Context: an optimization exercise on an open-source flow, tuned for small area, a short achievable clock period and few clock cycles. The choices shown serve that exercise and are no tape-out recipe.
In this exercise RTL edits were held to simulation tests only and were not proved equivalent to the original.
Some runs may be left out. An edit can pass the tests and still lose a function that they never use.
The clock port is modelled as an ideal driver, which makes a skipped or thinned clock tree look cheaper than it is; a real chip needs a root buffer or a tree.

==> flow/design.v <==
`default_nettype none
module seq_gcd (
	input  wire        clk,
	input  wire        rst_n,
	input  wire [31:0] la_write_a,
	input  wire [31:0] la_write_b,
	input  wire [31:0] a_i,
	input  wire [31:0] b_i,
	output wire [31:0] gcd_o,
	output wire [31:0] rdata,
	output reg         ready
);
	reg [31:0] a_q;
	reg [31:0] b_q;
	reg        busy;
	wire la_load = (&la_write_a) & (&la_write_b);
	function [4:0] enc;
		input [31:0] oh;
		integer i, j;
		begin
			for (j = 0; j < 5; j = j + 1) begin
				enc[j] = 1'b0;
				for (i = 0; i < 32; i = i + 1)
					if ((i >> j) & 1) enc[j] = enc[j] | oh[i];
			end
		end
	endfunction
	wire [31:0] ab = a_q | b_q;
	wire [32:0] hk;
	assign hk[0] = 1'b0;
	assign hk[1] = hk[0] | ab[0];
	assign hk[2] = hk[1] | ab[1];
	assign hk[3] = hk[2] | ab[2];
	assign hk[4] = hk[3] | ab[3];
	assign hk[5] = hk[4] | ab[4];
	assign hk[6] = hk[5] | ab[5];
	assign hk[7] = hk[6] | ab[6];
	assign hk[8] = hk[7] | ab[7];
	assign hk[9] = hk[8] | ab[8];
	assign hk[10] = hk[9] | ab[9];
	assign hk[11] = hk[10] | ab[10];
	assign hk[12] = hk[11] | ab[11];
	assign hk[13] = hk[12] | ab[12];
	assign hk[14] = hk[13] | ab[13];
	assign hk[15] = hk[14] | ab[14];
	assign hk[16] = hk[15] | ab[15];
	assign hk[17] = hk[16] | ab[16];
	assign hk[18] = hk[17] | ab[17];
	assign hk[19] = hk[18] | ab[18];
	assign hk[20] = hk[19] | ab[19];
	assign hk[21] = hk[20] | ab[20];
	assign hk[22] = hk[21] | ab[21];
	assign hk[23] = hk[22] | ab[22];
	assign hk[24] = hk[23] | ab[23];
	assign hk[25] = hk[24] | ab[24];
	assign hk[26] = hk[25] | ab[25];
	assign hk[27] = hk[26] | ab[26];
	assign hk[28] = hk[27] | ab[27];
	assign hk[29] = hk[28] | ab[28];
	assign hk[30] = hk[29] | ab[29];
	assign hk[31] = hk[30] | ab[30];
	assign hk[32] = hk[31] | ab[31];
	wire [31:0] low    = ab & ~hk[31:0];
	wire [4:0]  k      = enc(low);
	wire        a_lo   = |(a_q & low);
	wire        b_lo   = |(b_q & low);
	wire        zop    = ~|a_q | ~|b_q;    
	wire [32:0] s0_v;
	wire [31:0] s0_p = a_q ^ ~b_q;
	wire [31:0] s0_g = a_q & ~b_q;
	wire s0_G1_0 = s0_g[1] | (s0_p[1] & (a_q[0] | ~b_q[0]));
	wire s0_G3_2 = s0_g[3] | (s0_p[3] & s0_g[2]);
	wire s0_P3_2 = s0_p[3] & s0_p[2];
	wire s0_G5_4 = s0_g[5] | (s0_p[5] & s0_g[4]);
	wire s0_P5_4 = s0_p[5] & s0_p[4];
	wire s0_G7_6 = s0_g[7] | (s0_p[7] & s0_g[6]);
	wire s0_P7_6 = s0_p[7] & s0_p[6];
	wire s0_G9_8 = s0_g[9] | (s0_p[9] & s0_g[8]);
	wire s0_P9_8 = s0_p[9] & s0_p[8];
	wire s0_G11_10 = s0_g[11] | (s0_p[11] & s0_g[10]);
	wire s0_P11_10 = s0_p[11] & s0_p[10];
	wire s0_G13_12 = s0_g[13] | (s0_p[13] & s0_g[12]);
	wire s0_P13_12 = s0_p[13] & s0_p[12];
	wire s0_G15_14 = s0_g[15] | (s0_p[15] & s0_g[14]);
	wire s0_P15_14 = s0_p[15] & s0_p[14];
	wire s0_G17_16 = s0_g[17] | (s0_p[17] & s0_g[16]);
	wire s0_P17_16 = s0_p[17] & s0_p[16];
	wire s0_G19_18 = s0_g[19] | (s0_p[19] & s0_g[18]);
	wire s0_P19_18 = s0_p[19] & s0_p[18];
	wire s0_G21_20 = s0_g[21] | (s0_p[21] & s0_g[20]);
	wire s0_P21_20 = s0_p[21] & s0_p[20];
	wire s0_G23_22 = s0_g[23] | (s0_p[23] & s0_g[22]);
	wire s0_P23_22 = s0_p[23] & s0_p[22];
	wire s0_G25_24 = s0_g[25] | (s0_p[25] & s0_g[24]);
	wire s0_P25_24 = s0_p[25] & s0_p[24];
	wire s0_G27_26 = s0_g[27] | (s0_p[27] & s0_g[26]);
	wire s0_P27_26 = s0_p[27] & s0_p[26];
	wire s0_G29_28 = s0_g[29] | (s0_p[29] & s0_g[28]);
	wire s0_P29_28 = s0_p[29] & s0_p[28];
	wire s0_G31_30 = s0_g[31] | (s0_p[31] & s0_g[30]);
	wire s0_P31_30 = s0_p[31] & s0_p[30];
	wire s0_G3_0 = s0_G3_2 | (s0_P3_2 & s0_G1_0);
	wire s0_G7_4 = s0_G7_6 | (s0_P7_6 & s0_G5_4);
	wire s0_P7_4 = s0_P7_6 & s0_P5_4;
	wire s0_G11_8 = s0_G11_10 | (s0_P11_10 & s0_G9_8);
	wire s0_P11_8 = s0_P11_10 & s0_P9_8;
	wire s0_G15_12 = s0_G15_14 | (s0_P15_14 & s0_G13_12);
	wire s0_P15_12 = s0_P15_14 & s0_P13_12;
	wire s0_G19_16 = s0_G19_18 | (s0_P19_18 & s0_G17_16);
	wire s0_P19_16 = s0_P19_18 & s0_P17_16;
	wire s0_G23_20 = s0_G23_22 | (s0_P23_22 & s0_G21_20);
	wire s0_P23_20 = s0_P23_22 & s0_P21_20;
	wire s0_G27_24 = s0_G27_26 | (s0_P27_26 & s0_G25_24);
	wire s0_P27_24 = s0_P27_26 & s0_P25_24;
	wire s0_G31_28 = s0_G31_30 | (s0_P31_30 & s0_G29_28);
	wire s0_P31_28 = s0_P31_30 & s0_P29_28;
	wire s0_G7_0 = s0_G7_4 | (s0_P7_4 & s0_G3_0);
	wire s0_G15_8 = s0_G15_12 | (s0_P15_12 & s0_G11_8);
	wire s0_P15_8 = s0_P15_12 & s0_P11_8;
	wire s0_G23_16 = s0_G23_20 | (s0_P23_20 & s0_G19_16);
	wire s0_P23_16 = s0_P23_20 & s0_P19_16;
	wire s0_G31_24 = s0_G31_28 | (s0_P31_28 & s0_G27_24);
	wire s0_P31_24 = s0_P31_28 & s0_P27_24;
	wire s0_G15_0 = s0_G15_8 | (s0_P15_8 & s0_G7_0);
	wire s0_G31_16 = s0_G31_24 | (s0_P31_24 & s0_G23_16);
	wire s0_P31_16 = s0_P31_24 & s0_P23_16;
	wire s0_G31_0 = s0_G31_16 | (s0_P31_16 & s0_G15_0);
	wire s0_G23_0 = s0_G23_16 | (s0_P23_16 & s0_G15_0);
	wire s0_G11_0 = s0_G11_8 | (s0_P11_8 & s0_G7_0);
	wire s0_G19_0 = s0_G19_16 | (s0_P19_16 & s0_G15_0);
	wire s0_G27_0 = s0_G27_24 | (s0_P27_24 & s0_G23_0);
	wire s0_G5_0 = s0_G5_4 | (s0_P5_4 & s0_G3_0);
	wire s0_G9_0 = s0_G9_8 | (s0_P9_8 & s0_G7_0);
	wire s0_G13_0 = s0_G13_12 | (s0_P13_12 & s0_G11_0);
	wire s0_G17_0 = s0_G17_16 | (s0_P17_16 & s0_G15_0);
	wire s0_G21_0 = s0_G21_20 | (s0_P21_20 & s0_G19_0);
	wire s0_G25_0 = s0_G25_24 | (s0_P25_24 & s0_G23_0);
	wire s0_G29_0 = s0_G29_28 | (s0_P29_28 & s0_G27_0);
	wire s0_G2_0 = s0_g[2] | (s0_p[2] & s0_G1_0);
	wire s0_G4_0 = s0_g[4] | (s0_p[4] & s0_G3_0);
	wire s0_G6_0 = s0_g[6] | (s0_p[6] & s0_G5_0);
	wire s0_G8_0 = s0_g[8] | (s0_p[8] & s0_G7_0);
	wire s0_G10_0 = s0_g[10] | (s0_p[10] & s0_G9_0);
	wire s0_G12_0 = s0_g[12] | (s0_p[12] & s0_G11_0);
	wire s0_G14_0 = s0_g[14] | (s0_p[14] & s0_G13_0);
	wire s0_G16_0 = s0_g[16] | (s0_p[16] & s0_G15_0);
	wire s0_G18_0 = s0_g[18] | (s0_p[18] & s0_G17_0);
	wire s0_G20_0 = s0_g[20] | (s0_p[20] & s0_G19_0);
	wire s0_G22_0 = s0_g[22] | (s0_p[22] & s0_G21_0);
	wire s0_G24_0 = s0_g[24] | (s0_p[24] & s0_G23_0);
	wire s0_G26_0 = s0_g[26] | (s0_p[26] & s0_G25_0);
	wire s0_G28_0 = s0_g[28] | (s0_p[28] & s0_G27_0);
	wire s0_G30_0 = s0_g[30] | (s0_p[30] & s0_G29_0);
	assign s0_v[0] = s0_p[0] ^ 1'b1;
	assign s0_v[1] = s0_p[1] ^ (a_q[0] | ~b_q[0]);
	assign s0_v[2] = s0_p[2] ^ s0_G1_0;
	assign s0_v[3] = s0_p[3] ^ s0_G2_0;
	assign s0_v[4] = s0_p[4] ^ s0_G3_0;
	assign s0_v[5] = s0_p[5] ^ s0_G4_0;
	assign s0_v[6] = s0_p[6] ^ s0_G5_0;
	assign s0_v[7] = s0_p[7] ^ s0_G6_0;
	assign s0_v[8] = s0_p[8] ^ s0_G7_0;
	assign s0_v[9] = s0_p[9] ^ s0_G8_0;
	assign s0_v[10] = s0_p[10] ^ s0_G9_0;
	assign s0_v[11] = s0_p[11] ^ s0_G10_0;
	assign s0_v[12] = s0_p[12] ^ s0_G11_0;
	assign s0_v[13] = s0_p[13] ^ s0_G12_0;
	assign s0_v[14] = s0_p[14] ^ s0_G13_0;
	assign s0_v[15] = s0_p[15] ^ s0_G14_0;
	assign s0_v[16] = s0_p[16] ^ s0_G15_0;
	assign s0_v[17] = s0_p[17] ^ s0_G16_0;
	assign s0_v[18] = s0_p[18] ^ s0_G17_0;
	assign s0_v[19] = s0_p[19] ^ s0_G18_0;
	assign s0_v[20] = s0_p[20] ^ s0_G19_0;
	assign s0_v[21] = s0_p[21] ^ s0_G20_0;
	assign s0_v[22] = s0_p[22] ^ s0_G21_0;
	assign s0_v[23] = s0_p[23] ^ s0_G22_0;
	assign s0_v[24] = s0_p[24] ^ s0_G23_0;
	assign s0_v[25] = s0_p[25] ^ s0_G24_0;
	assign s0_v[26] = s0_p[26] ^ s0_G25_0;
	assign s0_v[27] = s0_p[27] ^ s0_G26_0;
	assign s0_v[28] = s0_p[28] ^ s0_G27_0;
	assign s0_v[29] = s0_p[29] ^ s0_G28_0;
	assign s0_v[30] = s0_p[30] ^ s0_G29_0;
	assign s0_v[31] = s0_p[31] ^ s0_G30_0;
	assign s0_v[32] = ~s0_G31_0;
	wire        s0_neg  = s0_v[32];
	wire [31:0] s0_xy   = a_q ^ b_q;
	wire [32:0] s0_h;
	wire s0_h_1_0 = s0_xy[1] | s0_xy[0];
	wire s0_h_3_2 = s0_xy[3] | s0_xy[2];
	wire s0_h_5_4 = s0_xy[5] | s0_xy[4];
	wire s0_h_7_6 = s0_xy[7] | s0_xy[6];
	wire s0_h_9_8 = s0_xy[9] | s0_xy[8];
	wire s0_h_11_10 = s0_xy[11] | s0_xy[10];
	wire s0_h_13_12 = s0_xy[13] | s0_xy[12];
	wire s0_h_15_14 = s0_xy[15] | s0_xy[14];
	wire s0_h_17_16 = s0_xy[17] | s0_xy[16];
	wire s0_h_19_18 = s0_xy[19] | s0_xy[18];
	wire s0_h_21_20 = s0_xy[21] | s0_xy[20];
	wire s0_h_23_22 = s0_xy[23] | s0_xy[22];
	wire s0_h_25_24 = s0_xy[25] | s0_xy[24];
	wire s0_h_27_26 = s0_xy[27] | s0_xy[26];
	wire s0_h_29_28 = s0_xy[29] | s0_xy[28];
	wire s0_h_31_30 = s0_xy[31] | s0_xy[30];
	wire s0_h_3_0 = s0_h_3_2 | s0_h_1_0;
	wire s0_h_7_4 = s0_h_7_6 | s0_h_5_4;
	wire s0_h_11_8 = s0_h_11_10 | s0_h_9_8;
	wire s0_h_15_12 = s0_h_15_14 | s0_h_13_12;
	wire s0_h_19_16 = s0_h_19_18 | s0_h_17_16;
	wire s0_h_23_20 = s0_h_23_22 | s0_h_21_20;
	wire s0_h_27_24 = s0_h_27_26 | s0_h_25_24;
	wire s0_h_31_28 = s0_h_31_30 | s0_h_29_28;
	wire s0_h_7_0 = s0_h_7_4 | s0_h_3_0;
	wire s0_h_15_8 = s0_h_15_12 | s0_h_11_8;
	wire s0_h_23_16 = s0_h_23_20 | s0_h_19_16;
	wire s0_h_31_24 = s0_h_31_28 | s0_h_27_24;
	wire s0_h_15_0 = s0_h_15_8 | s0_h_7_0;
	wire s0_h_31_16 = s0_h_31_24 | s0_h_23_16;
	wire s0_h_31_0 = s0_h_31_16 | s0_h_15_0;
	wire s0_h_23_0 = s0_h_23_16 | s0_h_15_0;
	wire s0_h_11_0 = s0_h_11_8 | s0_h_7_0;
	wire s0_h_19_0 = s0_h_19_16 | s0_h_15_0;
	wire s0_h_27_0 = s0_h_27_24 | s0_h_23_0;
	wire s0_h_5_0 = s0_h_5_4 | s0_h_3_0;
	wire s0_h_9_0 = s0_h_9_8 | s0_h_7_0;
	wire s0_h_13_0 = s0_h_13_12 | s0_h_11_0;
	wire s0_h_17_0 = s0_h_17_16 | s0_h_15_0;
	wire s0_h_21_0 = s0_h_21_20 | s0_h_19_0;
	wire s0_h_25_0 = s0_h_25_24 | s0_h_23_0;
	wire s0_h_29_0 = s0_h_29_28 | s0_h_27_0;
	wire s0_h_2_0 = s0_xy[2] | s0_h_1_0;
	wire s0_h_4_0 = s0_xy[4] | s0_h_3_0;
	wire s0_h_6_0 = s0_xy[6] | s0_h_5_0;
	wire s0_h_8_0 = s0_xy[8] | s0_h_7_0;
	wire s0_h_10_0 = s0_xy[10] | s0_h_9_0;
	wire s0_h_12_0 = s0_xy[12] | s0_h_11_0;
	wire s0_h_14_0 = s0_xy[14] | s0_h_13_0;
	wire s0_h_16_0 = s0_xy[16] | s0_h_15_0;
	wire s0_h_18_0 = s0_xy[18] | s0_h_17_0;
	wire s0_h_20_0 = s0_xy[20] | s0_h_19_0;
	wire s0_h_22_0 = s0_xy[22] | s0_h_21_0;
	wire s0_h_24_0 = s0_xy[24] | s0_h_23_0;
	wire s0_h_26_0 = s0_xy[26] | s0_h_25_0;
	wire s0_h_28_0 = s0_xy[28] | s0_h_27_0;
	wire s0_h_30_0 = s0_xy[30] | s0_h_29_0;
	assign s0_h[0] = 1'b0;
	assign s0_h[1] = s0_xy[0];
	assign s0_h[2] = s0_h_1_0;
	assign s0_h[3] = s0_h_2_0;
	assign s0_h[4] = s0_h_3_0;
	assign s0_h[5] = s0_h_4_0;
	assign s0_h[6] = s0_h_5_0;
	assign s0_h[7] = s0_h_6_0;
	assign s0_h[8] = s0_h_7_0;
	assign s0_h[9] = s0_h_8_0;
	assign s0_h[10] = s0_h_9_0;
	assign s0_h[11] = s0_h_10_0;
	assign s0_h[12] = s0_h_11_0;
	assign s0_h[13] = s0_h_12_0;
	assign s0_h[14] = s0_h_13_0;
	assign s0_h[15] = s0_h_14_0;
	assign s0_h[16] = s0_h_15_0;
	assign s0_h[17] = s0_h_16_0;
	assign s0_h[18] = s0_h_17_0;
	assign s0_h[19] = s0_h_18_0;
	assign s0_h[20] = s0_h_19_0;
	assign s0_h[21] = s0_h_20_0;
	assign s0_h[22] = s0_h_21_0;
	assign s0_h[23] = s0_h_22_0;
	assign s0_h[24] = s0_h_23_0;
	assign s0_h[25] = s0_h_24_0;
	assign s0_h[26] = s0_h_25_0;
	assign s0_h[27] = s0_h_26_0;
	assign s0_h[28] = s0_h_27_0;
	assign s0_h[29] = s0_h_28_0;
	assign s0_h[30] = s0_h_29_0;
	assign s0_h[31] = s0_h_30_0;
	assign s0_h[32] = s0_h_31_0;
	wire        s0_zero = ~s0_h[32];
	wire [31:0] s0_u    = s0_v[31:0] ^ (s0_h[31:0] & {32{s0_neg}});
	wire [4:0]  s0_amt  = enc(s0_xy & ~s0_h[31:0]) - k;
	wire [2:0]  s0_sh   = (|s0_amt[4:3]) ? {3{1'b1}} : s0_amt[2:0];
	wire [31:0] s0_n    = s0_u >> s0_sh;
	wire [31:0] x1   = s0_neg ? a_q : b_q;         
	wire        pre1 = s0_neg ? ~a_lo : ~b_lo;    
	wire [31:0] y1   = s0_n & ~{32{pre1}};
	wire [32:0] s1_v;
	wire [31:0] s1_p = x1 ^ ~y1;
	wire [31:0] s1_g = x1 & ~y1;
	wire s1_G1_0 = s1_g[1] | (s1_p[1] & (x1[0] | ~y1[0]));
	wire s1_G3_2 = s1_g[3] | (s1_p[3] & s1_g[2]);
	wire s1_P3_2 = s1_p[3] & s1_p[2];
	wire s1_G5_4 = s1_g[5] | (s1_p[5] & s1_g[4]);
	wire s1_P5_4 = s1_p[5] & s1_p[4];
	wire s1_G7_6 = s1_g[7] | (s1_p[7] & s1_g[6]);
	wire s1_P7_6 = s1_p[7] & s1_p[6];
	wire s1_G9_8 = s1_g[9] | (s1_p[9] & s1_g[8]);
	wire s1_P9_8 = s1_p[9] & s1_p[8];
	wire s1_G11_10 = s1_g[11] | (s1_p[11] & s1_g[10]);
	wire s1_P11_10 = s1_p[11] & s1_p[10];
	wire s1_G13_12 = s1_g[13] | (s1_p[13] & s1_g[12]);
	wire s1_P13_12 = s1_p[13] & s1_p[12];
	wire s1_G15_14 = s1_g[15] | (s1_p[15] & s1_g[14]);
	wire s1_P15_14 = s1_p[15] & s1_p[14];
	wire s1_G17_16 = s1_g[17] | (s1_p[17] & s1_g[16]);
	wire s1_P17_16 = s1_p[17] & s1_p[16];
	wire s1_G19_18 = s1_g[19] | (s1_p[19] & s1_g[18]);
	wire s1_P19_18 = s1_p[19] & s1_p[18];
	wire s1_G21_20 = s1_g[21] | (s1_p[21] & s1_g[20]);
	wire s1_P21_20 = s1_p[21] & s1_p[20];
	wire s1_G23_22 = s1_g[23] | (s1_p[23] & s1_g[22]);
	wire s1_P23_22 = s1_p[23] & s1_p[22];
	wire s1_G25_24 = s1_g[25] | (s1_p[25] & s1_g[24]);
	wire s1_P25_24 = s1_p[25] & s1_p[24];
	wire s1_G27_26 = s1_g[27] | (s1_p[27] & s1_g[26]);
	wire s1_P27_26 = s1_p[27] & s1_p[26];
	wire s1_G29_28 = s1_g[29] | (s1_p[29] & s1_g[28]);
	wire s1_P29_28 = s1_p[29] & s1_p[28];
	wire s1_G31_30 = s1_g[31] | (s1_p[31] & s1_g[30]);
	wire s1_P31_30 = s1_p[31] & s1_p[30];
	wire s1_G3_0 = s1_G3_2 | (s1_P3_2 & s1_G1_0);
	wire s1_G7_4 = s1_G7_6 | (s1_P7_6 & s1_G5_4);
	wire s1_P7_4 = s1_P7_6 & s1_P5_4;
	wire s1_G11_8 = s1_G11_10 | (s1_P11_10 & s1_G9_8);
	wire s1_P11_8 = s1_P11_10 & s1_P9_8;
	wire s1_G15_12 = s1_G15_14 | (s1_P15_14 & s1_G13_12);
	wire s1_P15_12 = s1_P15_14 & s1_P13_12;
	wire s1_G19_16 = s1_G19_18 | (s1_P19_18 & s1_G17_16);
	wire s1_P19_16 = s1_P19_18 & s1_P17_16;
	wire s1_G23_20 = s1_G23_22 | (s1_P23_22 & s1_G21_20);
	wire s1_P23_20 = s1_P23_22 & s1_P21_20;
	wire s1_G27_24 = s1_G27_26 | (s1_P27_26 & s1_G25_24);
	wire s1_P27_24 = s1_P27_26 & s1_P25_24;
	wire s1_G31_28 = s1_G31_30 | (s1_P31_30 & s1_G29_28);
	wire s1_P31_28 = s1_P31_30 & s1_P29_28;
	wire s1_G7_0 = s1_G7_4 | (s1_P7_4 & s1_G3_0);
	wire s1_G15_8 = s1_G15_12 | (s1_P15_12 & s1_G11_8);
	wire s1_P15_8 = s1_P15_12 & s1_P11_8;
	wire s1_G23_16 = s1_G23_20 | (s1_P23_20 & s1_G19_16);
	wire s1_P23_16 = s1_P23_20 & s1_P19_16;
	wire s1_G31_24 = s1_G31_28 | (s1_P31_28 & s1_G27_24);
	wire s1_P31_24 = s1_P31_28 & s1_P27_24;
	wire s1_G15_0 = s1_G15_8 | (s1_P15_8 & s1_G7_0);
	wire s1_G31_16 = s1_G31_24 | (s1_P31_24 & s1_G23_16);
	wire s1_P31_16 = s1_P31_24 & s1_P23_16;
	wire s1_G31_0 = s1_G31_16 | (s1_P31_16 & s1_G15_0);
	wire s1_G23_0 = s1_G23_16 | (s1_P23_16 & s1_G15_0);
	wire s1_G11_0 = s1_G11_8 | (s1_P11_8 & s1_G7_0);
	wire s1_G19_0 = s1_G19_16 | (s1_P19_16 & s1_G15_0);
	wire s1_G27_0 = s1_G27_24 | (s1_P27_24 & s1_G23_0);
	wire s1_G5_0 = s1_G5_4 | (s1_P5_4 & s1_G3_0);
	wire s1_G9_0 = s1_G9_8 | (s1_P9_8 & s1_G7_0);
	wire s1_G13_0 = s1_G13_12 | (s1_P13_12 & s1_G11_0);
	wire s1_G17_0 = s1_G17_16 | (s1_P17_16 & s1_G15_0);
	wire s1_G21_0 = s1_G21_20 | (s1_P21_20 & s1_G19_0);
	wire s1_G25_0 = s1_G25_24 | (s1_P25_24 & s1_G23_0);
	wire s1_G29_0 = s1_G29_28 | (s1_P29_28 & s1_G27_0);
	wire s1_G2_0 = s1_g[2] | (s1_p[2] & s1_G1_0);
	wire s1_G4_0 = s1_g[4] | (s1_p[4] & s1_G3_0);
	wire s1_G6_0 = s1_g[6] | (s1_p[6] & s1_G5_0);
	wire s1_G8_0 = s1_g[8] | (s1_p[8] & s1_G7_0);
	wire s1_G10_0 = s1_g[10] | (s1_p[10] & s1_G9_0);
	wire s1_G12_0 = s1_g[12] | (s1_p[12] & s1_G11_0);
	wire s1_G14_0 = s1_g[14] | (s1_p[14] & s1_G13_0);
	wire s1_G16_0 = s1_g[16] | (s1_p[16] & s1_G15_0);
	wire s1_G18_0 = s1_g[18] | (s1_p[18] & s1_G17_0);
	wire s1_G20_0 = s1_g[20] | (s1_p[20] & s1_G19_0);
	wire s1_G22_0 = s1_g[22] | (s1_p[22] & s1_G21_0);
	wire s1_G24_0 = s1_g[24] | (s1_p[24] & s1_G23_0);
	wire s1_G26_0 = s1_g[26] | (s1_p[26] & s1_G25_0);
	wire s1_G28_0 = s1_g[28] | (s1_p[28] & s1_G27_0);
	wire s1_G30_0 = s1_g[30] | (s1_p[30] & s1_G29_0);
	assign s1_v[0] = s1_p[0] ^ 1'b1;
	assign s1_v[1] = s1_p[1] ^ (x1[0] | ~y1[0]);
	assign s1_v[2] = s1_p[2] ^ s1_G1_0;
	assign s1_v[3] = s1_p[3] ^ s1_G2_0;
	assign s1_v[4] = s1_p[4] ^ s1_G3_0;
	assign s1_v[5] = s1_p[5] ^ s1_G4_0;
	assign s1_v[6] = s1_p[6] ^ s1_G5_0;
	assign s1_v[7] = s1_p[7] ^ s1_G6_0;
	assign s1_v[8] = s1_p[8] ^ s1_G7_0;
	assign s1_v[9] = s1_p[9] ^ s1_G8_0;
	assign s1_v[10] = s1_p[10] ^ s1_G9_0;
	assign s1_v[11] = s1_p[11] ^ s1_G10_0;
	assign s1_v[12] = s1_p[12] ^ s1_G11_0;
	assign s1_v[13] = s1_p[13] ^ s1_G12_0;
	assign s1_v[14] = s1_p[14] ^ s1_G13_0;
	assign s1_v[15] = s1_p[15] ^ s1_G14_0;
	assign s1_v[16] = s1_p[16] ^ s1_G15_0;
	assign s1_v[17] = s1_p[17] ^ s1_G16_0;
	assign s1_v[18] = s1_p[18] ^ s1_G17_0;
	assign s1_v[19] = s1_p[19] ^ s1_G18_0;
	assign s1_v[20] = s1_p[20] ^ s1_G19_0;
	assign s1_v[21] = s1_p[21] ^ s1_G20_0;
	assign s1_v[22] = s1_p[22] ^ s1_G21_0;
	assign s1_v[23] = s1_p[23] ^ s1_G22_0;
	assign s1_v[24] = s1_p[24] ^ s1_G23_0;
	assign s1_v[25] = s1_p[25] ^ s1_G24_0;
	assign s1_v[26] = s1_p[26] ^ s1_G25_0;
	assign s1_v[27] = s1_p[27] ^ s1_G26_0;
	assign s1_v[28] = s1_p[28] ^ s1_G27_0;
	assign s1_v[29] = s1_p[29] ^ s1_G28_0;
	assign s1_v[30] = s1_p[30] ^ s1_G29_0;
	assign s1_v[31] = s1_p[31] ^ s1_G30_0;
	assign s1_v[32] = ~s1_G31_0;
	wire        s1_neg  = s1_v[32];
	wire [31:0] s1_xy   = x1 ^ y1;
	wire [32:0] s1_h;
	wire s1_h_1_0 = s1_xy[1] | s1_xy[0];
	wire s1_h_3_2 = s1_xy[3] | s1_xy[2];
	wire s1_h_5_4 = s1_xy[5] | s1_xy[4];
	wire s1_h_7_6 = s1_xy[7] | s1_xy[6];
	wire s1_h_9_8 = s1_xy[9] | s1_xy[8];
	wire s1_h_11_10 = s1_xy[11] | s1_xy[10];
	wire s1_h_13_12 = s1_xy[13] | s1_xy[12];
	wire s1_h_15_14 = s1_xy[15] | s1_xy[14];
	wire s1_h_17_16 = s1_xy[17] | s1_xy[16];
	wire s1_h_19_18 = s1_xy[19] | s1_xy[18];
	wire s1_h_21_20 = s1_xy[21] | s1_xy[20];
	wire s1_h_23_22 = s1_xy[23] | s1_xy[22];
	wire s1_h_25_24 = s1_xy[25] | s1_xy[24];
	wire s1_h_27_26 = s1_xy[27] | s1_xy[26];
	wire s1_h_29_28 = s1_xy[29] | s1_xy[28];
	wire s1_h_31_30 = s1_xy[31] | s1_xy[30];
	wire s1_h_3_0 = s1_h_3_2 | s1_h_1_0;
	wire s1_h_7_4 = s1_h_7_6 | s1_h_5_4;
	wire s1_h_11_8 = s1_h_11_10 | s1_h_9_8;
	wire s1_h_15_12 = s1_h_15_14 | s1_h_13_12;
	wire s1_h_19_16 = s1_h_19_18 | s1_h_17_16;
	wire s1_h_23_20 = s1_h_23_22 | s1_h_21_20;
	wire s1_h_27_24 = s1_h_27_26 | s1_h_25_24;
	wire s1_h_31_28 = s1_h_31_30 | s1_h_29_28;
	wire s1_h_7_0 = s1_h_7_4 | s1_h_3_0;
	wire s1_h_15_8 = s1_h_15_12 | s1_h_11_8;
	wire s1_h_23_16 = s1_h_23_20 | s1_h_19_16;
	wire s1_h_31_24 = s1_h_31_28 | s1_h_27_24;
	wire s1_h_15_0 = s1_h_15_8 | s1_h_7_0;
	wire s1_h_31_16 = s1_h_31_24 | s1_h_23_16;
	wire s1_h_31_0 = s1_h_31_16 | s1_h_15_0;
	wire s1_h_23_0 = s1_h_23_16 | s1_h_15_0;
	wire s1_h_11_0 = s1_h_11_8 | s1_h_7_0;
	wire s1_h_19_0 = s1_h_19_16 | s1_h_15_0;
	wire s1_h_27_0 = s1_h_27_24 | s1_h_23_0;
	wire s1_h_5_0 = s1_h_5_4 | s1_h_3_0;
	wire s1_h_9_0 = s1_h_9_8 | s1_h_7_0;
	wire s1_h_13_0 = s1_h_13_12 | s1_h_11_0;
	wire s1_h_17_0 = s1_h_17_16 | s1_h_15_0;
	wire s1_h_21_0 = s1_h_21_20 | s1_h_19_0;
	wire s1_h_25_0 = s1_h_25_24 | s1_h_23_0;
	wire s1_h_29_0 = s1_h_29_28 | s1_h_27_0;
	wire s1_h_2_0 = s1_xy[2] | s1_h_1_0;
	wire s1_h_4_0 = s1_xy[4] | s1_h_3_0;
	wire s1_h_6_0 = s1_xy[6] | s1_h_5_0;
	wire s1_h_8_0 = s1_xy[8] | s1_h_7_0;
	wire s1_h_10_0 = s1_xy[10] | s1_h_9_0;
	wire s1_h_12_0 = s1_xy[12] | s1_h_11_0;
	wire s1_h_14_0 = s1_xy[14] | s1_h_13_0;
	wire s1_h_16_0 = s1_xy[16] | s1_h_15_0;
	wire s1_h_18_0 = s1_xy[18] | s1_h_17_0;
	wire s1_h_20_0 = s1_xy[20] | s1_h_19_0;
	wire s1_h_22_0 = s1_xy[22] | s1_h_21_0;
	wire s1_h_24_0 = s1_xy[24] | s1_h_23_0;
	wire s1_h_26_0 = s1_xy[26] | s1_h_25_0;
	wire s1_h_28_0 = s1_xy[28] | s1_h_27_0;
	wire s1_h_30_0 = s1_xy[30] | s1_h_29_0;
	assign s1_h[0] = 1'b0;
	assign s1_h[1] = s1_xy[0];
	assign s1_h[2] = s1_h_1_0;
	assign s1_h[3] = s1_h_2_0;
	assign s1_h[4] = s1_h_3_0;
	assign s1_h[5] = s1_h_4_0;
	assign s1_h[6] = s1_h_5_0;
	assign s1_h[7] = s1_h_6_0;
	assign s1_h[8] = s1_h_7_0;
	assign s1_h[9] = s1_h_8_0;
	assign s1_h[10] = s1_h_9_0;
	assign s1_h[11] = s1_h_10_0;
	assign s1_h[12] = s1_h_11_0;
	assign s1_h[13] = s1_h_12_0;
	assign s1_h[14] = s1_h_13_0;
	assign s1_h[15] = s1_h_14_0;
	assign s1_h[16] = s1_h_15_0;
	assign s1_h[17] = s1_h_16_0;
	assign s1_h[18] = s1_h_17_0;
	assign s1_h[19] = s1_h_18_0;
	assign s1_h[20] = s1_h_19_0;
	assign s1_h[21] = s1_h_20_0;
	assign s1_h[22] = s1_h_21_0;
	assign s1_h[23] = s1_h_22_0;
	assign s1_h[24] = s1_h_23_0;
	assign s1_h[25] = s1_h_24_0;
	assign s1_h[26] = s1_h_25_0;
	assign s1_h[27] = s1_h_26_0;
	assign s1_h[28] = s1_h_27_0;
	assign s1_h[29] = s1_h_28_0;
	assign s1_h[30] = s1_h_29_0;
	assign s1_h[31] = s1_h_30_0;
	assign s1_h[32] = s1_h_31_0;
	wire        s1_zero = ~s1_h[32];
	wire [31:0] s1_u    = s1_v[31:0] ^ (s1_h[31:0] & {32{s1_neg}});
	wire [4:0]  s1_amt  = enc(s1_xy & ~s1_h[31:0]) - k;
	wire [2:0]  s1_sh   = (|s1_amt[4:3]) ? {3{1'b1}} : s1_amt[2:0];
	wire [31:0] s1_n    = s1_u >> s1_sh;
	wire        to_n0 = zop | pre1 | ~(s0_zero | s1_zero | s1_neg);
	wire [31:0] a_nx  = to_n0 ? s0_n : x1;
	wire [31:0] b_nx  = s1_n;
	wire        done  = zop | s0_zero | s1_zero;
	always @(posedge clk) begin
		a_q <= busy ? a_nx : a_i;
		b_q <= busy ? b_nx : b_i;
	end
	always @(posedge clk or negedge rst_n) begin
		if (~rst_n) begin
			busy  <= 1'b0;
			ready <= 1'b0;
		end else begin
			busy  <= busy ? ~done : la_load;
			ready <= busy & done;
		end
	end
	assign gcd_o = a_q;
	assign rdata = 32'd0;
endmodule
`default_nettype wire
==> flow/flow/run.sh <==
#!/bin/bash
# The standard layout with two changes: port buffers use the smallest buffer
# cell (buf_1) instead of buffer_ports' default choice, and clock tree
# synthesis uses small clock buffers and adds no dummy loads.
set -euo pipefail
export BUFFER_PORTS_ARGS="-buffer_cell sky130_fd_sc_hd__buf_1"
export CTS_ARGS="-sink_clustering_enable -repair_clock_nets -dont_use_dummy_load -buf_list sky130_fd_sc_hd__clkbuf_4 -root_buf sky130_fd_sc_hd__clkbuf_8"
bash standard.sh > flow.log 2>&1
==> flow/standard.sh <==
#!/bin/bash
# synth_recipe.tcl (not shown) runs the flow's synth.tcl, then flattens the netlist and writes it again
# the make line also repeats each setting of config.mk as NAME=value (left out here)
make -C /OpenROAD-flow-scripts/flow DESIGN_CONFIG=/design/flow/config.mk WORK_HOME=/design/flow/orfs CLKGATE_MAP_FILE= SYNTH_SCRIPT=/design/flow/synth_recipe.tcl "${@:-finish}"
==> flow/config.mk <==
export PLATFORM = sky130hd
export DESIGN_NAME = seq_gcd
export DESIGN_NICKNAME = seq_gcd
export VERILOG_FILES = /design/flow/design.v
export SDC_FILE = /design/flow/constraint.sdc
export NUM_CORES = 4
export LEC_CHECK = 0
export ABC_AREA = 1
export CAP_MARGIN = 20
export CORE_MARGIN = 2
export CORE_UTILIZATION = 50
export PLACE_DENSITY = 0.7
export SLEW_MARGIN = 20
==> flow/constraint.sdc <==
create_clock -name core_clock -period 70.0 [get_ports {clk}]
set_input_delay 14.0000 -clock core_clock [delete_from_list [all_inputs] [get_ports {clk}]]
set_output_delay 14.0000 -clock core_clock [all_outputs]
set_load 0.01 [all_outputs]
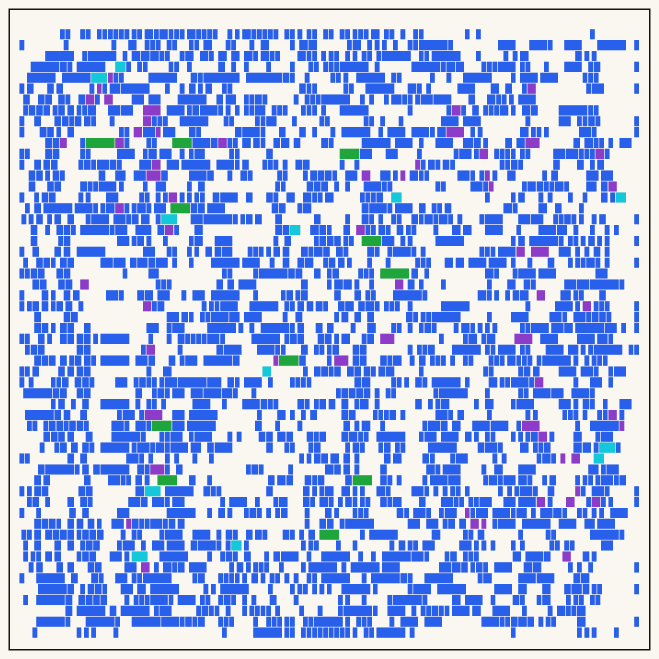
Run 1: drive-strength map
Drawn at 4 px/um.
Key: purple = drive 2 [cells 60, share 2.8%]; cyan = drive 3 to 4 [cells 12, share 0.57%, most used buf_4]; blue = drive 1 or less [cells 2035, share 96%, most used nand2_1]; green = drive 6 and up [cells 11, share 0.52%, most used clkbuf_8]
Syn-to-layout area delta: 5.56%
design area: 12800 um2
worst setup margin: 54.92 ns

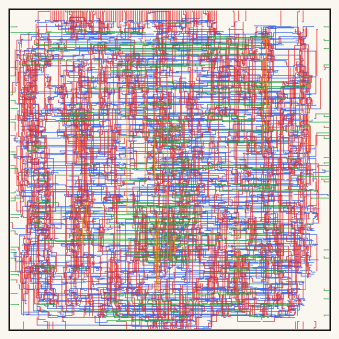
Run 1: routed metal, one color a layer
Drawn at 2 px/um.
Key: red = met2 [wire length 18800 um]; orange = met4 [wire length 872 um]; blue = met1 [wire length 20.2 mm]; green = met3 [wire length 5420 um]

==> summary.txt, run 1 <==
placed cells=2428; crit-path max cell delay=0.51 ns; Max Buffers Root-to-Sink=2; post-synth cell types=57; Core ar.=23600 um2; Crit Path Category=flop to primary output; number of max-cap violations=0; Initial Util=51.4%; met1 WL=20200 um; setup TNS=0 ns; Top FF cell, synth=dfxtp_1; drt first pass iters=7; Final #Nets=2385; Buf/Inv on CP=1; Reg2Reg Setup Slack=57.40 ns; Fin. Hold Viols=0; Worst R2R End=b_q[17]; Die H=160 um; syn_area_per_cell=6.01 um2; drt initial violations=1630; Fin Clk Skew=0.0247 ns; number of global-route vias before repair=12600; Final setup viols=0; CP max-delay cell=dfxtp_1; Post-Place Cell Area=12700 um2; global route overflow=0; clock latency (worst-skew pair)=0.38 ns; reg-to-reg startpoint=a_q[4]; kind of cell adding the most delay to the critical path=flip-flops; clk root buf=clkbuf_8; first-pass GRT wire length=69500 um; share of cells above drive strength 1=3.92%; Post-synth ARST share=3.03%; status=timing/DRC/antenna clean; pin count of the biggest net entering global routing=99; Detailed Place HPWL=37100 um; Post-Syn Instances=2018; WP data arrival=1.08 ns; Final ANT Viol Nets=0; worst path required time=56.00 ns; Max FO, Critical Path=6; die area=25500 um2; FF+latch count, synth=66; met2 wire len=18800 um; Layout Cells excl Fill=2437; top layer reached by signal wires=met4; fin crit period=15.08 ns; Die X-Extent=160 um; CTS tree=built; final WL=45300 um; Hold Slack=0.643 ns; Inserted Diodes=0; postcts setup bufs=0; clk slew on worst S/H paths=0.08 ns; relative max-transition margin=30.6%; number of synthesized flops with an enable pin=0; R2R depth=64; met3 wire len=5420 um; Port Buf Inserts=162; Seq/Total Area, Yosys=11.0%; CTS sink count=66; initial antenna violation count=0; CP Capture Type=primary output; hold buffer count at cts=0; Worst Hold Launch=busy; RSZ-0062 raised after global routing=false; hold depth=2; Rows=56; Yosys warning total=1; CP Launch Type=flop; Hold Path Sink=b_q[27]; # DRC=0; CTS buffer count=9; period utilization=21.5%; Gates resized, CTS repair=0; Vias/cell=5.75; CP cell instances=buf_1; I/O pins=195; fmax=66.3 MHz; gpl congestion=0.991; routed vias=14000; actual slew at the worst max-slew pin=1.04 ns; mapped cell area=12100 um2; level count of the clock H-tree=3; Slew Viols, Final=0; hold crit path type=flop to flop
Testbench counts for the RTL of run 1, summed over its fixed seeds: cycles 24,209.
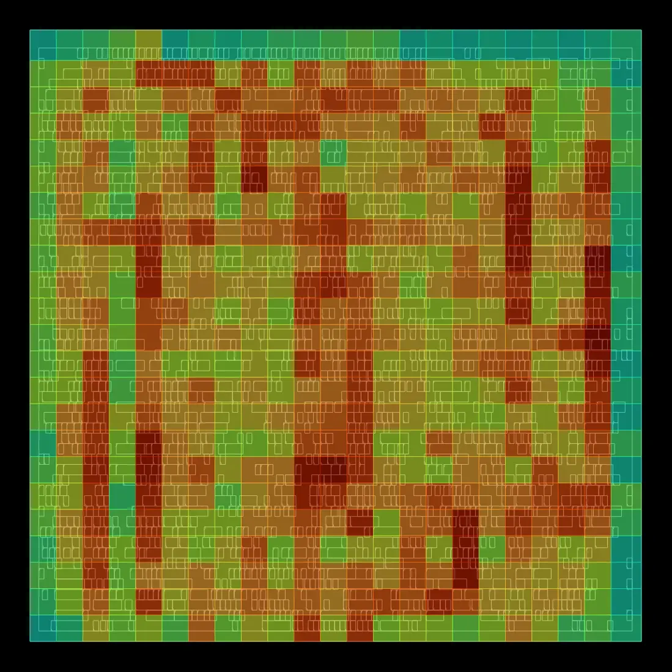
Run 1: congestion heat map
routing usage on met3: 8.29%
wire per inst: 18.6 um
GRT Total Usage: 34.4%
met1 usage: 51.0%
fin util: 54.2%

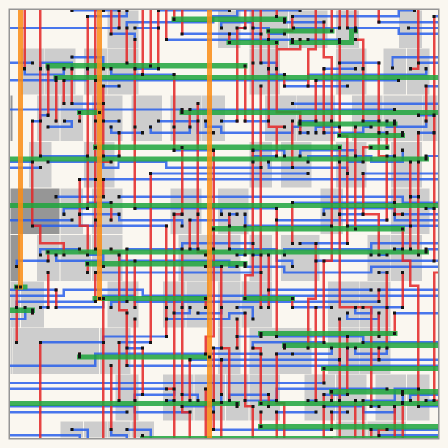
Run 1: a small window of the routed layout
Window x 67 to 92, y 67 to 92 um. Cells in gray, sequential cells in the stronger gray; small squares are vias.
Key: blue = met1; orange = met4; red = met2; green = met3
Sequential cells in the window: 0. 69 logic cells have their middle in the window. Most frequent: nand3_1 (35), nand2_1 (20), nand4_1 (6).

==> run 1: kinds of logic (layout without fill, tap and decap cells) <==
logic type	Yosys count	count (layout)	share of synthesized area, %
simple gates	1216	1216	45.8
buf+inv	347	416	12.6
compound gates	157	157	7.77
fa+ha+maj	135	135	15.9
xor+xnor	96	96	6.93
flops	66	66	11.0
other cells	1	32	0.0309
==> run 1: how the worst max path moves through the flow <==
stage | start | endpoint | slack [ns] | depth (start not counted)
6_report | a_q[10] | gcd_o[10] | 54.92 | 1
5_1_grt | a_q[10] | gcd_o[10] | 54.86 | 1
4_1_cts | a_q[10] | gcd_o[10] | 54.90 | 1
3_5_place_dp | la_write_b[21] | busy | 55.10 | 5
3_3_place_gp | la_write_a[31] | busy | 55.09 | 5
2_1_floorplan | la_write_b[22] | busy | 55.35 | 4
==> run 1: state kept, by name (all words and copies together), names as in the netlist <==
register	count
ready	1
b_q	32
a_q	32
busy	1
==> run 1: metal layers <==
| metal | GRT usage (%) | vias to the layer above |
|---|---|---|
| met5 | 0 | - |
| met2 | 50.0 | 739 |
| li1 | - | 6823 |
| met3 | 8.29 | 59 |
| met1 | 51.0 | 6392 |
| met4 | 7.98 | 0 |
==> run 1: metrics by stage <==
step,setup slack [ns],utilization [%]
2_1_floorplan,55.35,-
3_3_place_gp,55.09,53.7
3_5_place_dp,55.10,53.7
4_1_cts,54.90,54.2
5_1_grt,54.86,54.2
6_report,54.92,54.2
==> run 1: synth_stat cells (12+ instances only) <==
master    instances  area share, %
clkbuf_1         34            1.1
buf_2            24           0.99
nor4_1           30            1.5
xnor2_1          36            2.6
o21ai_0          55            2.3
nand2_2          12           0.62
nor2_2           15           0.77
nor2_1          204            6.3
nand3_1         342             14
nor3_1           20           0.83
inv_2            14           0.43
fa_1             32            5.3
nand2_1         478             15
dfxtp_1          64             11
xor2_1           60            4.3
buf_4            46            2.8
nand4_1          85            4.4
a21oi_1          43            1.8
ha_1            103             11
inv_1           221            6.8
==> run 1: layout make-up <==
class	instances	area (um2)
clock buffers	9	124
fillers	2566	10800
inverters	239	901
multi-input cells	1636	9390
flip-flops and latches	66	1330
well taps	319	399
repair buffers	168	653
==> run 1: placed cells by master, fill, tap and decap left out, types with 3 or more instances in the layout <==
cell,n
o21a_1,4
inv_1,221
nand3_2,4
conb_1,32
o211ai_1,6
dfxtp_1,64
or2_2,6
a31oi_1,4
nand2_2,14
buf_1,162
inv_2,14
o21ai_0,55
nand4_2,5
xnor2_1,36
nor3_1,20
o221ai_1,4
o21bai_1,5
nand3_1,342
o21ai_1,4
nand4_1,85
a2111oi_0,3
o2111ai_1,3
nand2_1,476
nor2_1,204
a21oi_1,43
fa_1,32
xor2_1,60
buf_4,6
nand3b_1,4
nor2_2,14
nor2_4,5
clkbuf_8,9
ha_1,103
nor4_1,30
a221oi_1,3
o22ai_1,8
Run 1, I/O pins on the die edge:
Drawn at 2 px/um. Pins as bars across the die edge, other pins in gray.
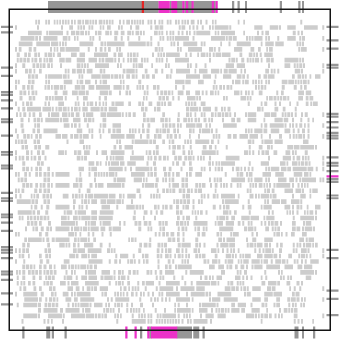

==> run 2, diff against run 1 <==
--- a/flow/design.v
+++ b/flow/design.v
@@ -66,3 +66,3 @@
 	wire        b_lo   = |(b_q & low);
-	wire        zop    = ~|a_q | ~|b_q;    
+	wire        zop    = 1'b0;
 	wire [32:0] s0_v;
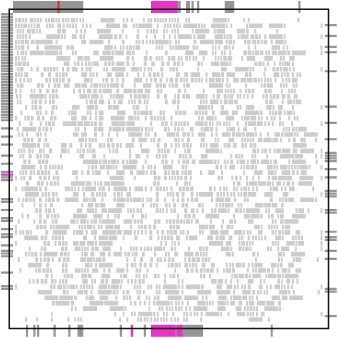
Run 2: I/O pins on the die edge
Drawn at 2 px/um. Pins as bars across the die edge, other pins in gray.
Key: red = `rst_n` [pins 1, direction input, edge top]; magenta = `a_i` [pins 32, direction input, edge 17 bottom, 14 top, 1 left]

==> run 2 against run 1 <==
  * Still clean on timing, DRC and antenna
  * Global-route usage decreased by 2.4 points
  * Core utilization decreased by 0.24 points
  * Cell count decreased by 0.90%
  * Die area decreased by 1.1%
  * Critical path type unchanged
  * Largest cell class unchanged
==> summary.txt, run 2 <==
mapped cell area=12000 um2 (was 12100 um2); level count of the clock H-tree=3 (unchanged); Slew Viols, Final=0 (unchanged); CTS tree=built (unchanged); Core ar.=23500 um2 (was 23600 um2); design area=12700 um2 (was 12800 um2); pin count of the biggest net entering global routing=81 (was 99); drt initial violations=1604 (was 1630); top-count cell post-synth=nand2_1 (unchanged); Syn-to-layout area delta=5.72% (was 5.56%); main area contributors after synthesis=nand2_1, nand3_1, ha_1 (unchanged); Reg2Reg Setup Slack=57.18 ns (was 57.40 ns); Final setup viols=0 (unchanged); Layout Cells excl Fill=2415 (was 2437); status=timing/DRC/antenna clean (unchanged); Gates resized, CTS repair=0 (unchanged); CP max-delay cell=dfxtp_1 (unchanged); Max Buffers Root-to-Sink=2 (unchanged); Crit Path Category=flop to primary output (unchanged); Post-Syn Instances=1995 (was 2018); first-pass GRT wire length=64600 um (was 69500 um); fmax=66.3 MHz (about the same); Buf/Inv on CP=1 (unchanged); routed vias=13800 (was 14000); initial antenna violation count=0 (unchanged); Synth top cells by count=nand2_1, nand3_1, inv_1, nor2_1, ha_1 (unchanged); number of global-route vias before repair=12300 (was 12600); period utilization=21.6% (was 21.5%); Hold Path Sink=b_q[27] (unchanged); Place WS=55.11 ns (was 55.10 ns); reg-to-reg startpoint=b_q[0] (was a_q[4]); CP Capture Type=primary output (unchanged); CTS sink count=66 (unchanged); drt first pass iters=6 (was 7); FF+latch count, synth=66 (unchanged); Max FO, Critical Path=5 (was 6); setup TNS=0 ns (unchanged); I/O pins=195 (unchanged); commonest non-fill, non-tap cell in the layout=nand2_1 (unchanged); CP cell instances=buf_1 (unchanged); Fin. Hold Viols=0 (unchanged); R2R depth=68 (was 64); postcts setup bufs=0 (unchanged); Final ANT Viol Nets=0 (unchanged); crit-path max cell delay=0.51 ns (about the same); WP data arrival=1.09 ns (was 1.08 ns); actual slew at the worst max-slew pin=1.08 ns (was 1.04 ns); top flop regs=a_q x32, b_q x32 (unchanged); hold depth=2 (unchanged); placed cells=2406 (was 2428); Detailed Place HPWL=34400 um (was 37100 um); kind of cell adding the most delay to the critical path=flip-flops (unchanged); Inserted Diodes=0 (unchanged); RSZ-0062 raised after global routing=false (unchanged); hold buffer count at cts=0 (unchanged); wire per inst=17.4 um (was 18.6 um); most frequent cells in the layout=nand2_1, nand3_1, inv_1, nor2_1, buf_1 (unchanged); Seq/Total Area, Yosys=11.1% (was 11.0%); Rows=56 (unchanged); Synth area leader=nand2_1 (unchanged); Top FF cell, synth=dfxtp_1 (unchanged); worst setup margin=54.91 ns (was 54.92 ns); number of synthesized flops with an enable pin=0 (unchanged); clk slew on worst S/H paths=0.08 ns (about the same); Fin Clk Skew=0.0215 ns (was 0.0247 ns); global route overflow=0 (unchanged); fin util=54.0% (was 54.2%); die area=25200 um2 (was 25500 um2); worst path required time=56.00 ns (about the same); # DRC=0 (unchanged); syn_area_per_cell=6.01 um2 (about the same); GRT Total Usage=32.0% (was 34.4%); clock latency (worst-skew pair)=0.38 ns (about the same); hold crit path type=flop to flop (unchanged); Die H=159 um (was 160 um); CTS buffer count=9 (unchanged); CP Launch Type=flop (unchanged); Worst R2R End=b_q[18] (was b_q[17]); Port Buf Inserts=162 (unchanged); Post-synth ARST share=3.03% (unchanged); Die X-Extent=159 um (was 160 um); Post-Place Cell Area=12500 um2 (was 12700 um2); clk root buf=clkbuf_8 (unchanged); Worst Hold Launch=busy (unchanged); Yosys warning total=1 (unchanged); Initial Util=51.1% (was 51.4%); top-area cell type share of the netlist area=15.0% (was 14.8%); post-synth cell types=56 (was 57); relative max-transition margin=28.2% (was 30.6%); fin crit period=15.09 ns (was 15.08 ns); gpl congestion=1.04 (was 0.991); number of max-cap violations=0 (unchanged); share of cells above drive strength 1=3.58% (was 3.92%); final WL=42000 um (was 45300 um); Vias/cell=5.69 (was 5.75); Final #Nets=2363 (was 2385)
Testbench counts for the RTL of run 2, summed over its fixed seeds: cycles 24,209.
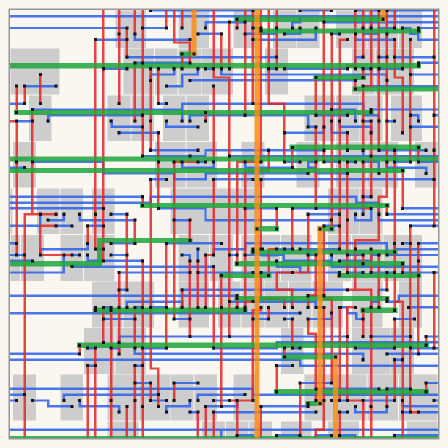
Run 2: a small window of the routed layout
Window x 67 to 92, y 67 to 92 um. Cells in gray, sequential cells in the stronger gray; small squares are vias.
Key: orange = met4; green = met3; blue = met1; red = met2
Sequential cells in the window: 0. Most frequent: nand3_1 (29), nand2_1 (25), nor2_1 (11). 75 logic cells have their middle in the window.

==> run 2: area by class of cell <==
cell class,count,area [um2]
repair buffers,166,638
inverters,253,951
multi-input cells,1602,9230
fillers,2489,10800
well taps,319,399
flip-flops and latches,66,1330
clock buffers,9,124
==> run 2: worst max path at each step <==
stage | start | endpoint | slack, ns | cells past startpoint
final | a_q[10] | gcd_o[10] | 54.91 | 1
after CTS | a_q[10] | gcd_o[10] | 54.90 | 1
after floorplan | la_write_b[22] | busy | 55.35 | 4
after detailed placement | la_write_a[23] | busy | 55.11 | 5
after global placement | la_write_a[23] | busy | 55.12 | 5
after global routing | a_q[10] | gcd_o[10] | 54.87 | 1
==> run 2: per-stage QoR <==
stage	hold slack [ns]
after floorplan	0.545
after CTS	0.631
after detailed placement	0.612
after global routing	0.703
final	0.625
after global placement	0.606
==> run 2: logic make-up after synthesis <==
group                      synth area share [%]
adders and majority gates                  16.1
other                                    0.0313
xor gates and xnor gates                   7.02
AOI/OAI and AO/OA                          8.80
DFF                                        11.1
and+or+nand+nor                            44.0
buffers and inverters                      12.9
==> run 2: metal layers <==
layer / up-vias / share of wire, % / global-route usage [%]
li1: 6697 / - / -
met1: 6240 / 46 / 48.9
met2: 736 / 40 / 45.7
met3: 80 / 10 / 4.23
met4: 0 / 3.0 / 10.5
met5: - / 0 / 0
Run 2, routed metal, one color a layer:
Drawn at 2 px/um.
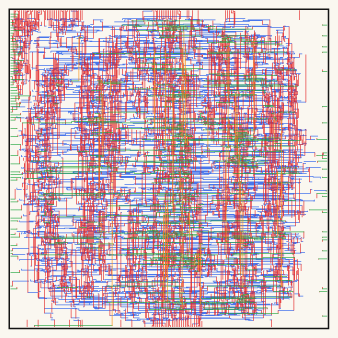

==> run 3, diff against run 2 <==
--- a/flow/config.mk
+++ b/flow/config.mk
@@ -8,3 +8,3 @@
 export ABC_AREA = 1
-export CAP_MARGIN = 20
+export CAP_MARGIN = 0
 export CORE_MARGIN = 2
@@ -12,2 +12,2 @@
 export PLACE_DENSITY = 0.7
-export SLEW_MARGIN = 20
+export SLEW_MARGIN = 0
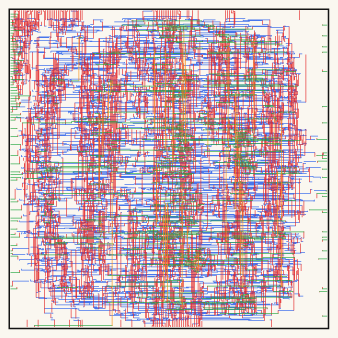
Run 3: routed metal, one color a layer
Drawn at 2 px/um.
Key: green = met3 [wire length 4410 um]; orange = met4 [wire length 1260 um]; red = met2 [wire length 16900 um]; blue = met1 [wire length 19500 um]

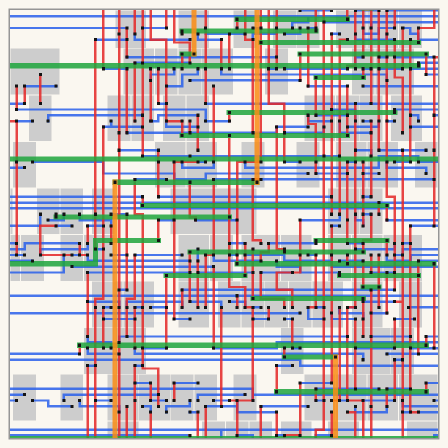
Run 3: a small window of the routed layout
Window x 67 to 92, y 67 to 92 um. Cells in gray, sequential cells in the stronger gray; small squares are vias.
Key: green = met3; red = met2; blue = met1; orange = met4
75 logic cells have their middle in the window. Most frequent: nand3_1 (29), nand2_1 (25), nor2_1 (11). Sequential cells in the window: 0.

==> run 3 against run 2 <==
  * Routed wire length hardly changed
  * Sequential share of layout area hardly changed
  * Count of clock-buffer cells in the layout stayed put
  * Cell count stayed put
  * Worst setup slack worse by 0.0022 ns
  * Maximum frequency hardly changed
  * Area after synthesis stayed put
  * Global-route usage stayed put
  * Non-clock buffer count stayed put
  * Flip-flop and latch count stayed put
==> summary.txt, run 3 <==
status=timing/DRC/antenna clean (unchanged); first-pass GRT wire length=64600 um (unchanged); postcts setup bufs=0 (unchanged); Final ANT Viol Nets=0 (unchanged); crit-path max cell delay=0.51 ns (about the same); Final #Nets=2363 (unchanged); Final setup viols=0 (unchanged); Slew Viols, Final=0 (unchanged); # DRC=0 (unchanged); number of synthesized flops with an enable pin=0 (unchanged); final WL=42100 um (was 42000 um); Vias/cell=5.70 (was 5.69); Max Buffers Root-to-Sink=2 (unchanged); gpl congestion=1.04 (unchanged); Top FF cell, synth=dfxtp_1 (unchanged); Post-Place Cell Area=12500 um2 (unchanged); Port Buf Inserts=162 (unchanged); Post-Syn Instances=1995 (unchanged); Yosys warning total=1 (unchanged); level count of the clock H-tree=3 (unchanged); # fillers=2489 (unchanged); Core ar.=23500 um2 (unchanged); Fin. Hold Viols=0 (unchanged); CP Launch Type=flop (unchanged); setup TNS=0 ns (unchanged); global route overflow=0 (unchanged); post-synth cell types=56 (unchanged); top-count cell post-synth=nand2_1 (unchanged); clk slew on worst S/H paths=0.08 ns (about the same); die area=25200 um2 (unchanged); Crit Path Category=flop to primary output (unchanged); Buf/Inv on CP=1 (unchanged); fin util=54.0% (about the same); wire per inst=17.4 um (about the same); Inserted Diodes=0 (unchanged); Die X-Extent=159 um (unchanged); kind of cell adding the most delay to the critical path=flip-flops (unchanged); most frequent cells in the layout=nand2_1, nand3_1, inv_1, nor2_1, buf_1 (unchanged); syn_area_per_cell=6.01 um2 (unchanged); Rows=56 (unchanged); FF+latch count, synth=66 (unchanged); Synth area leader=nand2_1 (unchanged); clock latency (worst-skew pair)=0.39 ns (was 0.38 ns); CTS tree=built (unchanged); design area=12700 um2 (about the same); Post-synth ARST share=3.03% (unchanged); I/O pins=195 (unchanged); routed vias=13800 (about the same); period utilization=21.6% (about the same); drt initial violations=1608 (was 1604); top flop regs=a_q x32, b_q x32 (unchanged); number of global-route vias before repair=12300 (unchanged); fmax=66.3 MHz (about the same); initial antenna violation count=0 (unchanged); Syn-to-layout area delta=5.68% (was 5.72%); commonest non-fill, non-tap cell in the layout=nand2_1 (unchanged); drt first pass iters=6 (unchanged); CP max-delay cell=dfxtp_1 (unchanged); actual slew at the worst max-slew pin=1.22 ns (was 1.08 ns); hold crit path type=flop to flop (unchanged)
-- run 3: final timing paths --
kind	startpoint	end	slack [ns]	cells past startpoint
worst min-delay path	busy	b_q[27]	0.62	2
worst min register to register	busy	b_q[27]	0.62	2
min in group asynchronous	rst_n	ready	13.40	1
worst max-delay path	a_q[10]	gcd_o[10]	54.91	1
worst max register to register	b_q[0]	b_q[18]	57.21	68
max in group asynchronous	rst_n	busy	56.48	1
-- run 3: area by class of cell --
class	count	area, um2	share of cell area [%]
inverter	253	951	7.51
clock buffer	9	124	0.978
timing repair buffer	166	638	5.04
sequential	66	1330	10.5
tap	319	399	3.15
multi-input combinational	1602	9220	72.8
-- run 3: metal layers --
layer | GRT usage [%] | share of wire, % | vias to the layer above
met5 | 0 | 0 | -
met4 | 10.5 | 3.0 | 0
met3 | 4.23 | 10 | 80
met2 | 45.7 | 40 | 769
met1 | 48.9 | 46 | 6233
li1 | - | - | 6691
-- run 3: cell families after synthesis --
kind of cell,Yosys count,synth area share [%]
AND/OR/NAND/NOR,1167,44.0
XOR/XNOR,96,7.02
AO/OA/AOI/OAI,172,8.80
buffers and inverters,358,12.9
adder cells (fa/ha/maj),135,16.1
other,1,0.0313
flip-flops,66,11.1
Run 3, drive-strength map:
Drawn at 4 px/um.
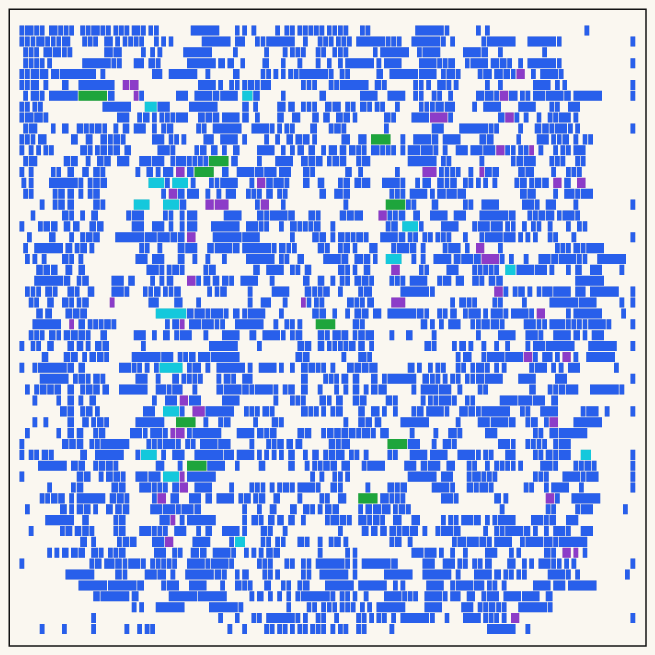

==> run 4, diff against run 3 <==
==> flow/flow/run.sh (replaced) <==
#!/bin/bash
# The standard layout with these changes: port buffers use the smallest
# buffer cell (buf_1) instead of buffer_ports' default choice; clock tree
# synthesis adds no dummy loads; after global placement, upsize.tcl gives
# the a_q flip-flops, which drive gcd_o, the next drive strength.
set -euo pipefail
export BUFFER_PORTS_ARGS="-buffer_cell sky130_fd_sc_hd__buf_1"
export CTS_ARGS="-sink_clustering_enable -repair_clock_nets -dont_use_dummy_load -buf_list sky130_fd_sc_hd__clkbuf_4 -root_buf sky130_fd_sc_hd__clkbuf_8"
export POST_GLOBAL_PLACE_TCL="$(pwd)/flow/upsize.tcl"
bash standard.sh > flow.log 2>&1
==> flow/flow/upsize.tcl (new file) <==
# Sourced after global placement (POST_GLOBAL_PLACE_TCL): gcd_o comes
# straight from the a_q flip-flops through the output buffers, so give those
# flip-flops the next drive strength (same cell type).
set block [ord::get_db_block]
set n 0
foreach inst [$block getInsts] {
  set name [$inst getName]
  set master [[$inst getMaster] getName]
  if {[string match {a_q*} $name] && $master eq "sky130_fd_sc_hd__dfxtp_1"} {
    $inst swapMaster [[ord::get_db] findMaster sky130_fd_sc_hd__dfxtp_2]
    incr n
  }
}
puts "upsize.tcl: $n flip-flops upsized"
--- a/flow/config.mk
+++ b/flow/config.mk
@@ -8,6 +8,6 @@
 export ABC_AREA = 1
-export CAP_MARGIN = 0
+export CAP_MARGIN = 20
 export CORE_MARGIN = 2
-export CORE_UTILIZATION = 50
-export PLACE_DENSITY = 0.7
-export SLEW_MARGIN = 0
+export CORE_UTILIZATION = 65
+export PLACE_DENSITY = 0.8
+export SLEW_MARGIN = 20
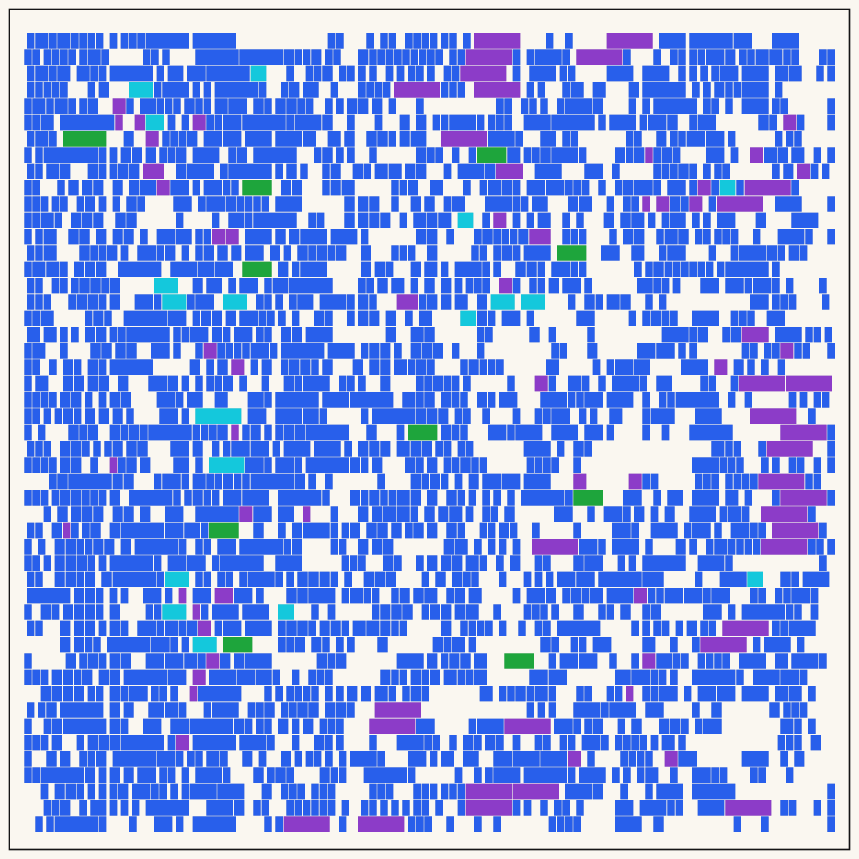
Run 4: drive-strength map
Drawn at 6 px/um.
Key: green = drive 6 and up [cells 10, share 0.48%, most used clkbuf_8]; blue = drive 1 or less [cells 1990, share 95%, most used nand2_1]; cyan = drive 3 to 4 [cells 18, share 0.86%, most used nor2_4]; purple = drive 2 [cells 80, share 3.8%, most used dfxtp_2]
Syn-to-layout area delta: 5.20%
worst setup margin: 55.00 ns
Non-clk bufs: 168
design area: 12600 um2

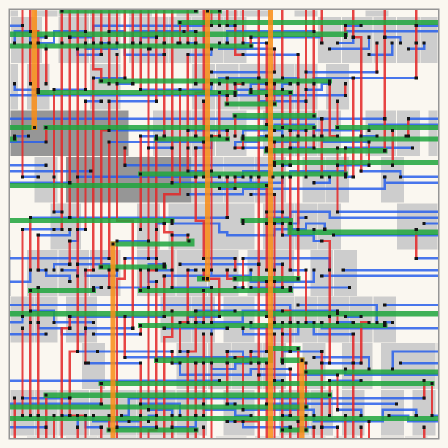
Run 4: a small window of the routed layout
Window x 57 to 82, y 57 to 82 um. Cells in gray, sequential cells in the stronger gray; small squares are vias.
Key: blue = met1; green = met3; orange = met4; red = met2
Most frequent: nand3_1 (27), nand2_1 (25), nor2_1 (12). Netlist names of flops here include `b_q` (2). 86 logic cells have their middle in the window. Sequential cells in the window: 2.

==> run 4 against run 3 <==
  * Routed wire length hardly changed
  * Sequential share of layout area is 0.37 points higher
  * First-iteration DRC count is 32% higher
  * Hold slack better by 0.050 ns
==> summary.txt, run 4 <==
number of max-cap violations=0 (unchanged); setup TNS=0 ns (unchanged); syn_area_per_cell=6.01 um2 (unchanged); # DRC=0 (unchanged); Yosys warning total=1 (unchanged); Final ANT Viol Nets=0 (unchanged); CP max-delay cell=dfxtp_2 (was dfxtp_1); CTS tree=built (unchanged); Detailed Place HPWL=34100 um (was 34400 um); Fin. Hold Viols=0 (unchanged); mapped cell area=12000 um2 (unchanged); status=timing/DRC/antenna clean (unchanged); Inserted Diodes=0 (unchanged); hold buffer count at cts=0 (unchanged); postcts setup bufs=0 (unchanged); Seq/Total Area, Yosys=11.1% (unchanged); area of the multi-input gates=9220 um2 (unchanged); first-pass GRT wire length=64400 um (was 64600 um); level count of the clock H-tree=3 (unchanged); Layout Cells excl Fill=2327 (was 2415); clk slew on worst S/H paths=0.10 ns (was 0.08 ns); pin count of the biggest net entering global routing=83 (was 81); die area=19500 um2 (was 25200 um2); number of synthesized flops with an enable pin=0 (unchanged); CTS buffer count=9 (unchanged); Max FO, Critical Path=5 (unchanged); Gates resized, CTS repair=0 (unchanged); clk root buf=clkbuf_8 (unchanged); crit-path max cell delay=0.42 ns (was 0.51 ns); CTS sink count=66 (unchanged); Die X-Extent=140 um (was 159 um); Initial Util=66.5% (was 51.1%); drt first pass iters=11 (was 6); FF+latch count, synth=66 (unchanged); top-area cell type share of the netlist area=15.0% (unchanged); Rows=49 (was 56); share of cells above drive strength 1=5.15% (was 3.53%); global route overflow=0 (unchanged); actual slew at the worst max-slew pin=1.06 ns (was 1.22 ns); commonest non-fill, non-tap cell in the layout=nand2_1 (unchanged); Vias/cell=6.15 (was 5.70); top-count cell post-synth=nand2_1 (unchanged); # fillers=1683 (was 2489); drt initial violations=2128 (was 1608); CP Launch Type=flop (unchanged); WP data arrival=1.00 ns (was 1.09 ns); Reg area=1370 um2 (was 1330 um2); Buf/Inv on CP=1 (unchanged); wire per inst=18.1 um (was 17.4 um); GRT Total Usage=41.3% (was 32.0%); placed cells=2318 (was 2406); Top FF cell, synth=dfxtp_1 (unchanged); Port Buf Inserts=162 (unchanged); initial antenna violation count=1 (was 0); Die H=140 um (was 159 um); I/O pins=195 (unchanged); hold crit path type=flop to flop (unchanged); Final setup viols=0 (unchanged); most frequent cells in the layout=nand2_1, nand3_1, inv_1, nor2_1, buf_1 (unchanged); CP Capture Type=primary output (unchanged); relative max-transition margin=29.2% (was 18.4%); Final #Nets=2365 (was 2363); Max Buffers Root-to-Sink=2 (unchanged); Synth area leader=nand2_1 (unchanged); Synth top cells by count=nand2_1, nand3_1, inv_1, nor2_1, ha_1 (unchanged); post-synth cell types=56 (unchanged)
## run 4: changes by cell type in the layout (fill, tap and decap cells not counted), sizes merged
| cell | before | now |
|---|---|---|
| buf | 166 | 168 |
## run 4: cell families (layout without fill, tap and decap cells)
| logic type | count (synthesis) | in the layout | synth area share (%) |
|---|---|---|---|
| compound gates | 172 | 172 | 8.80 |
| simple gates | 1167 | 1167 | 44.0 |
| flops | 66 | 66 | 11.1 |
| other cells | 1 | 32 | 0.0313 |
| fa+ha+maj | 135 | 135 | 16.1 |
| buf+inv | 358 | 430 | 12.9 |
| xor+xnor | 96 | 96 | 7.02 |
## run 4: path summary, 6_finish.rpt
check	start	endpoint	slack [ns]	depth (start not counted)
min in group asynchronous	rst_n	busy	13.39	1
setup / recovery	a_q[6]	gcd_o[6]	55.00	1
hold reg to reg	busy	b_q[27]	0.67	2
max in group asynchronous	rst_n	ready	56.48	1
setup reg to reg	a_q[0]	b_q[19]	57.21	70
hold / removal	busy	b_q[27]	0.67	2
## run 4: cell type report
type	instances	area share, %
Tap cell	229	2.27
Timing Repair Buffer	168	5.18
Inverter	253	7.54
Sequential cell	66	10.9
Clock buffer	9	0.983
Multi-Input combinational cell	1602	73.1
## run 4: routing by layer
layer	up-vias	GRT usage [%]	part of all wire (%)
met2	1113	61.3	41
met5	-	0	0.040
met3	116	11.3	16
li1	6694	-	-
met4	2	12.4	3.1
met1	6378	58.4	40
Run 4, congestion heat map:
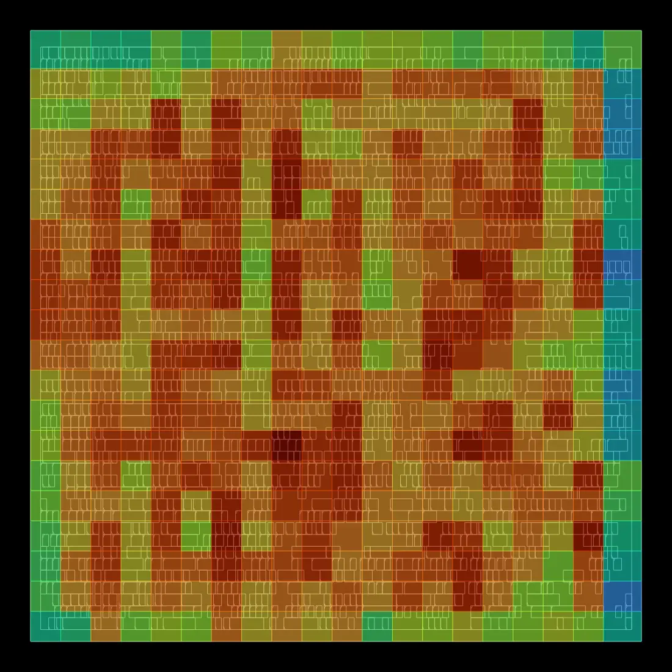

==> run 5, diff against run 4 <==
--- a/flow/config.mk
+++ b/flow/config.mk
@@ -10,4 +10,4 @@
 export CORE_MARGIN = 2
-export CORE_UTILIZATION = 65
-export PLACE_DENSITY = 0.8
+export CORE_UTILIZATION = 50
+export PLACE_DENSITY = 0.7
 export SLEW_MARGIN = 20
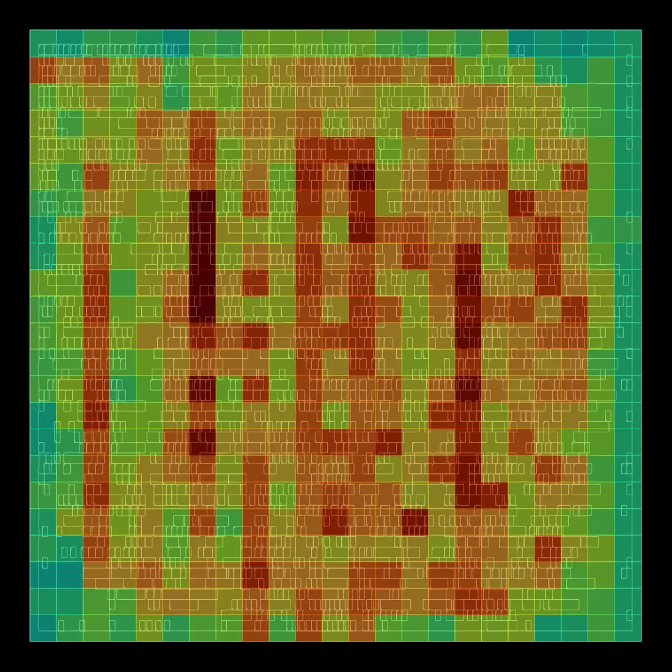
Run 5: congestion heat map
grt met2 use: 45.4%
GRT Total Usage: 32.0%

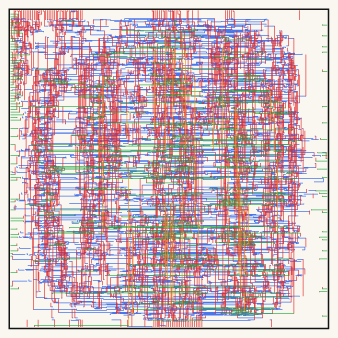
Run 5: routed metal, one color a layer
Drawn at 2 px/um.
Key: red = met2 [wire length 16900 um]; orange = met4 [wire length 1220 um]; blue = met1 [wire length 18900 um]; green = met3 [wire length 4830 um]
wire per inst: 17.3 um
routed vias: 13700
final WL: 41800 um

==> run 5 against run 4 <==
  * Non-clock buffer count is 2 lower
  * Hold slack worse by 0.063 ns
  * Core utilization decreased by 16 points
  * Area after synthesis stayed put
  * Routed wire length down 0.62%
  * Die area is 29% higher
  * Maximum frequency is essentially flat
  * Flip-flop and latch count is the same
==> summary.txt, run 5 <==
met1 WL=18900 um (was 16800 um); fin util=54.1% (was 69.9%); design area=12700 um2 (was 12600 um2); level count of the clock H-tree=3 (unchanged); Max Buffers Root-to-Sink=2 (unchanged); hold crit path type=flop to flop (unchanged); Synth area leader=nand2_1 (unchanged); drt first pass iters=7 (was 11); top-area cell type share of the netlist area=15.0% (unchanged); crit-path max cell delay=0.43 ns (was 0.42 ns); I/O pins=195 (unchanged); number of global-route vias before repair=12300 (was 12500); Gates resized, CTS repair=0 (unchanged); Final ANT Viol Nets=0 (unchanged); Initial Util=51.1% (was 66.5%); Max FO, Critical Path=5 (unchanged); setup TNS=0 ns (unchanged); number of synthesized flops with an enable pin=0 (unchanged); pin count of the biggest net entering global routing=81 (was 83); # DRC=0 (unchanged); CP max-delay cell=dfxtp_2 (unchanged); Slew Viols, Final=0 (unchanged); Yosys warning total=1 (unchanged); Fin. Hold Viols=0 (unchanged); clock latency (worst-skew pair)=0.39 ns (was 0.40 ns); actual slew at the worst max-slew pin=1.05 ns (was 1.06 ns); share of cells above drive strength 1=5.10% (was 5.15%); drt initial violations=1372 (was 2128); fmax=66.6 MHz (was 66.7 MHz); top layer reached by signal wires=met4 (was met5); Buf/Inv on CP=1 (unchanged); first-pass GRT wire length=64400 um (about the same); global route overflow=0 (unchanged); die area=25200 um2 (was 19500 um2); Port Buf Inserts=162 (unchanged); kind of cell adding the most delay to the critical path=flip-flops (unchanged); hold buffer count at cts=0 (unchanged); Post-Syn Instances=1995 (unchanged); Post-Place Cell Area=12600 um2 (was 12500 um2); Seq/Total Area, Yosys=11.1% (unchanged); RSZ-0062 raised after global routing=false (unchanged); CP Capture Type=primary output (unchanged); CTS buffer count=9 (unchanged); CTS sink count=66 (unchanged); fin crit period=15.01 ns (was 15.00 ns); relative max-transition margin=29.9% (was 29.2%); syn_area_per_cell=6.01 um2 (unchanged); Rows=56 (was 49); Die H=159 um (was 140 um); CTS tree=built (unchanged); Inserted Diodes=0 (unchanged); FF+latch count, synth=66 (unchanged); Die X-Extent=159 um (was 140 um); clk root buf=clkbuf_8 (unchanged); Synth top cells by count=nand2_1, nand3_1, inv_1, nor2_1, ha_1 (unchanged); Detailed Place HPWL=34400 um (was 34100 um); commonest non-fill, non-tap cell in the layout=nand2_1 (unchanged); initial antenna violation count=1 (unchanged); Post-synth ARST share=3.03% (unchanged); period utilization=21.4% (about the same); CP Launch Type=flop (unchanged); Fin Clk Skew=0.0292 ns (was 0.0298 ns); Crit Path Category=flop to primary output (unchanged); Layout Cells excl Fill=2415 (was 2327); Final setup viols=0 (unchanged); WP data arrival=1.01 ns (was 1.00 ns); placed cells=2406 (was 2318); CP cell instances=buf_1 (unchanged); most frequent cells in the layout=nand2_1, nand3_1, inv_1, nor2_1, buf_1 (unchanged); number of max-cap violations=0 (unchanged); main area contributors after synthesis=nand2_1, nand3_1, ha_1 (unchanged); status=timing/DRC/antenna clean (unchanged); postcts setup bufs=0 (unchanged); post-synth cell types=56 (unchanged); clk slew on worst S/H paths=0.08 ns (was 0.10 ns); top flop regs=a_q x32, b_q x32 (unchanged); Syn-to-layout area delta=6.06% (was 5.20%); top-count cell post-synth=nand2_1 (unchanged); Final #Nets=2363 (was 2365); Top FF cell, synth=dfxtp_1 (unchanged); Vias/cell=5.66 (was 6.15); met2 wire len=16900 um (was 17400 um); met3 wire len=4830 um (was 6550 um); mapped cell area=12000 um2 (unchanged); worst path required time=56.00 ns (about the same); Core ar.=23500 um2 (was 18000 um2)
==> run 5: final timing paths <==
kind                              to  slack, ns  depth (start not counted)    start
setup / recovery           gcd_o[10]      54.99                          1  a_q[10]
hold / removal               b_q[27]       0.61                          2     busy
setup reg to reg             b_q[18]      57.21                         68   b_q[0]
hold reg to reg              b_q[27]       0.61                          2     busy
max in group asynchronous      ready      56.49                          1    rst_n
min in group asynchronous       busy      13.39                          1    rst_n
==> run 5: area by class of cell <==
class                           instances  area, um2
Fill cell                            2495      10800
Inverter                              253        951
Timing Repair Buffer                  166        638
Multi-Input combinational cell       1602       9230
Sequential cell                        66       1370
Tap cell                              319        399
Clock buffer                            9        124
==> run 5: kinds of logic after synthesis <==
logic type	after synthesis	synth area share (%)
fa+ha+maj	135	16.1
simple gates	1167	44.0
other cells	1	0.0313
compound gates	172	8.80
xor+xnor	96	7.02
buf+inv	358	12.9
flops	66	11.1
==> run 5: metrics by stage <==
stage / hold slack, ns / setup slack [ns]
6_report: 0.612 / 54.99
5_1_grt: 0.681 / 54.97
4_1_cts: 0.620 / 54.98
3_5_place_dp: 0.603 / 55.13
3_3_place_gp: 0.606 / 55.12
2_1_floorplan: 0.545 / 55.35
==> run 5: layer usage <==
metal	track usage, %	vias to the layer above
li1	-	6689
met1	47.7	6183
met2	45.4	721
met3	6.19	75
met4	10.9	0
met5	0	-
Run 5, drive-strength map:
Drawn at 4 px/um.
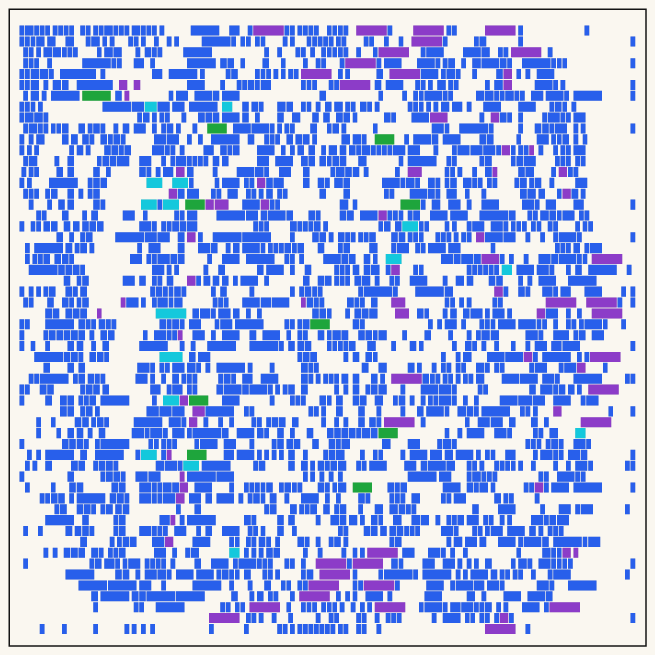

==> run 6, diff against run 5 <==
==> flow/flow/run.sh (replaced) <==
#!/bin/bash
# The standard layout with these changes: port buffers use the smallest
# buffer cell (buf_1) instead of buffer_ports' default choice; clock tree
# synthesis uses clkbuf_16 buffers and adds no dummy loads; after global placement, upsize.tcl gives
# the a_q flip-flops, which drive gcd_o, the next drive strength.
set -euo pipefail
export BUFFER_PORTS_ARGS="-buffer_cell sky130_fd_sc_hd__buf_1"
export CTS_ARGS="-sink_clustering_enable -repair_clock_nets -dont_use_dummy_load -buf_list sky130_fd_sc_hd__clkbuf_16 -root_buf sky130_fd_sc_hd__clkbuf_16"
export POST_GLOBAL_PLACE_TCL="$(pwd)/flow/upsize.tcl"
bash standard.sh > flow.log 2>&1
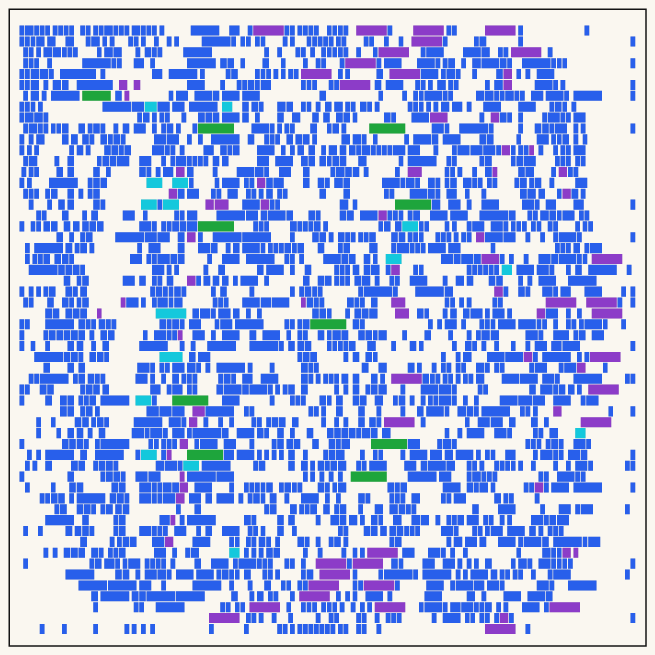
Run 6: drive-strength map
Drawn at 4 px/um.
Key: cyan = drive 3 to 4 [cells 16, share 0.76%, most used nor2_4]; purple = drive 2 [cells 81, share 3.9%, most used dfxtp_2]; green = drive 6 and up [cells 10, share 0.48%, most used clkbuf_16]; blue = drive 1 or less [cells 1989, share 95%, most used nand2_1]

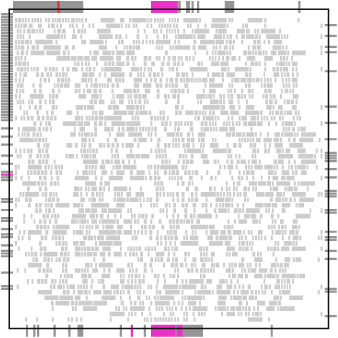
Run 6: I/O pins on the die edge
Drawn at 2 px/um. Pins as bars across the die edge, other pins in gray.
Key: magenta = `a_i` [pins 32, direction input, edge 17 bottom, 14 top, 1 left]; red = `rst_n` [pins 1, direction input, edge top]
All pins by edge: 64 left, 64 top, 40 bottom, 27 right.
Port Buf Inserts: 162
Die X-Extent: 159 um
Die H: 159 um

==> run 6 against run 5 <==
  * Core utilization increased by 0.43 points
  * Largest cell class unchanged
  * Global-route usage up 0.067 points
  * Routed wire length is essentially flat
  * Worst setup slack improved by 0.043 ns
  * Maximum frequency is 0.29% higher
==> summary.txt, run 6 <==
status=timing/DRC/antenna clean (unchanged); wire per inst=17.3 um (about the same); WP data arrival=0.96 ns (was 1.01 ns); setup TNS=0 ns (unchanged); hold depth=2 (unchanged); initial antenna violation count=1 (unchanged); drt first pass iters=8 (was 7); fin crit period=14.96 ns (was 15.01 ns); R2R depth=68 (unchanged); CTS tree=built (unchanged); relative max-transition margin=29.9% (about the same); Gates resized, CTS repair=0 (unchanged); postcts setup bufs=0 (unchanged); actual slew at the worst max-slew pin=1.05 ns (about the same); mapped cell area=12000 um2 (unchanged); CP Launch Type=flop (unchanged); Detailed Place HPWL=34400 um (unchanged); CP Capture Type=primary output (unchanged); Final #Nets=2363 (unchanged); top flop regs=a_q x32, b_q x32 (unchanged); top-area cell type share of the netlist area=15.0% (unchanged); Core ar.=23500 um2 (unchanged); commonest non-fill, non-tap cell in the layout=nand2_1 (unchanged); Post-synth ARST share=3.03% (unchanged); Crit Path Category=flop to primary output (unchanged); Inserted Diodes=0 (unchanged); Vias/cell=5.65 (was 5.66); routed vias=13700 (about the same); crit-path max cell delay=0.42 ns (was 0.43 ns); CTS sink count=66 (unchanged); Fin. Hold Viols=0 (unchanged); kind of cell adding the most delay to the critical path=flip-flops (unchanged); CP max-delay cell=dfxtp_2 (unchanged); clock latency (worst-skew pair)=0.36 ns (was 0.39 ns); clk root buf=clkbuf_16 (was clkbuf_8); level count of the clock H-tree=3 (unchanged); number of synthesized flops with an enable pin=0 (unchanged); fmax=66.8 MHz (was 66.6 MHz); Initial Util=51.1% (unchanged); top-count cell post-synth=nand2_1 (unchanged); Max Buffers Root-to-Sink=2 (unchanged); Reg2Reg Setup Slack=57.21 ns (about the same); clk slew on worst S/H paths=0.06 ns (was 0.08 ns); Hold Slack=0.609 ns (was 0.612 ns); post-synth cell types=56 (unchanged); Post-Syn Instances=1995 (unchanged); share of cells above drive strength 1=5.10% (unchanged); GRT Total Usage=32.1% (was 32.0%); main area contributors after synthesis=nand2_1, nand3_1, ha_1 (unchanged); Synth top cells by count=nand2_1, nand3_1, inv_1, nor2_1, ha_1 (unchanged); Slew Viols, Final=0 (unchanged); Buf/Inv on CP=1 (unchanged); reg-to-reg startpoint=b_q[0] (unchanged); Fin Clk Skew=0.0243 ns (was 0.0292 ns); die area=25200 um2 (unchanged); Final ANT Viol Nets=0 (unchanged); first-pass GRT wire length=64500 um (was 64400 um); global route overflow=0 (unchanged); period utilization=21.4% (about the same); drt initial violations=1395 (was 1372); hold buffer count at cts=0 (unchanged); number of max-cap violations=0 (unchanged); # DRC=0 (unchanged); Worst R2R End=b_q[19] (was b_q[18]); I/O pins=195 (unchanged); hold crit path type=flop to flop (unchanged); number of global-route vias before repair=12300 (about the same); Final setup viols=0 (unchanged); Rows=56 (unchanged); RSZ-0062 raised after global routing=false (unchanged); Top FF cell, synth=dfxtp_1 (unchanged); pin count of the biggest net entering global routing=81 (unchanged); most frequent cells in the layout=nand2_1, nand3_1, inv_1, nor2_1, buf_1 (unchanged); syn_area_per_cell=6.01 um2 (unchanged); FF+latch count, synth=66 (unchanged); Max FO, Critical Path=5 (unchanged); final WL=41800 um (about the same); CTS buffer count=9 (unchanged); worst path required time=56.00 ns (about the same); Yosys warning total=1 (unchanged); Hold Path Sink=b_q[27] (unchanged); Syn-to-layout area delta=6.90% (was 6.06%); Synth area leader=nand2_1 (unchanged); CP cell instances=buf_1 (unchanged); Worst Hold Launch=busy (unchanged); # fillers=2476 (was 2495); Seq/Total Area, Yosys=11.1% (unchanged)
==> run 6: worst max-delay path by stage <==
| stage | start | cells past startpoint | slack (ns) | to |
|---|---|---|---|---|
| 4_1_cts | a_q[10] | 1 | 55.03 | gcd_o[10] |
| 6_report | a_q[10] | 1 | 55.04 | gcd_o[10] |
| 3_5_place_dp | la_write_a[31] | 5 | 55.13 | busy |
| 3_3_place_gp | la_write_a[23] | 5 | 55.12 | busy |
| 2_1_floorplan | la_write_b[22] | 4 | 55.35 | busy |
| 5_1_grt | a_q[10] | 1 | 55.01 | gcd_o[10] |
==> run 6: per-stage QoR <==
step                std cells  area, um2  util (%)  worst slack, ns
floorplan                2026      12100         -            55.35
global placement         2406      12500      53.4            55.12
detailed placement       2406      12600      53.6            55.13
CTS                      2415      12800      54.6            55.03
global route             2415      12800      54.6            55.01
finish                   2415      12800      54.6            55.04
==> run 6: cell families (layout without fill, tap and decap cells) <==
| family | count (synthesis) | count (layout) | share of synthesized area (%) |
|---|---|---|---|
| simple gates | 1167 | 1167 | 44.0 |
| fa+ha+maj | 135 | 135 | 16.1 |
| buf+inv | 358 | 428 | 12.9 |
| xor+xnor | 96 | 96 | 7.02 |
| flops | 66 | 66 | 11.1 |
| other cells | 1 | 32 | 0.0313 |
| compound gates | 172 | 172 | 8.80 |
==> run 6: layer usage <==
layer	track usage, %	wire length, um	vias to the layer above
met4	10.1	1230	0
met2	45.5	16900	737
met5	0	0	-
met1	48.0	18800	6144
li1	-	-	6696
met3	6.43	4930	74
==> run 6: area by class of cell <==
class / count / area (um2) / area share [%]
Multi-Input combinational cell: 1602 / 9230 / 72.0
Sequential cell: 66 / 1370 / 10.7
Inverter: 253 / 951 / 7.42
Timing Repair Buffer: 166 / 638 / 4.98
Tap cell: 319 / 399 / 3.12
Clock buffer: 9 / 225 / 1.76
Run 6, a small window of the routed layout:
Window x 67 to 92, y 67 to 92 um. Cells in gray, sequential cells in the stronger gray; small squares are vias.
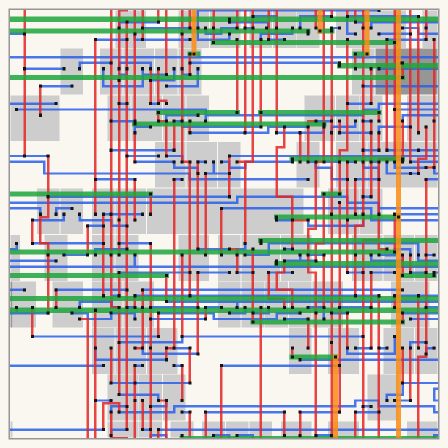

==> run 7, diff against run 6 <==
==> flow/flow/run.sh (replaced) <==
#!/bin/bash
# The standard layout with these changes: port buffers use the smallest
# buffer cell (buf_1) instead of buffer_ports' default choice; clock tree
# synthesis uses small clock buffers and adds no dummy loads; after global
# placement, upsize.tcl gives the a_q flip-flops and gcd_o's output buffers
# the next drive strength.
set -euo pipefail
export BUFFER_PORTS_ARGS="-buffer_cell sky130_fd_sc_hd__buf_1"
export CTS_ARGS="-sink_clustering_enable -repair_clock_nets -dont_use_dummy_load -buf_list sky130_fd_sc_hd__clkbuf_2 -root_buf sky130_fd_sc_hd__clkbuf_8"
export POST_GLOBAL_PLACE_TCL="$(pwd)/flow/upsize.tcl"
bash standard.sh > flow.log 2>&1
==> flow/flow/upsize.tcl (replaced) <==
# Sourced after global placement (POST_GLOBAL_PLACE_TCL): gcd_o comes
# straight from the a_q flip-flops through the output buffers, so give those
# flip-flops and buffers the next drive strength (same cell types).
set block [ord::get_db_block]
foreach inst [$block getInsts] {
  set name [$inst getName]
  set master [[$inst getMaster] getName]
  if {[string match {a_q\[*} $name] && $master eq "sky130_fd_sc_hd__dfxtp_1"} {
    replace_cell $name sky130_fd_sc_hd__dfxtp_2
  }
}
foreach port [$block getBTerms] {
  if {![string match {gcd_o*} [$port getName]]} { continue }
  set net [$port getNet]
  foreach iterm [$net getITerms] {
    set inst [$iterm getInst]
    if {[[$inst getMaster] getName] eq "sky130_fd_sc_hd__buf_1"} {
      replace_cell [$inst getName] sky130_fd_sc_hd__buf_2
    }
  }
}
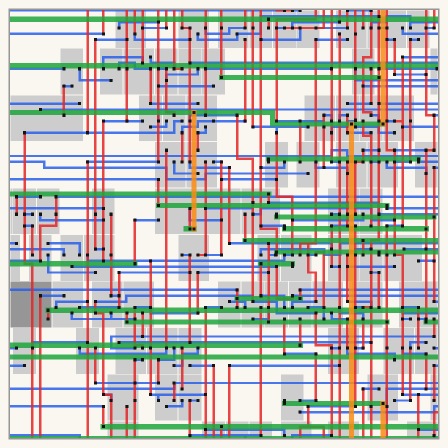
Run 7: a small window of the routed layout
Window x 67 to 92, y 67 to 92 um. Cells in gray, sequential cells in the stronger gray; small squares are vias.
Key: orange = met4; blue = met1; green = met3; red = met2
Sequential cells in the window: 0. Most frequent: nand3_1 (28), nand2_1 (22), nor2_1 (12). 70 logic cells have their middle in the window.

==> run 7 against run 6 <==
  * Still clean on timing, DRC and antenna
  * Via count increased by 0.92%
  * Routed wire length about the same
  * Area after synthesis unchanged
  * Register-to-register slack about the same
  * Sequential share of layout area decreased by 0.23 points
==> summary.txt, run 7 <==
postcts setup bufs=0 (unchanged); CTS tree=built (unchanged); Rows=56 (unchanged); clock latency (worst-skew pair)=0.38 ns (was 0.36 ns); WP data arrival=1.10 ns (was 0.96 ns); post-synth cell types=56 (unchanged); Slew Viols, Final=0 (unchanged); fin util=54.1% (was 54.6%); pin count of the biggest net entering global routing=81 (unchanged); Vias/cell=5.70 (was 5.65); clk root buf=clkbuf_8 (was clkbuf_16); CP Capture Type=primary output (unchanged); Synth Area in Compound Gates=8.80% (unchanged); drt initial violations=1614 (was 1395); most frequent cells in the layout=nand2_1, nand3_1, inv_1, nor2_1, buf_1 (unchanged); Synth top cells by count=nand2_1, nand3_1, inv_1, nor2_1, ha_1 (unchanged); dominant combinational cell family by area after synthesis=simple AND/OR/NAND/NOR gates (unchanged); clk slew on worst S/H paths=0.09 ns (was 0.06 ns); Top FF cell, synth=dfxtp_1 (unchanged); Reg2Reg Setup Slack=57.21 ns (about the same); CP cell instances=buf_2 (was buf_1); Final #Nets=2363 (unchanged); simple-gate portion of the synthesized area=44.0% (unchanged); RSZ-0062 raised after global routing=false (unchanged); main area contributors after synthesis=nand2_1, nand3_1, ha_1 (unchanged); number of global-route vias before repair=12200 (was 12300); drt first pass iters=6 (was 8); relative max-transition margin=28.9% (was 29.9%); mux share of post-synthesis cell area=0% (unchanged); hold buffer count at cts=0 (unchanged); final WL=41900 um (was 41800 um); level count of the clock H-tree=3 (unchanged); Synth area leader=nand2_1 (unchanged); Gates resized, CTS repair=0 (unchanged); top flop regs=a_q x32, b_q x32 (unchanged); Detailed Place HPWL=34400 um (about the same); wire per inst=17.3 um (about the same); # DRC=0 (unchanged); number of synthesized flops with an enable pin=0 (unchanged); Max Buffers Root-to-Sink=2 (unchanged); CTS buffer count=9 (unchanged); Crit Path Category=flop to primary output (unchanged); XOR/XNOR Fraction of Synth Area=7.02% (unchanged); top-area cell type share of the netlist area=15.0% (unchanged); Die X-Extent=159 um (unchanged); Seq/Total Area, Yosys=11.1% (unchanged); Port Buf Inserts=162 (unchanged); Fin. Hold Viols=0 (unchanged); actual slew at the worst max-slew pin=1.07 ns (was 1.05 ns); period utilization=21.6% (was 21.4%); Max FO, Critical Path=5 (unchanged); commonest non-fill, non-tap cell in the layout=nand2_1 (unchanged); share of cells above drive strength 1=5.10% (unchanged); R2R depth=68 (unchanged); global route overflow=0 (unchanged); setup TNS=0 ns (unchanged); Final setup viols=0 (unchanged); hold depth=2 (unchanged); initial antenna violation count=0 (was 1); first-pass GRT wire length=64400 um (was 64500 um); Post-synth ARST share=3.03% (unchanged); # fillers=2486 (was 2476); Fin Clk Skew=0.0205 ns (was 0.0243 ns); syn_area_per_cell=6.01 um2 (unchanged); routed vias=13800 (was 13700); I/O pins=195 (unchanged); hold crit path type=flop to flop (unchanged); Inserted Diodes=0 (unchanged); top-count cell post-synth=nand2_1 (unchanged); Worst R2R End=b_q[18] (was b_q[19]); fin crit period=15.10 ns (was 14.96 ns); CP Launch Type=flop (unchanged); die area=25200 um2 (unchanged); crit-path max cell delay=0.51 ns (was 0.42 ns); CP max-delay cell=dfxtp_1 (was dfxtp_2); Final ANT Viol Nets=0 (unchanged); kind of cell adding the most delay to the critical path=flip-flops (unchanged); worst path required time=56.00 ns (about the same); Core ar.=23500 um2 (unchanged); Hold Path Sink=b_q[27] (unchanged); Die H=159 um (unchanged); reg-to-reg startpoint=b_q[0] (unchanged); GRT Total Usage=31.9% (was 32.1%); adder-cell share of the synthesized area=16.1% (unchanged); Post-Syn Instances=1995 (unchanged); fmax=66.2 MHz (was 66.8 MHz); number of max-cap violations=0 (unchanged); FF+latch count, synth=66 (unchanged); Syn-to-layout area delta=6.06% (was 6.90%); CTS sink count=66 (unchanged); Initial Util=51.1% (unchanged); mapped cell area=12000 um2 (unchanged); Yosys warning total=1 (unchanged); Buf/Inv on CP=1 (unchanged); status=timing/DRC/antenna clean (unchanged); Worst Hold Launch=busy (unchanged)
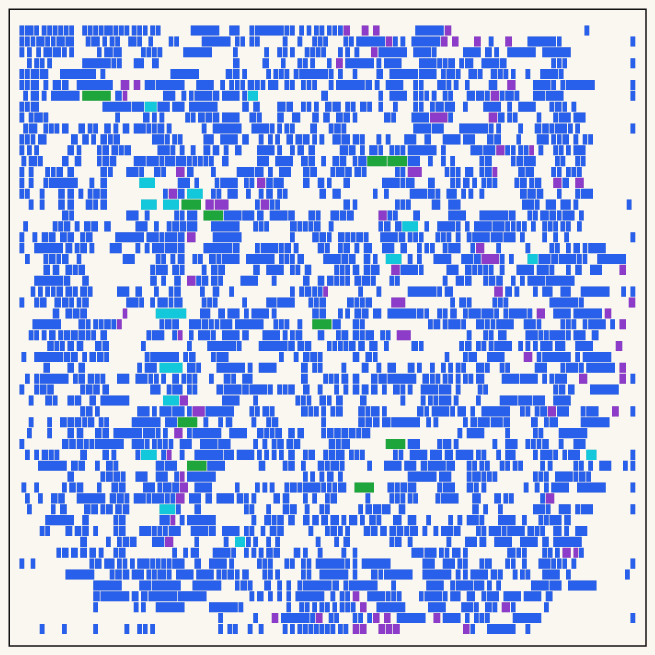
Run 7: drive-strength map
Drawn at 4 px/um.
Key: purple = drive 2 [cells 81, share 3.9%, most used buf_2]; green = drive 6 and up [cells 10, share 0.48%, most used clkbuf_8]; cyan = drive 3 to 4 [cells 16, share 0.76%, most used nor2_4]; blue = drive 1 or less [cells 1989, share 95%, most used nand2_1]

-- run 7: cell types whose count changed in the layout (fill, tap and decap cells not counted) --
| cell | before | now |
|---|---|---|
| dfxtp_2 | 32 | 0 |
| dfxtp_1 | 32 | 64 |
| clkbuf_8 | 0 | 9 |
| buf_1 | 162 | 130 |
| clkbuf_16 | 9 | 0 |
| buf_2 | 0 | 32 |
-- run 7: how the worst max path moves through the flow --
stage	cells past startpoint	from	endpoint	slack, ns
final	1	a_q[10]	gcd_o[10]	54.90
after global routing	1	a_q[10]	gcd_o[10]	54.86
after CTS	1	a_q[10]	gcd_o[10]	54.90
after detailed placement	5	la_write_a[23]	busy	55.13
after global placement	5	la_write_a[23]	busy	55.12
after floorplan	4	la_write_b[22]	busy	55.35
-- run 7: area by class of cell --
class	count	area (um2)	share of cell area, %
sequential	66	1330	10.5
timing repair buffer	166	678	5.34
clock buffer	9	124	0.975
tap	319	399	3.14
inverter	253	951	7.48
multi-input combinational	1602	9230	72.6
-- run 7: cell families after synthesis --
kind of cell    after synthesis
simple gates               1167
fa+ha+maj                   135
compound gates              172
other cells                   1
buf+inv                     358
xor+xnor                     96
flops                        66
-- run 7: layer usage --
metal / up-vias / routed length, um / track usage, %
met3: 78 / 4610 / 5.38
li1: 6688 / - / -
met1: 6243 / 19000 / 47.4
met4: 0 / 1190 / 10.2
met5: - / 0 / 0
met2: 768 / 17100 / 46.4
-- run 7: through the flow --
step / instances / instance area (um2) / hold slack (ns) / setup WS, ns
final: 2415 / 12700 / 0.628 / 54.90
after CTS: 2415 / 12700 / 0.632 / 54.90
after floorplan: 2026 / 12100 / 0.545 / 55.35
after global placement: 2406 / 12500 / 0.606 / 55.12
after global routing: 2415 / 12700 / 0.700 / 54.86
after detailed placement: 2406 / 12600 / 0.613 / 55.13
Run 7, routed metal, one color a layer:
Drawn at 2 px/um.
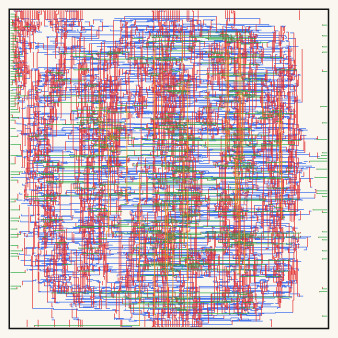

==> run 8, diff against run 7 <==
==> flow/flow/run.sh (replaced) <==
#!/bin/bash
# The standard layout with these changes: port buffers use the smallest
# buffer cell (buf_1) instead of buffer_ports' default choice; after global
# placement, upsize.tcl gives the a_q flip-flops, which drive gcd_o, the next
# drive strength; after clock tree synthesis, clk4.tcl makes the clock tree
# one level of four clkbuf_16 buffers on the clock port.
set -euo pipefail
export BUFFER_PORTS_ARGS="-buffer_cell sky130_fd_sc_hd__buf_1"
export CTS_ARGS="-sink_clustering_enable -repair_clock_nets -dont_use_dummy_load -buf_list sky130_fd_sc_hd__clkbuf_4 -root_buf sky130_fd_sc_hd__clkbuf_8"
export POST_GLOBAL_PLACE_TCL="$(pwd)/flow/upsize.tcl"
export POST_CTS_TCL="$(pwd)/flow/clk4.tcl"
bash standard.sh > flow.log 2>&1
==> flow/flow/clk4.tcl (new file) <==
# Sourced at the end of clock tree synthesis (POST_CTS_TCL). The design has
# only 66 flip-flops. CTS builds a root buffer driving eight leaf buffers;
# this makes the tree one level: the eight leaves are merged pairwise (by
# distance) into four clkbuf_16 buffers, which the clock port drives
# directly (the port feeds four cells), and the root buffer is removed.
# Every register still gets its clock through one buffer, as its neighbours.
set block [ord::get_db_block]
set db [ord::get_db]
set clk_net [$block findNet clk]
set root ""
foreach it [$clk_net getITerms] { set root [$it getInst] }
if {$root eq ""} { error "clk4.tcl: no clock root buffer" }
set root_out [[$root findITerm X] getNet]
set leaves {}
foreach it [$root_out getITerms] {
  set inst [$it getInst]
  if {$inst eq $root} { continue }
  if {![string match "sky130_fd_sc_hd__clkbuf_*" [[$inst getMaster] getName]]} {
    error "clk4.tcl: the root buffer drives [$inst getName], not a clock buffer"
  }
  lappend leaves $inst
}
if {[llength $leaves] != 8} { error "clk4.tcl: expected 8 leaf buffers, found [llength $leaves]" }
proc loc {inst} { return [$inst getLocation] }
proc dist {a b} {
  lassign [loc $a] ax ay
  lassign [loc $b] bx by
  return [expr {abs($ax - $bx) + abs($ay - $by)}]
}
# greedy pairing: repeatedly take the closest remaining pair
set left $leaves
set pairs {}
while {[llength $left] > 1} {
  set best ""
  set bd 1e18
  foreach a $left {
    foreach b $left {
      if {$a eq $b} { continue }
      set d [dist $a $b]
      if {$d < $bd} { set bd $d; set best [list $a $b] }
    }
  }
  lappend pairs $best
  set left [lsearch -all -inline -not -exact $left [lindex $best 0]]
  set left [lsearch -all -inline -not -exact $left [lindex $best 1]]
}
set big [$db findMaster sky130_fd_sc_hd__clkbuf_16]
set moved 0
foreach p $pairs {
  lassign $p keep drop
  set knet [[$keep findITerm X] getNet]
  set dnet [[$drop findITerm X] getNet]
  foreach it [$dnet getITerms] {
    if {[$it getInst] eq $drop} { continue }
    $it disconnect
    $it connect $knet
    incr moved
  }
  [$drop findITerm A] disconnect
  [$drop findITerm X] disconnect
  odb::dbInst_destroy $drop
  odb::dbNet_destroy $dnet
  $keep swapMaster $big
  set ka [$keep findITerm A]
  $ka disconnect
  $ka connect $clk_net
}
[$root findITerm A] disconnect
[$root findITerm X] disconnect
odb::dbInst_destroy $root
odb::dbNet_destroy $root_out
puts "clk4.tcl: [llength $pairs] leaf buffers on the clock port, $moved sinks moved"
detailed_placement
check_placement -verbose
estimate_parasitics -placement
report_clock_skew
==> flow/flow/upsize.tcl (replaced) <==
# Sourced after global placement (POST_GLOBAL_PLACE_TCL): gcd_o comes
# straight from the a_q flip-flops through the output buffers, so give those
# flip-flops the next drive strength (same cell type).
set block [ord::get_db_block]
set n 0
foreach inst [$block getInsts] {
  set name [$inst getName]
  set master [[$inst getMaster] getName]
  if {[string match {a_q*} $name] && $master eq "sky130_fd_sc_hd__dfxtp_1"} {
    $inst swapMaster [[ord::get_db] findMaster sky130_fd_sc_hd__dfxtp_2]
    incr n
  }
}
puts "upsize.tcl: $n flip-flops upsized"
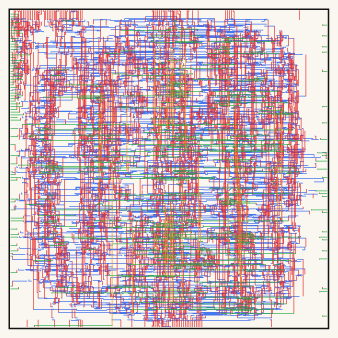
Run 8: routed metal, one color a layer
Drawn at 2 px/um.
Key: blue = met1 [wire length 19000 um]; orange = met4 [wire length 1270 um]; green = met3 [wire length 4520 um]; red = met2 [wire length 16900 um]

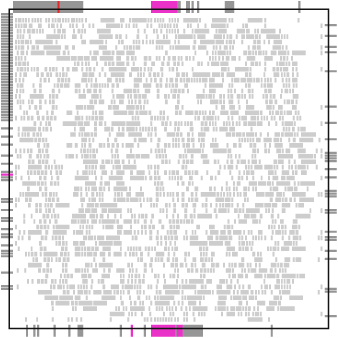
Run 8: I/O pins on the die edge
Drawn at 2 px/um. Pins as bars across the die edge, other pins in gray.
Key: red = `rst_n` [pins 1, direction input, edge top]; magenta = `a_i` [pins 32, direction input, edge 17 bottom, 14 top, 1 left]

==> run 8 against run 7 <==
  * Core utilization down 0.10 points
  * Synthesized cell count unchanged
  * Critical endpoint unchanged
  * Largest cell class unchanged
==> summary.txt, run 8 <==
CP max-delay cell=dfxtp_2 (was dfxtp_1); status=timing/DRC/antenna clean (unchanged); commonest non-fill, non-tap cell in the layout=nand2_1 (unchanged); number of global-route vias before repair=12300 (was 12200); Synth Area in Compound Gates=8.80% (unchanged); hold crit path type=flop to flop (unchanged); Syn-to-layout area delta=5.86% (was 6.06%); period utilization=21.1% (was 21.6%); worst path required time=56.00 ns (about the same); R2R depth=68 (unchanged); Fin Clk Skew=0.0153 ns (was 0.0205 ns); Final setup viols=0 (unchanged); CP Launch Type=flop (unchanged); fmax=67.7 MHz (was 66.2 MHz); Fin. Hold Viols=0 (unchanged); top layer reached by signal wires=met4 (unchanged); Rows=56 (unchanged); Port Buf Inserts=162 (unchanged); simple-gate portion of the synthesized area=44.0% (unchanged); wire per inst=17.3 um (about the same); Top FF cell, synth=dfxtp_1 (unchanged); worst setup path end=gcd_o[10] (unchanged); number of synthesized flops with an enable pin=0 (unchanged); setup TNS=0 ns (unchanged); top-count cell post-synth=nand2_1 (unchanged); CP Capture Type=primary output (unchanged); Synth area leader=nand2_1 (unchanged); Post-synth ARST share=3.03% (unchanged); RSZ-0062 raised after global routing=false (unchanged); Post-Syn Instances=1995 (unchanged); die area=25200 um2 (unchanged); fin util=54.0% (was 54.1%); Inserted Diodes=0 (unchanged); # DRC=0 (unchanged); number of max-cap violations=0 (unchanged); mux share of post-synthesis cell area=0% (unchanged); reg-to-reg startpoint=b_q[0] (unchanged); most frequent cells in the layout=nand2_1, nand3_1, inv_1, nor2_1, buf_1 (unchanged); routed vias=13600 (was 13800); Final ANT Viol Nets=0 (unchanged); I/O pins=195 (unchanged); first-pass GRT wire length=64200 um (was 64400 um); top flop regs=a_q x32, b_q x32 (unchanged); final WL=41700 um (was 41900 um); Final #Nets=2358 (was 2363); Initial Util=51.1% (unchanged); Worst Setup SP=a_q[10] (unchanged); GRT Total Usage=31.7% (was 31.9%); WP data arrival=0.77 ns (was 1.10 ns); Layout Cells excl Fill=2410 (was 2415); Worst R2R End=b_q[19] (was b_q[18]); global route overflow=0 (unchanged); Crit Path Category=flop to primary output (unchanged); dominant combinational cell family by area after synthesis=simple AND/OR/NAND/NOR gates (unchanged); CP Depth=1 (unchanged); Seq/Total Area, Yosys=11.1% (unchanged); drt first pass iters=7 (was 6); Die X-Extent=159 um (unchanged); Reg2Reg Setup Slack=57.27 ns (was 57.21 ns); FF+latch count, synth=66 (unchanged); actual slew at the worst max-slew pin=1.06 ns (was 1.07 ns); share of cells above drive strength 1=4.88% (was 5.10%); CTS sink count=66 (unchanged); relative max-transition margin=29.3% (was 28.9%); Vias/cell=5.63 (was 5.70); Yosys warning total=1 (unchanged); met1 WL=19000 um (about the same); initial antenna violation count=0 (unchanged); mapped cell area=12000 um2 (unchanged); Die H=159 um (unchanged); adder-cell share of the synthesized area=16.1% (unchanged); placed cells=2406 (unchanged); drt initial violations=1435 (was 1614); clk slew on worst S/H paths=0.08 ns (was 0.09 ns); Max FO, Critical Path=5 (unchanged); XOR/XNOR Fraction of Synth Area=7.02% (unchanged); crit-path max cell delay=0.43 ns (was 0.51 ns); post-synth cell types=56 (unchanged); pin count of the biggest net entering global routing=81 (unchanged); Synth top cells by count=nand2_1, nand3_1, inv_1, nor2_1, ha_1 (unchanged); syn_area_per_cell=6.01 um2 (unchanged); top-area cell type share of the netlist area=15.0% (unchanged); CP cell instances=buf_1 (was buf_2); met2 wire len=16900 um (was 17100 um); kind of cell adding the most delay to the critical path=flip-flops (unchanged); Slew Viols, Final=0 (unchanged); Detailed Place HPWL=34400 um (about the same); clock latency (worst-skew pair)=0.16 ns (was 0.38 ns); Buf/Inv on CP=1 (unchanged); met3 wire len=4520 um (was 4610 um); main area contributors after synthesis=nand2_1, nand3_1, ha_1 (unchanged); Core ar.=23500 um2 (unchanged); fin crit period=14.77 ns (was 15.10 ns)
==> run 8: cell counts after synthesis <==
No cell type changed its count.
==> run 8: cell type report <==
| class | instances | area, um2 |
|---|---|---|
| clock buffers | 4 | 100 |
| fillers | 2498 | 10800 |
| inverters | 253 | 951 |
| multi-input cells | 1602 | 9230 |
| flip-flops and latches | 66 | 1370 |
| well taps | 319 | 399 |
| repair buffers | 166 | 638 |
==> run 8: worst min-delay path by stage <==
| stage | end | slack, ns | cells after the start | startpoint |
|---|---|---|---|---|
| 5_1_grt | b_q[27] | 0.68 | 2 | busy |
| 2_1_floorplan | b_q[27] | 0.54 | 2 | busy |
| 3_5_place_dp | b_q[27] | 0.60 | 2 | busy |
| 6_report | b_q[27] | 0.62 | 2 | busy |
| 3_3_place_gp | b_q[27] | 0.61 | 2 | busy |
==> run 8: cells by family (layout without fill, tap and decap cells) <==
logic type | count (synthesis) | in the layout
buffers and inverters | 358 | 423
and+or+nand+nor | 1167 | 1167
AOI/OAI and AO/OA | 172 | 172
adders and majority gates | 135 | 135
DFF | 66 | 66
xor gates and xnor gates | 96 | 96
other | 1 | 32
==> run 8: metrics by stage <==
step	hold slack (ns)	cell area, um2	worst slack, ns
after detailed placement	0.603	12600	55.13
after global placement	0.606	12500	55.12
final	0.617	12700	55.23
after floorplan	0.545	12100	55.35
after global routing	0.684	12700	55.10
==> run 8: per-layer routing <==
metal	vias to the layer above	GRT usage, %
li1	6681	-
met1	6127	47.6
met2	693	45.2
met3	68	6.17
met4	0	9.59
met5	-	0

## separate check: timing with driven ports
The results above use ideal ports. As a check the final layouts listed here were re-extracted and re-timed, cells and wires unchanged.
Step 1, drivers: a clkbuf_16 drives clk and a buf_2 each remaining input, both assumed.
Step 2 also shifts input and output timing later by t, the mid clock arrival at the registers, as if the neighbouring blocks saw the same clock.
Three values: ideal ports, drivers, drivers and shift; two values: the first two.
| run | shift t [ns] | setup WS [ns] | worst data-port slew with drivers (ns) |
|---|---|---|---|
| run 1 | 0.415 | 54.920 / 54.877 / 55.061 | 0.06 |
| run 2 | 0.415 | 54.911 / 54.869 / 55.111 | 0.04 |
| run 3 | 0.417 | 54.909 / 54.867 / 55.112 | 0.04 |
| run 4 | 0.428 | 55.001 / 54.962 / 55.028 | 0.07 |
| run 5 | 0.419 | 54.993 / 54.953 / 55.113 | 0.04 |
| run 6 | 0.393 | 55.037 / 54.991 / 55.112 | 0.04 |
| run 7 | 0.409 | 54.904 / 54.864 / 55.124 | 0.04 |
| run 8 | 0.246 | 55.229 / 55.136 / 55.117 | 0.04 |
After both steps setup and hold are still met in every run listed. The setup slack of run 8, which loses most, moves by -0.093 ns with the drivers and by -0.112 ns with both steps.
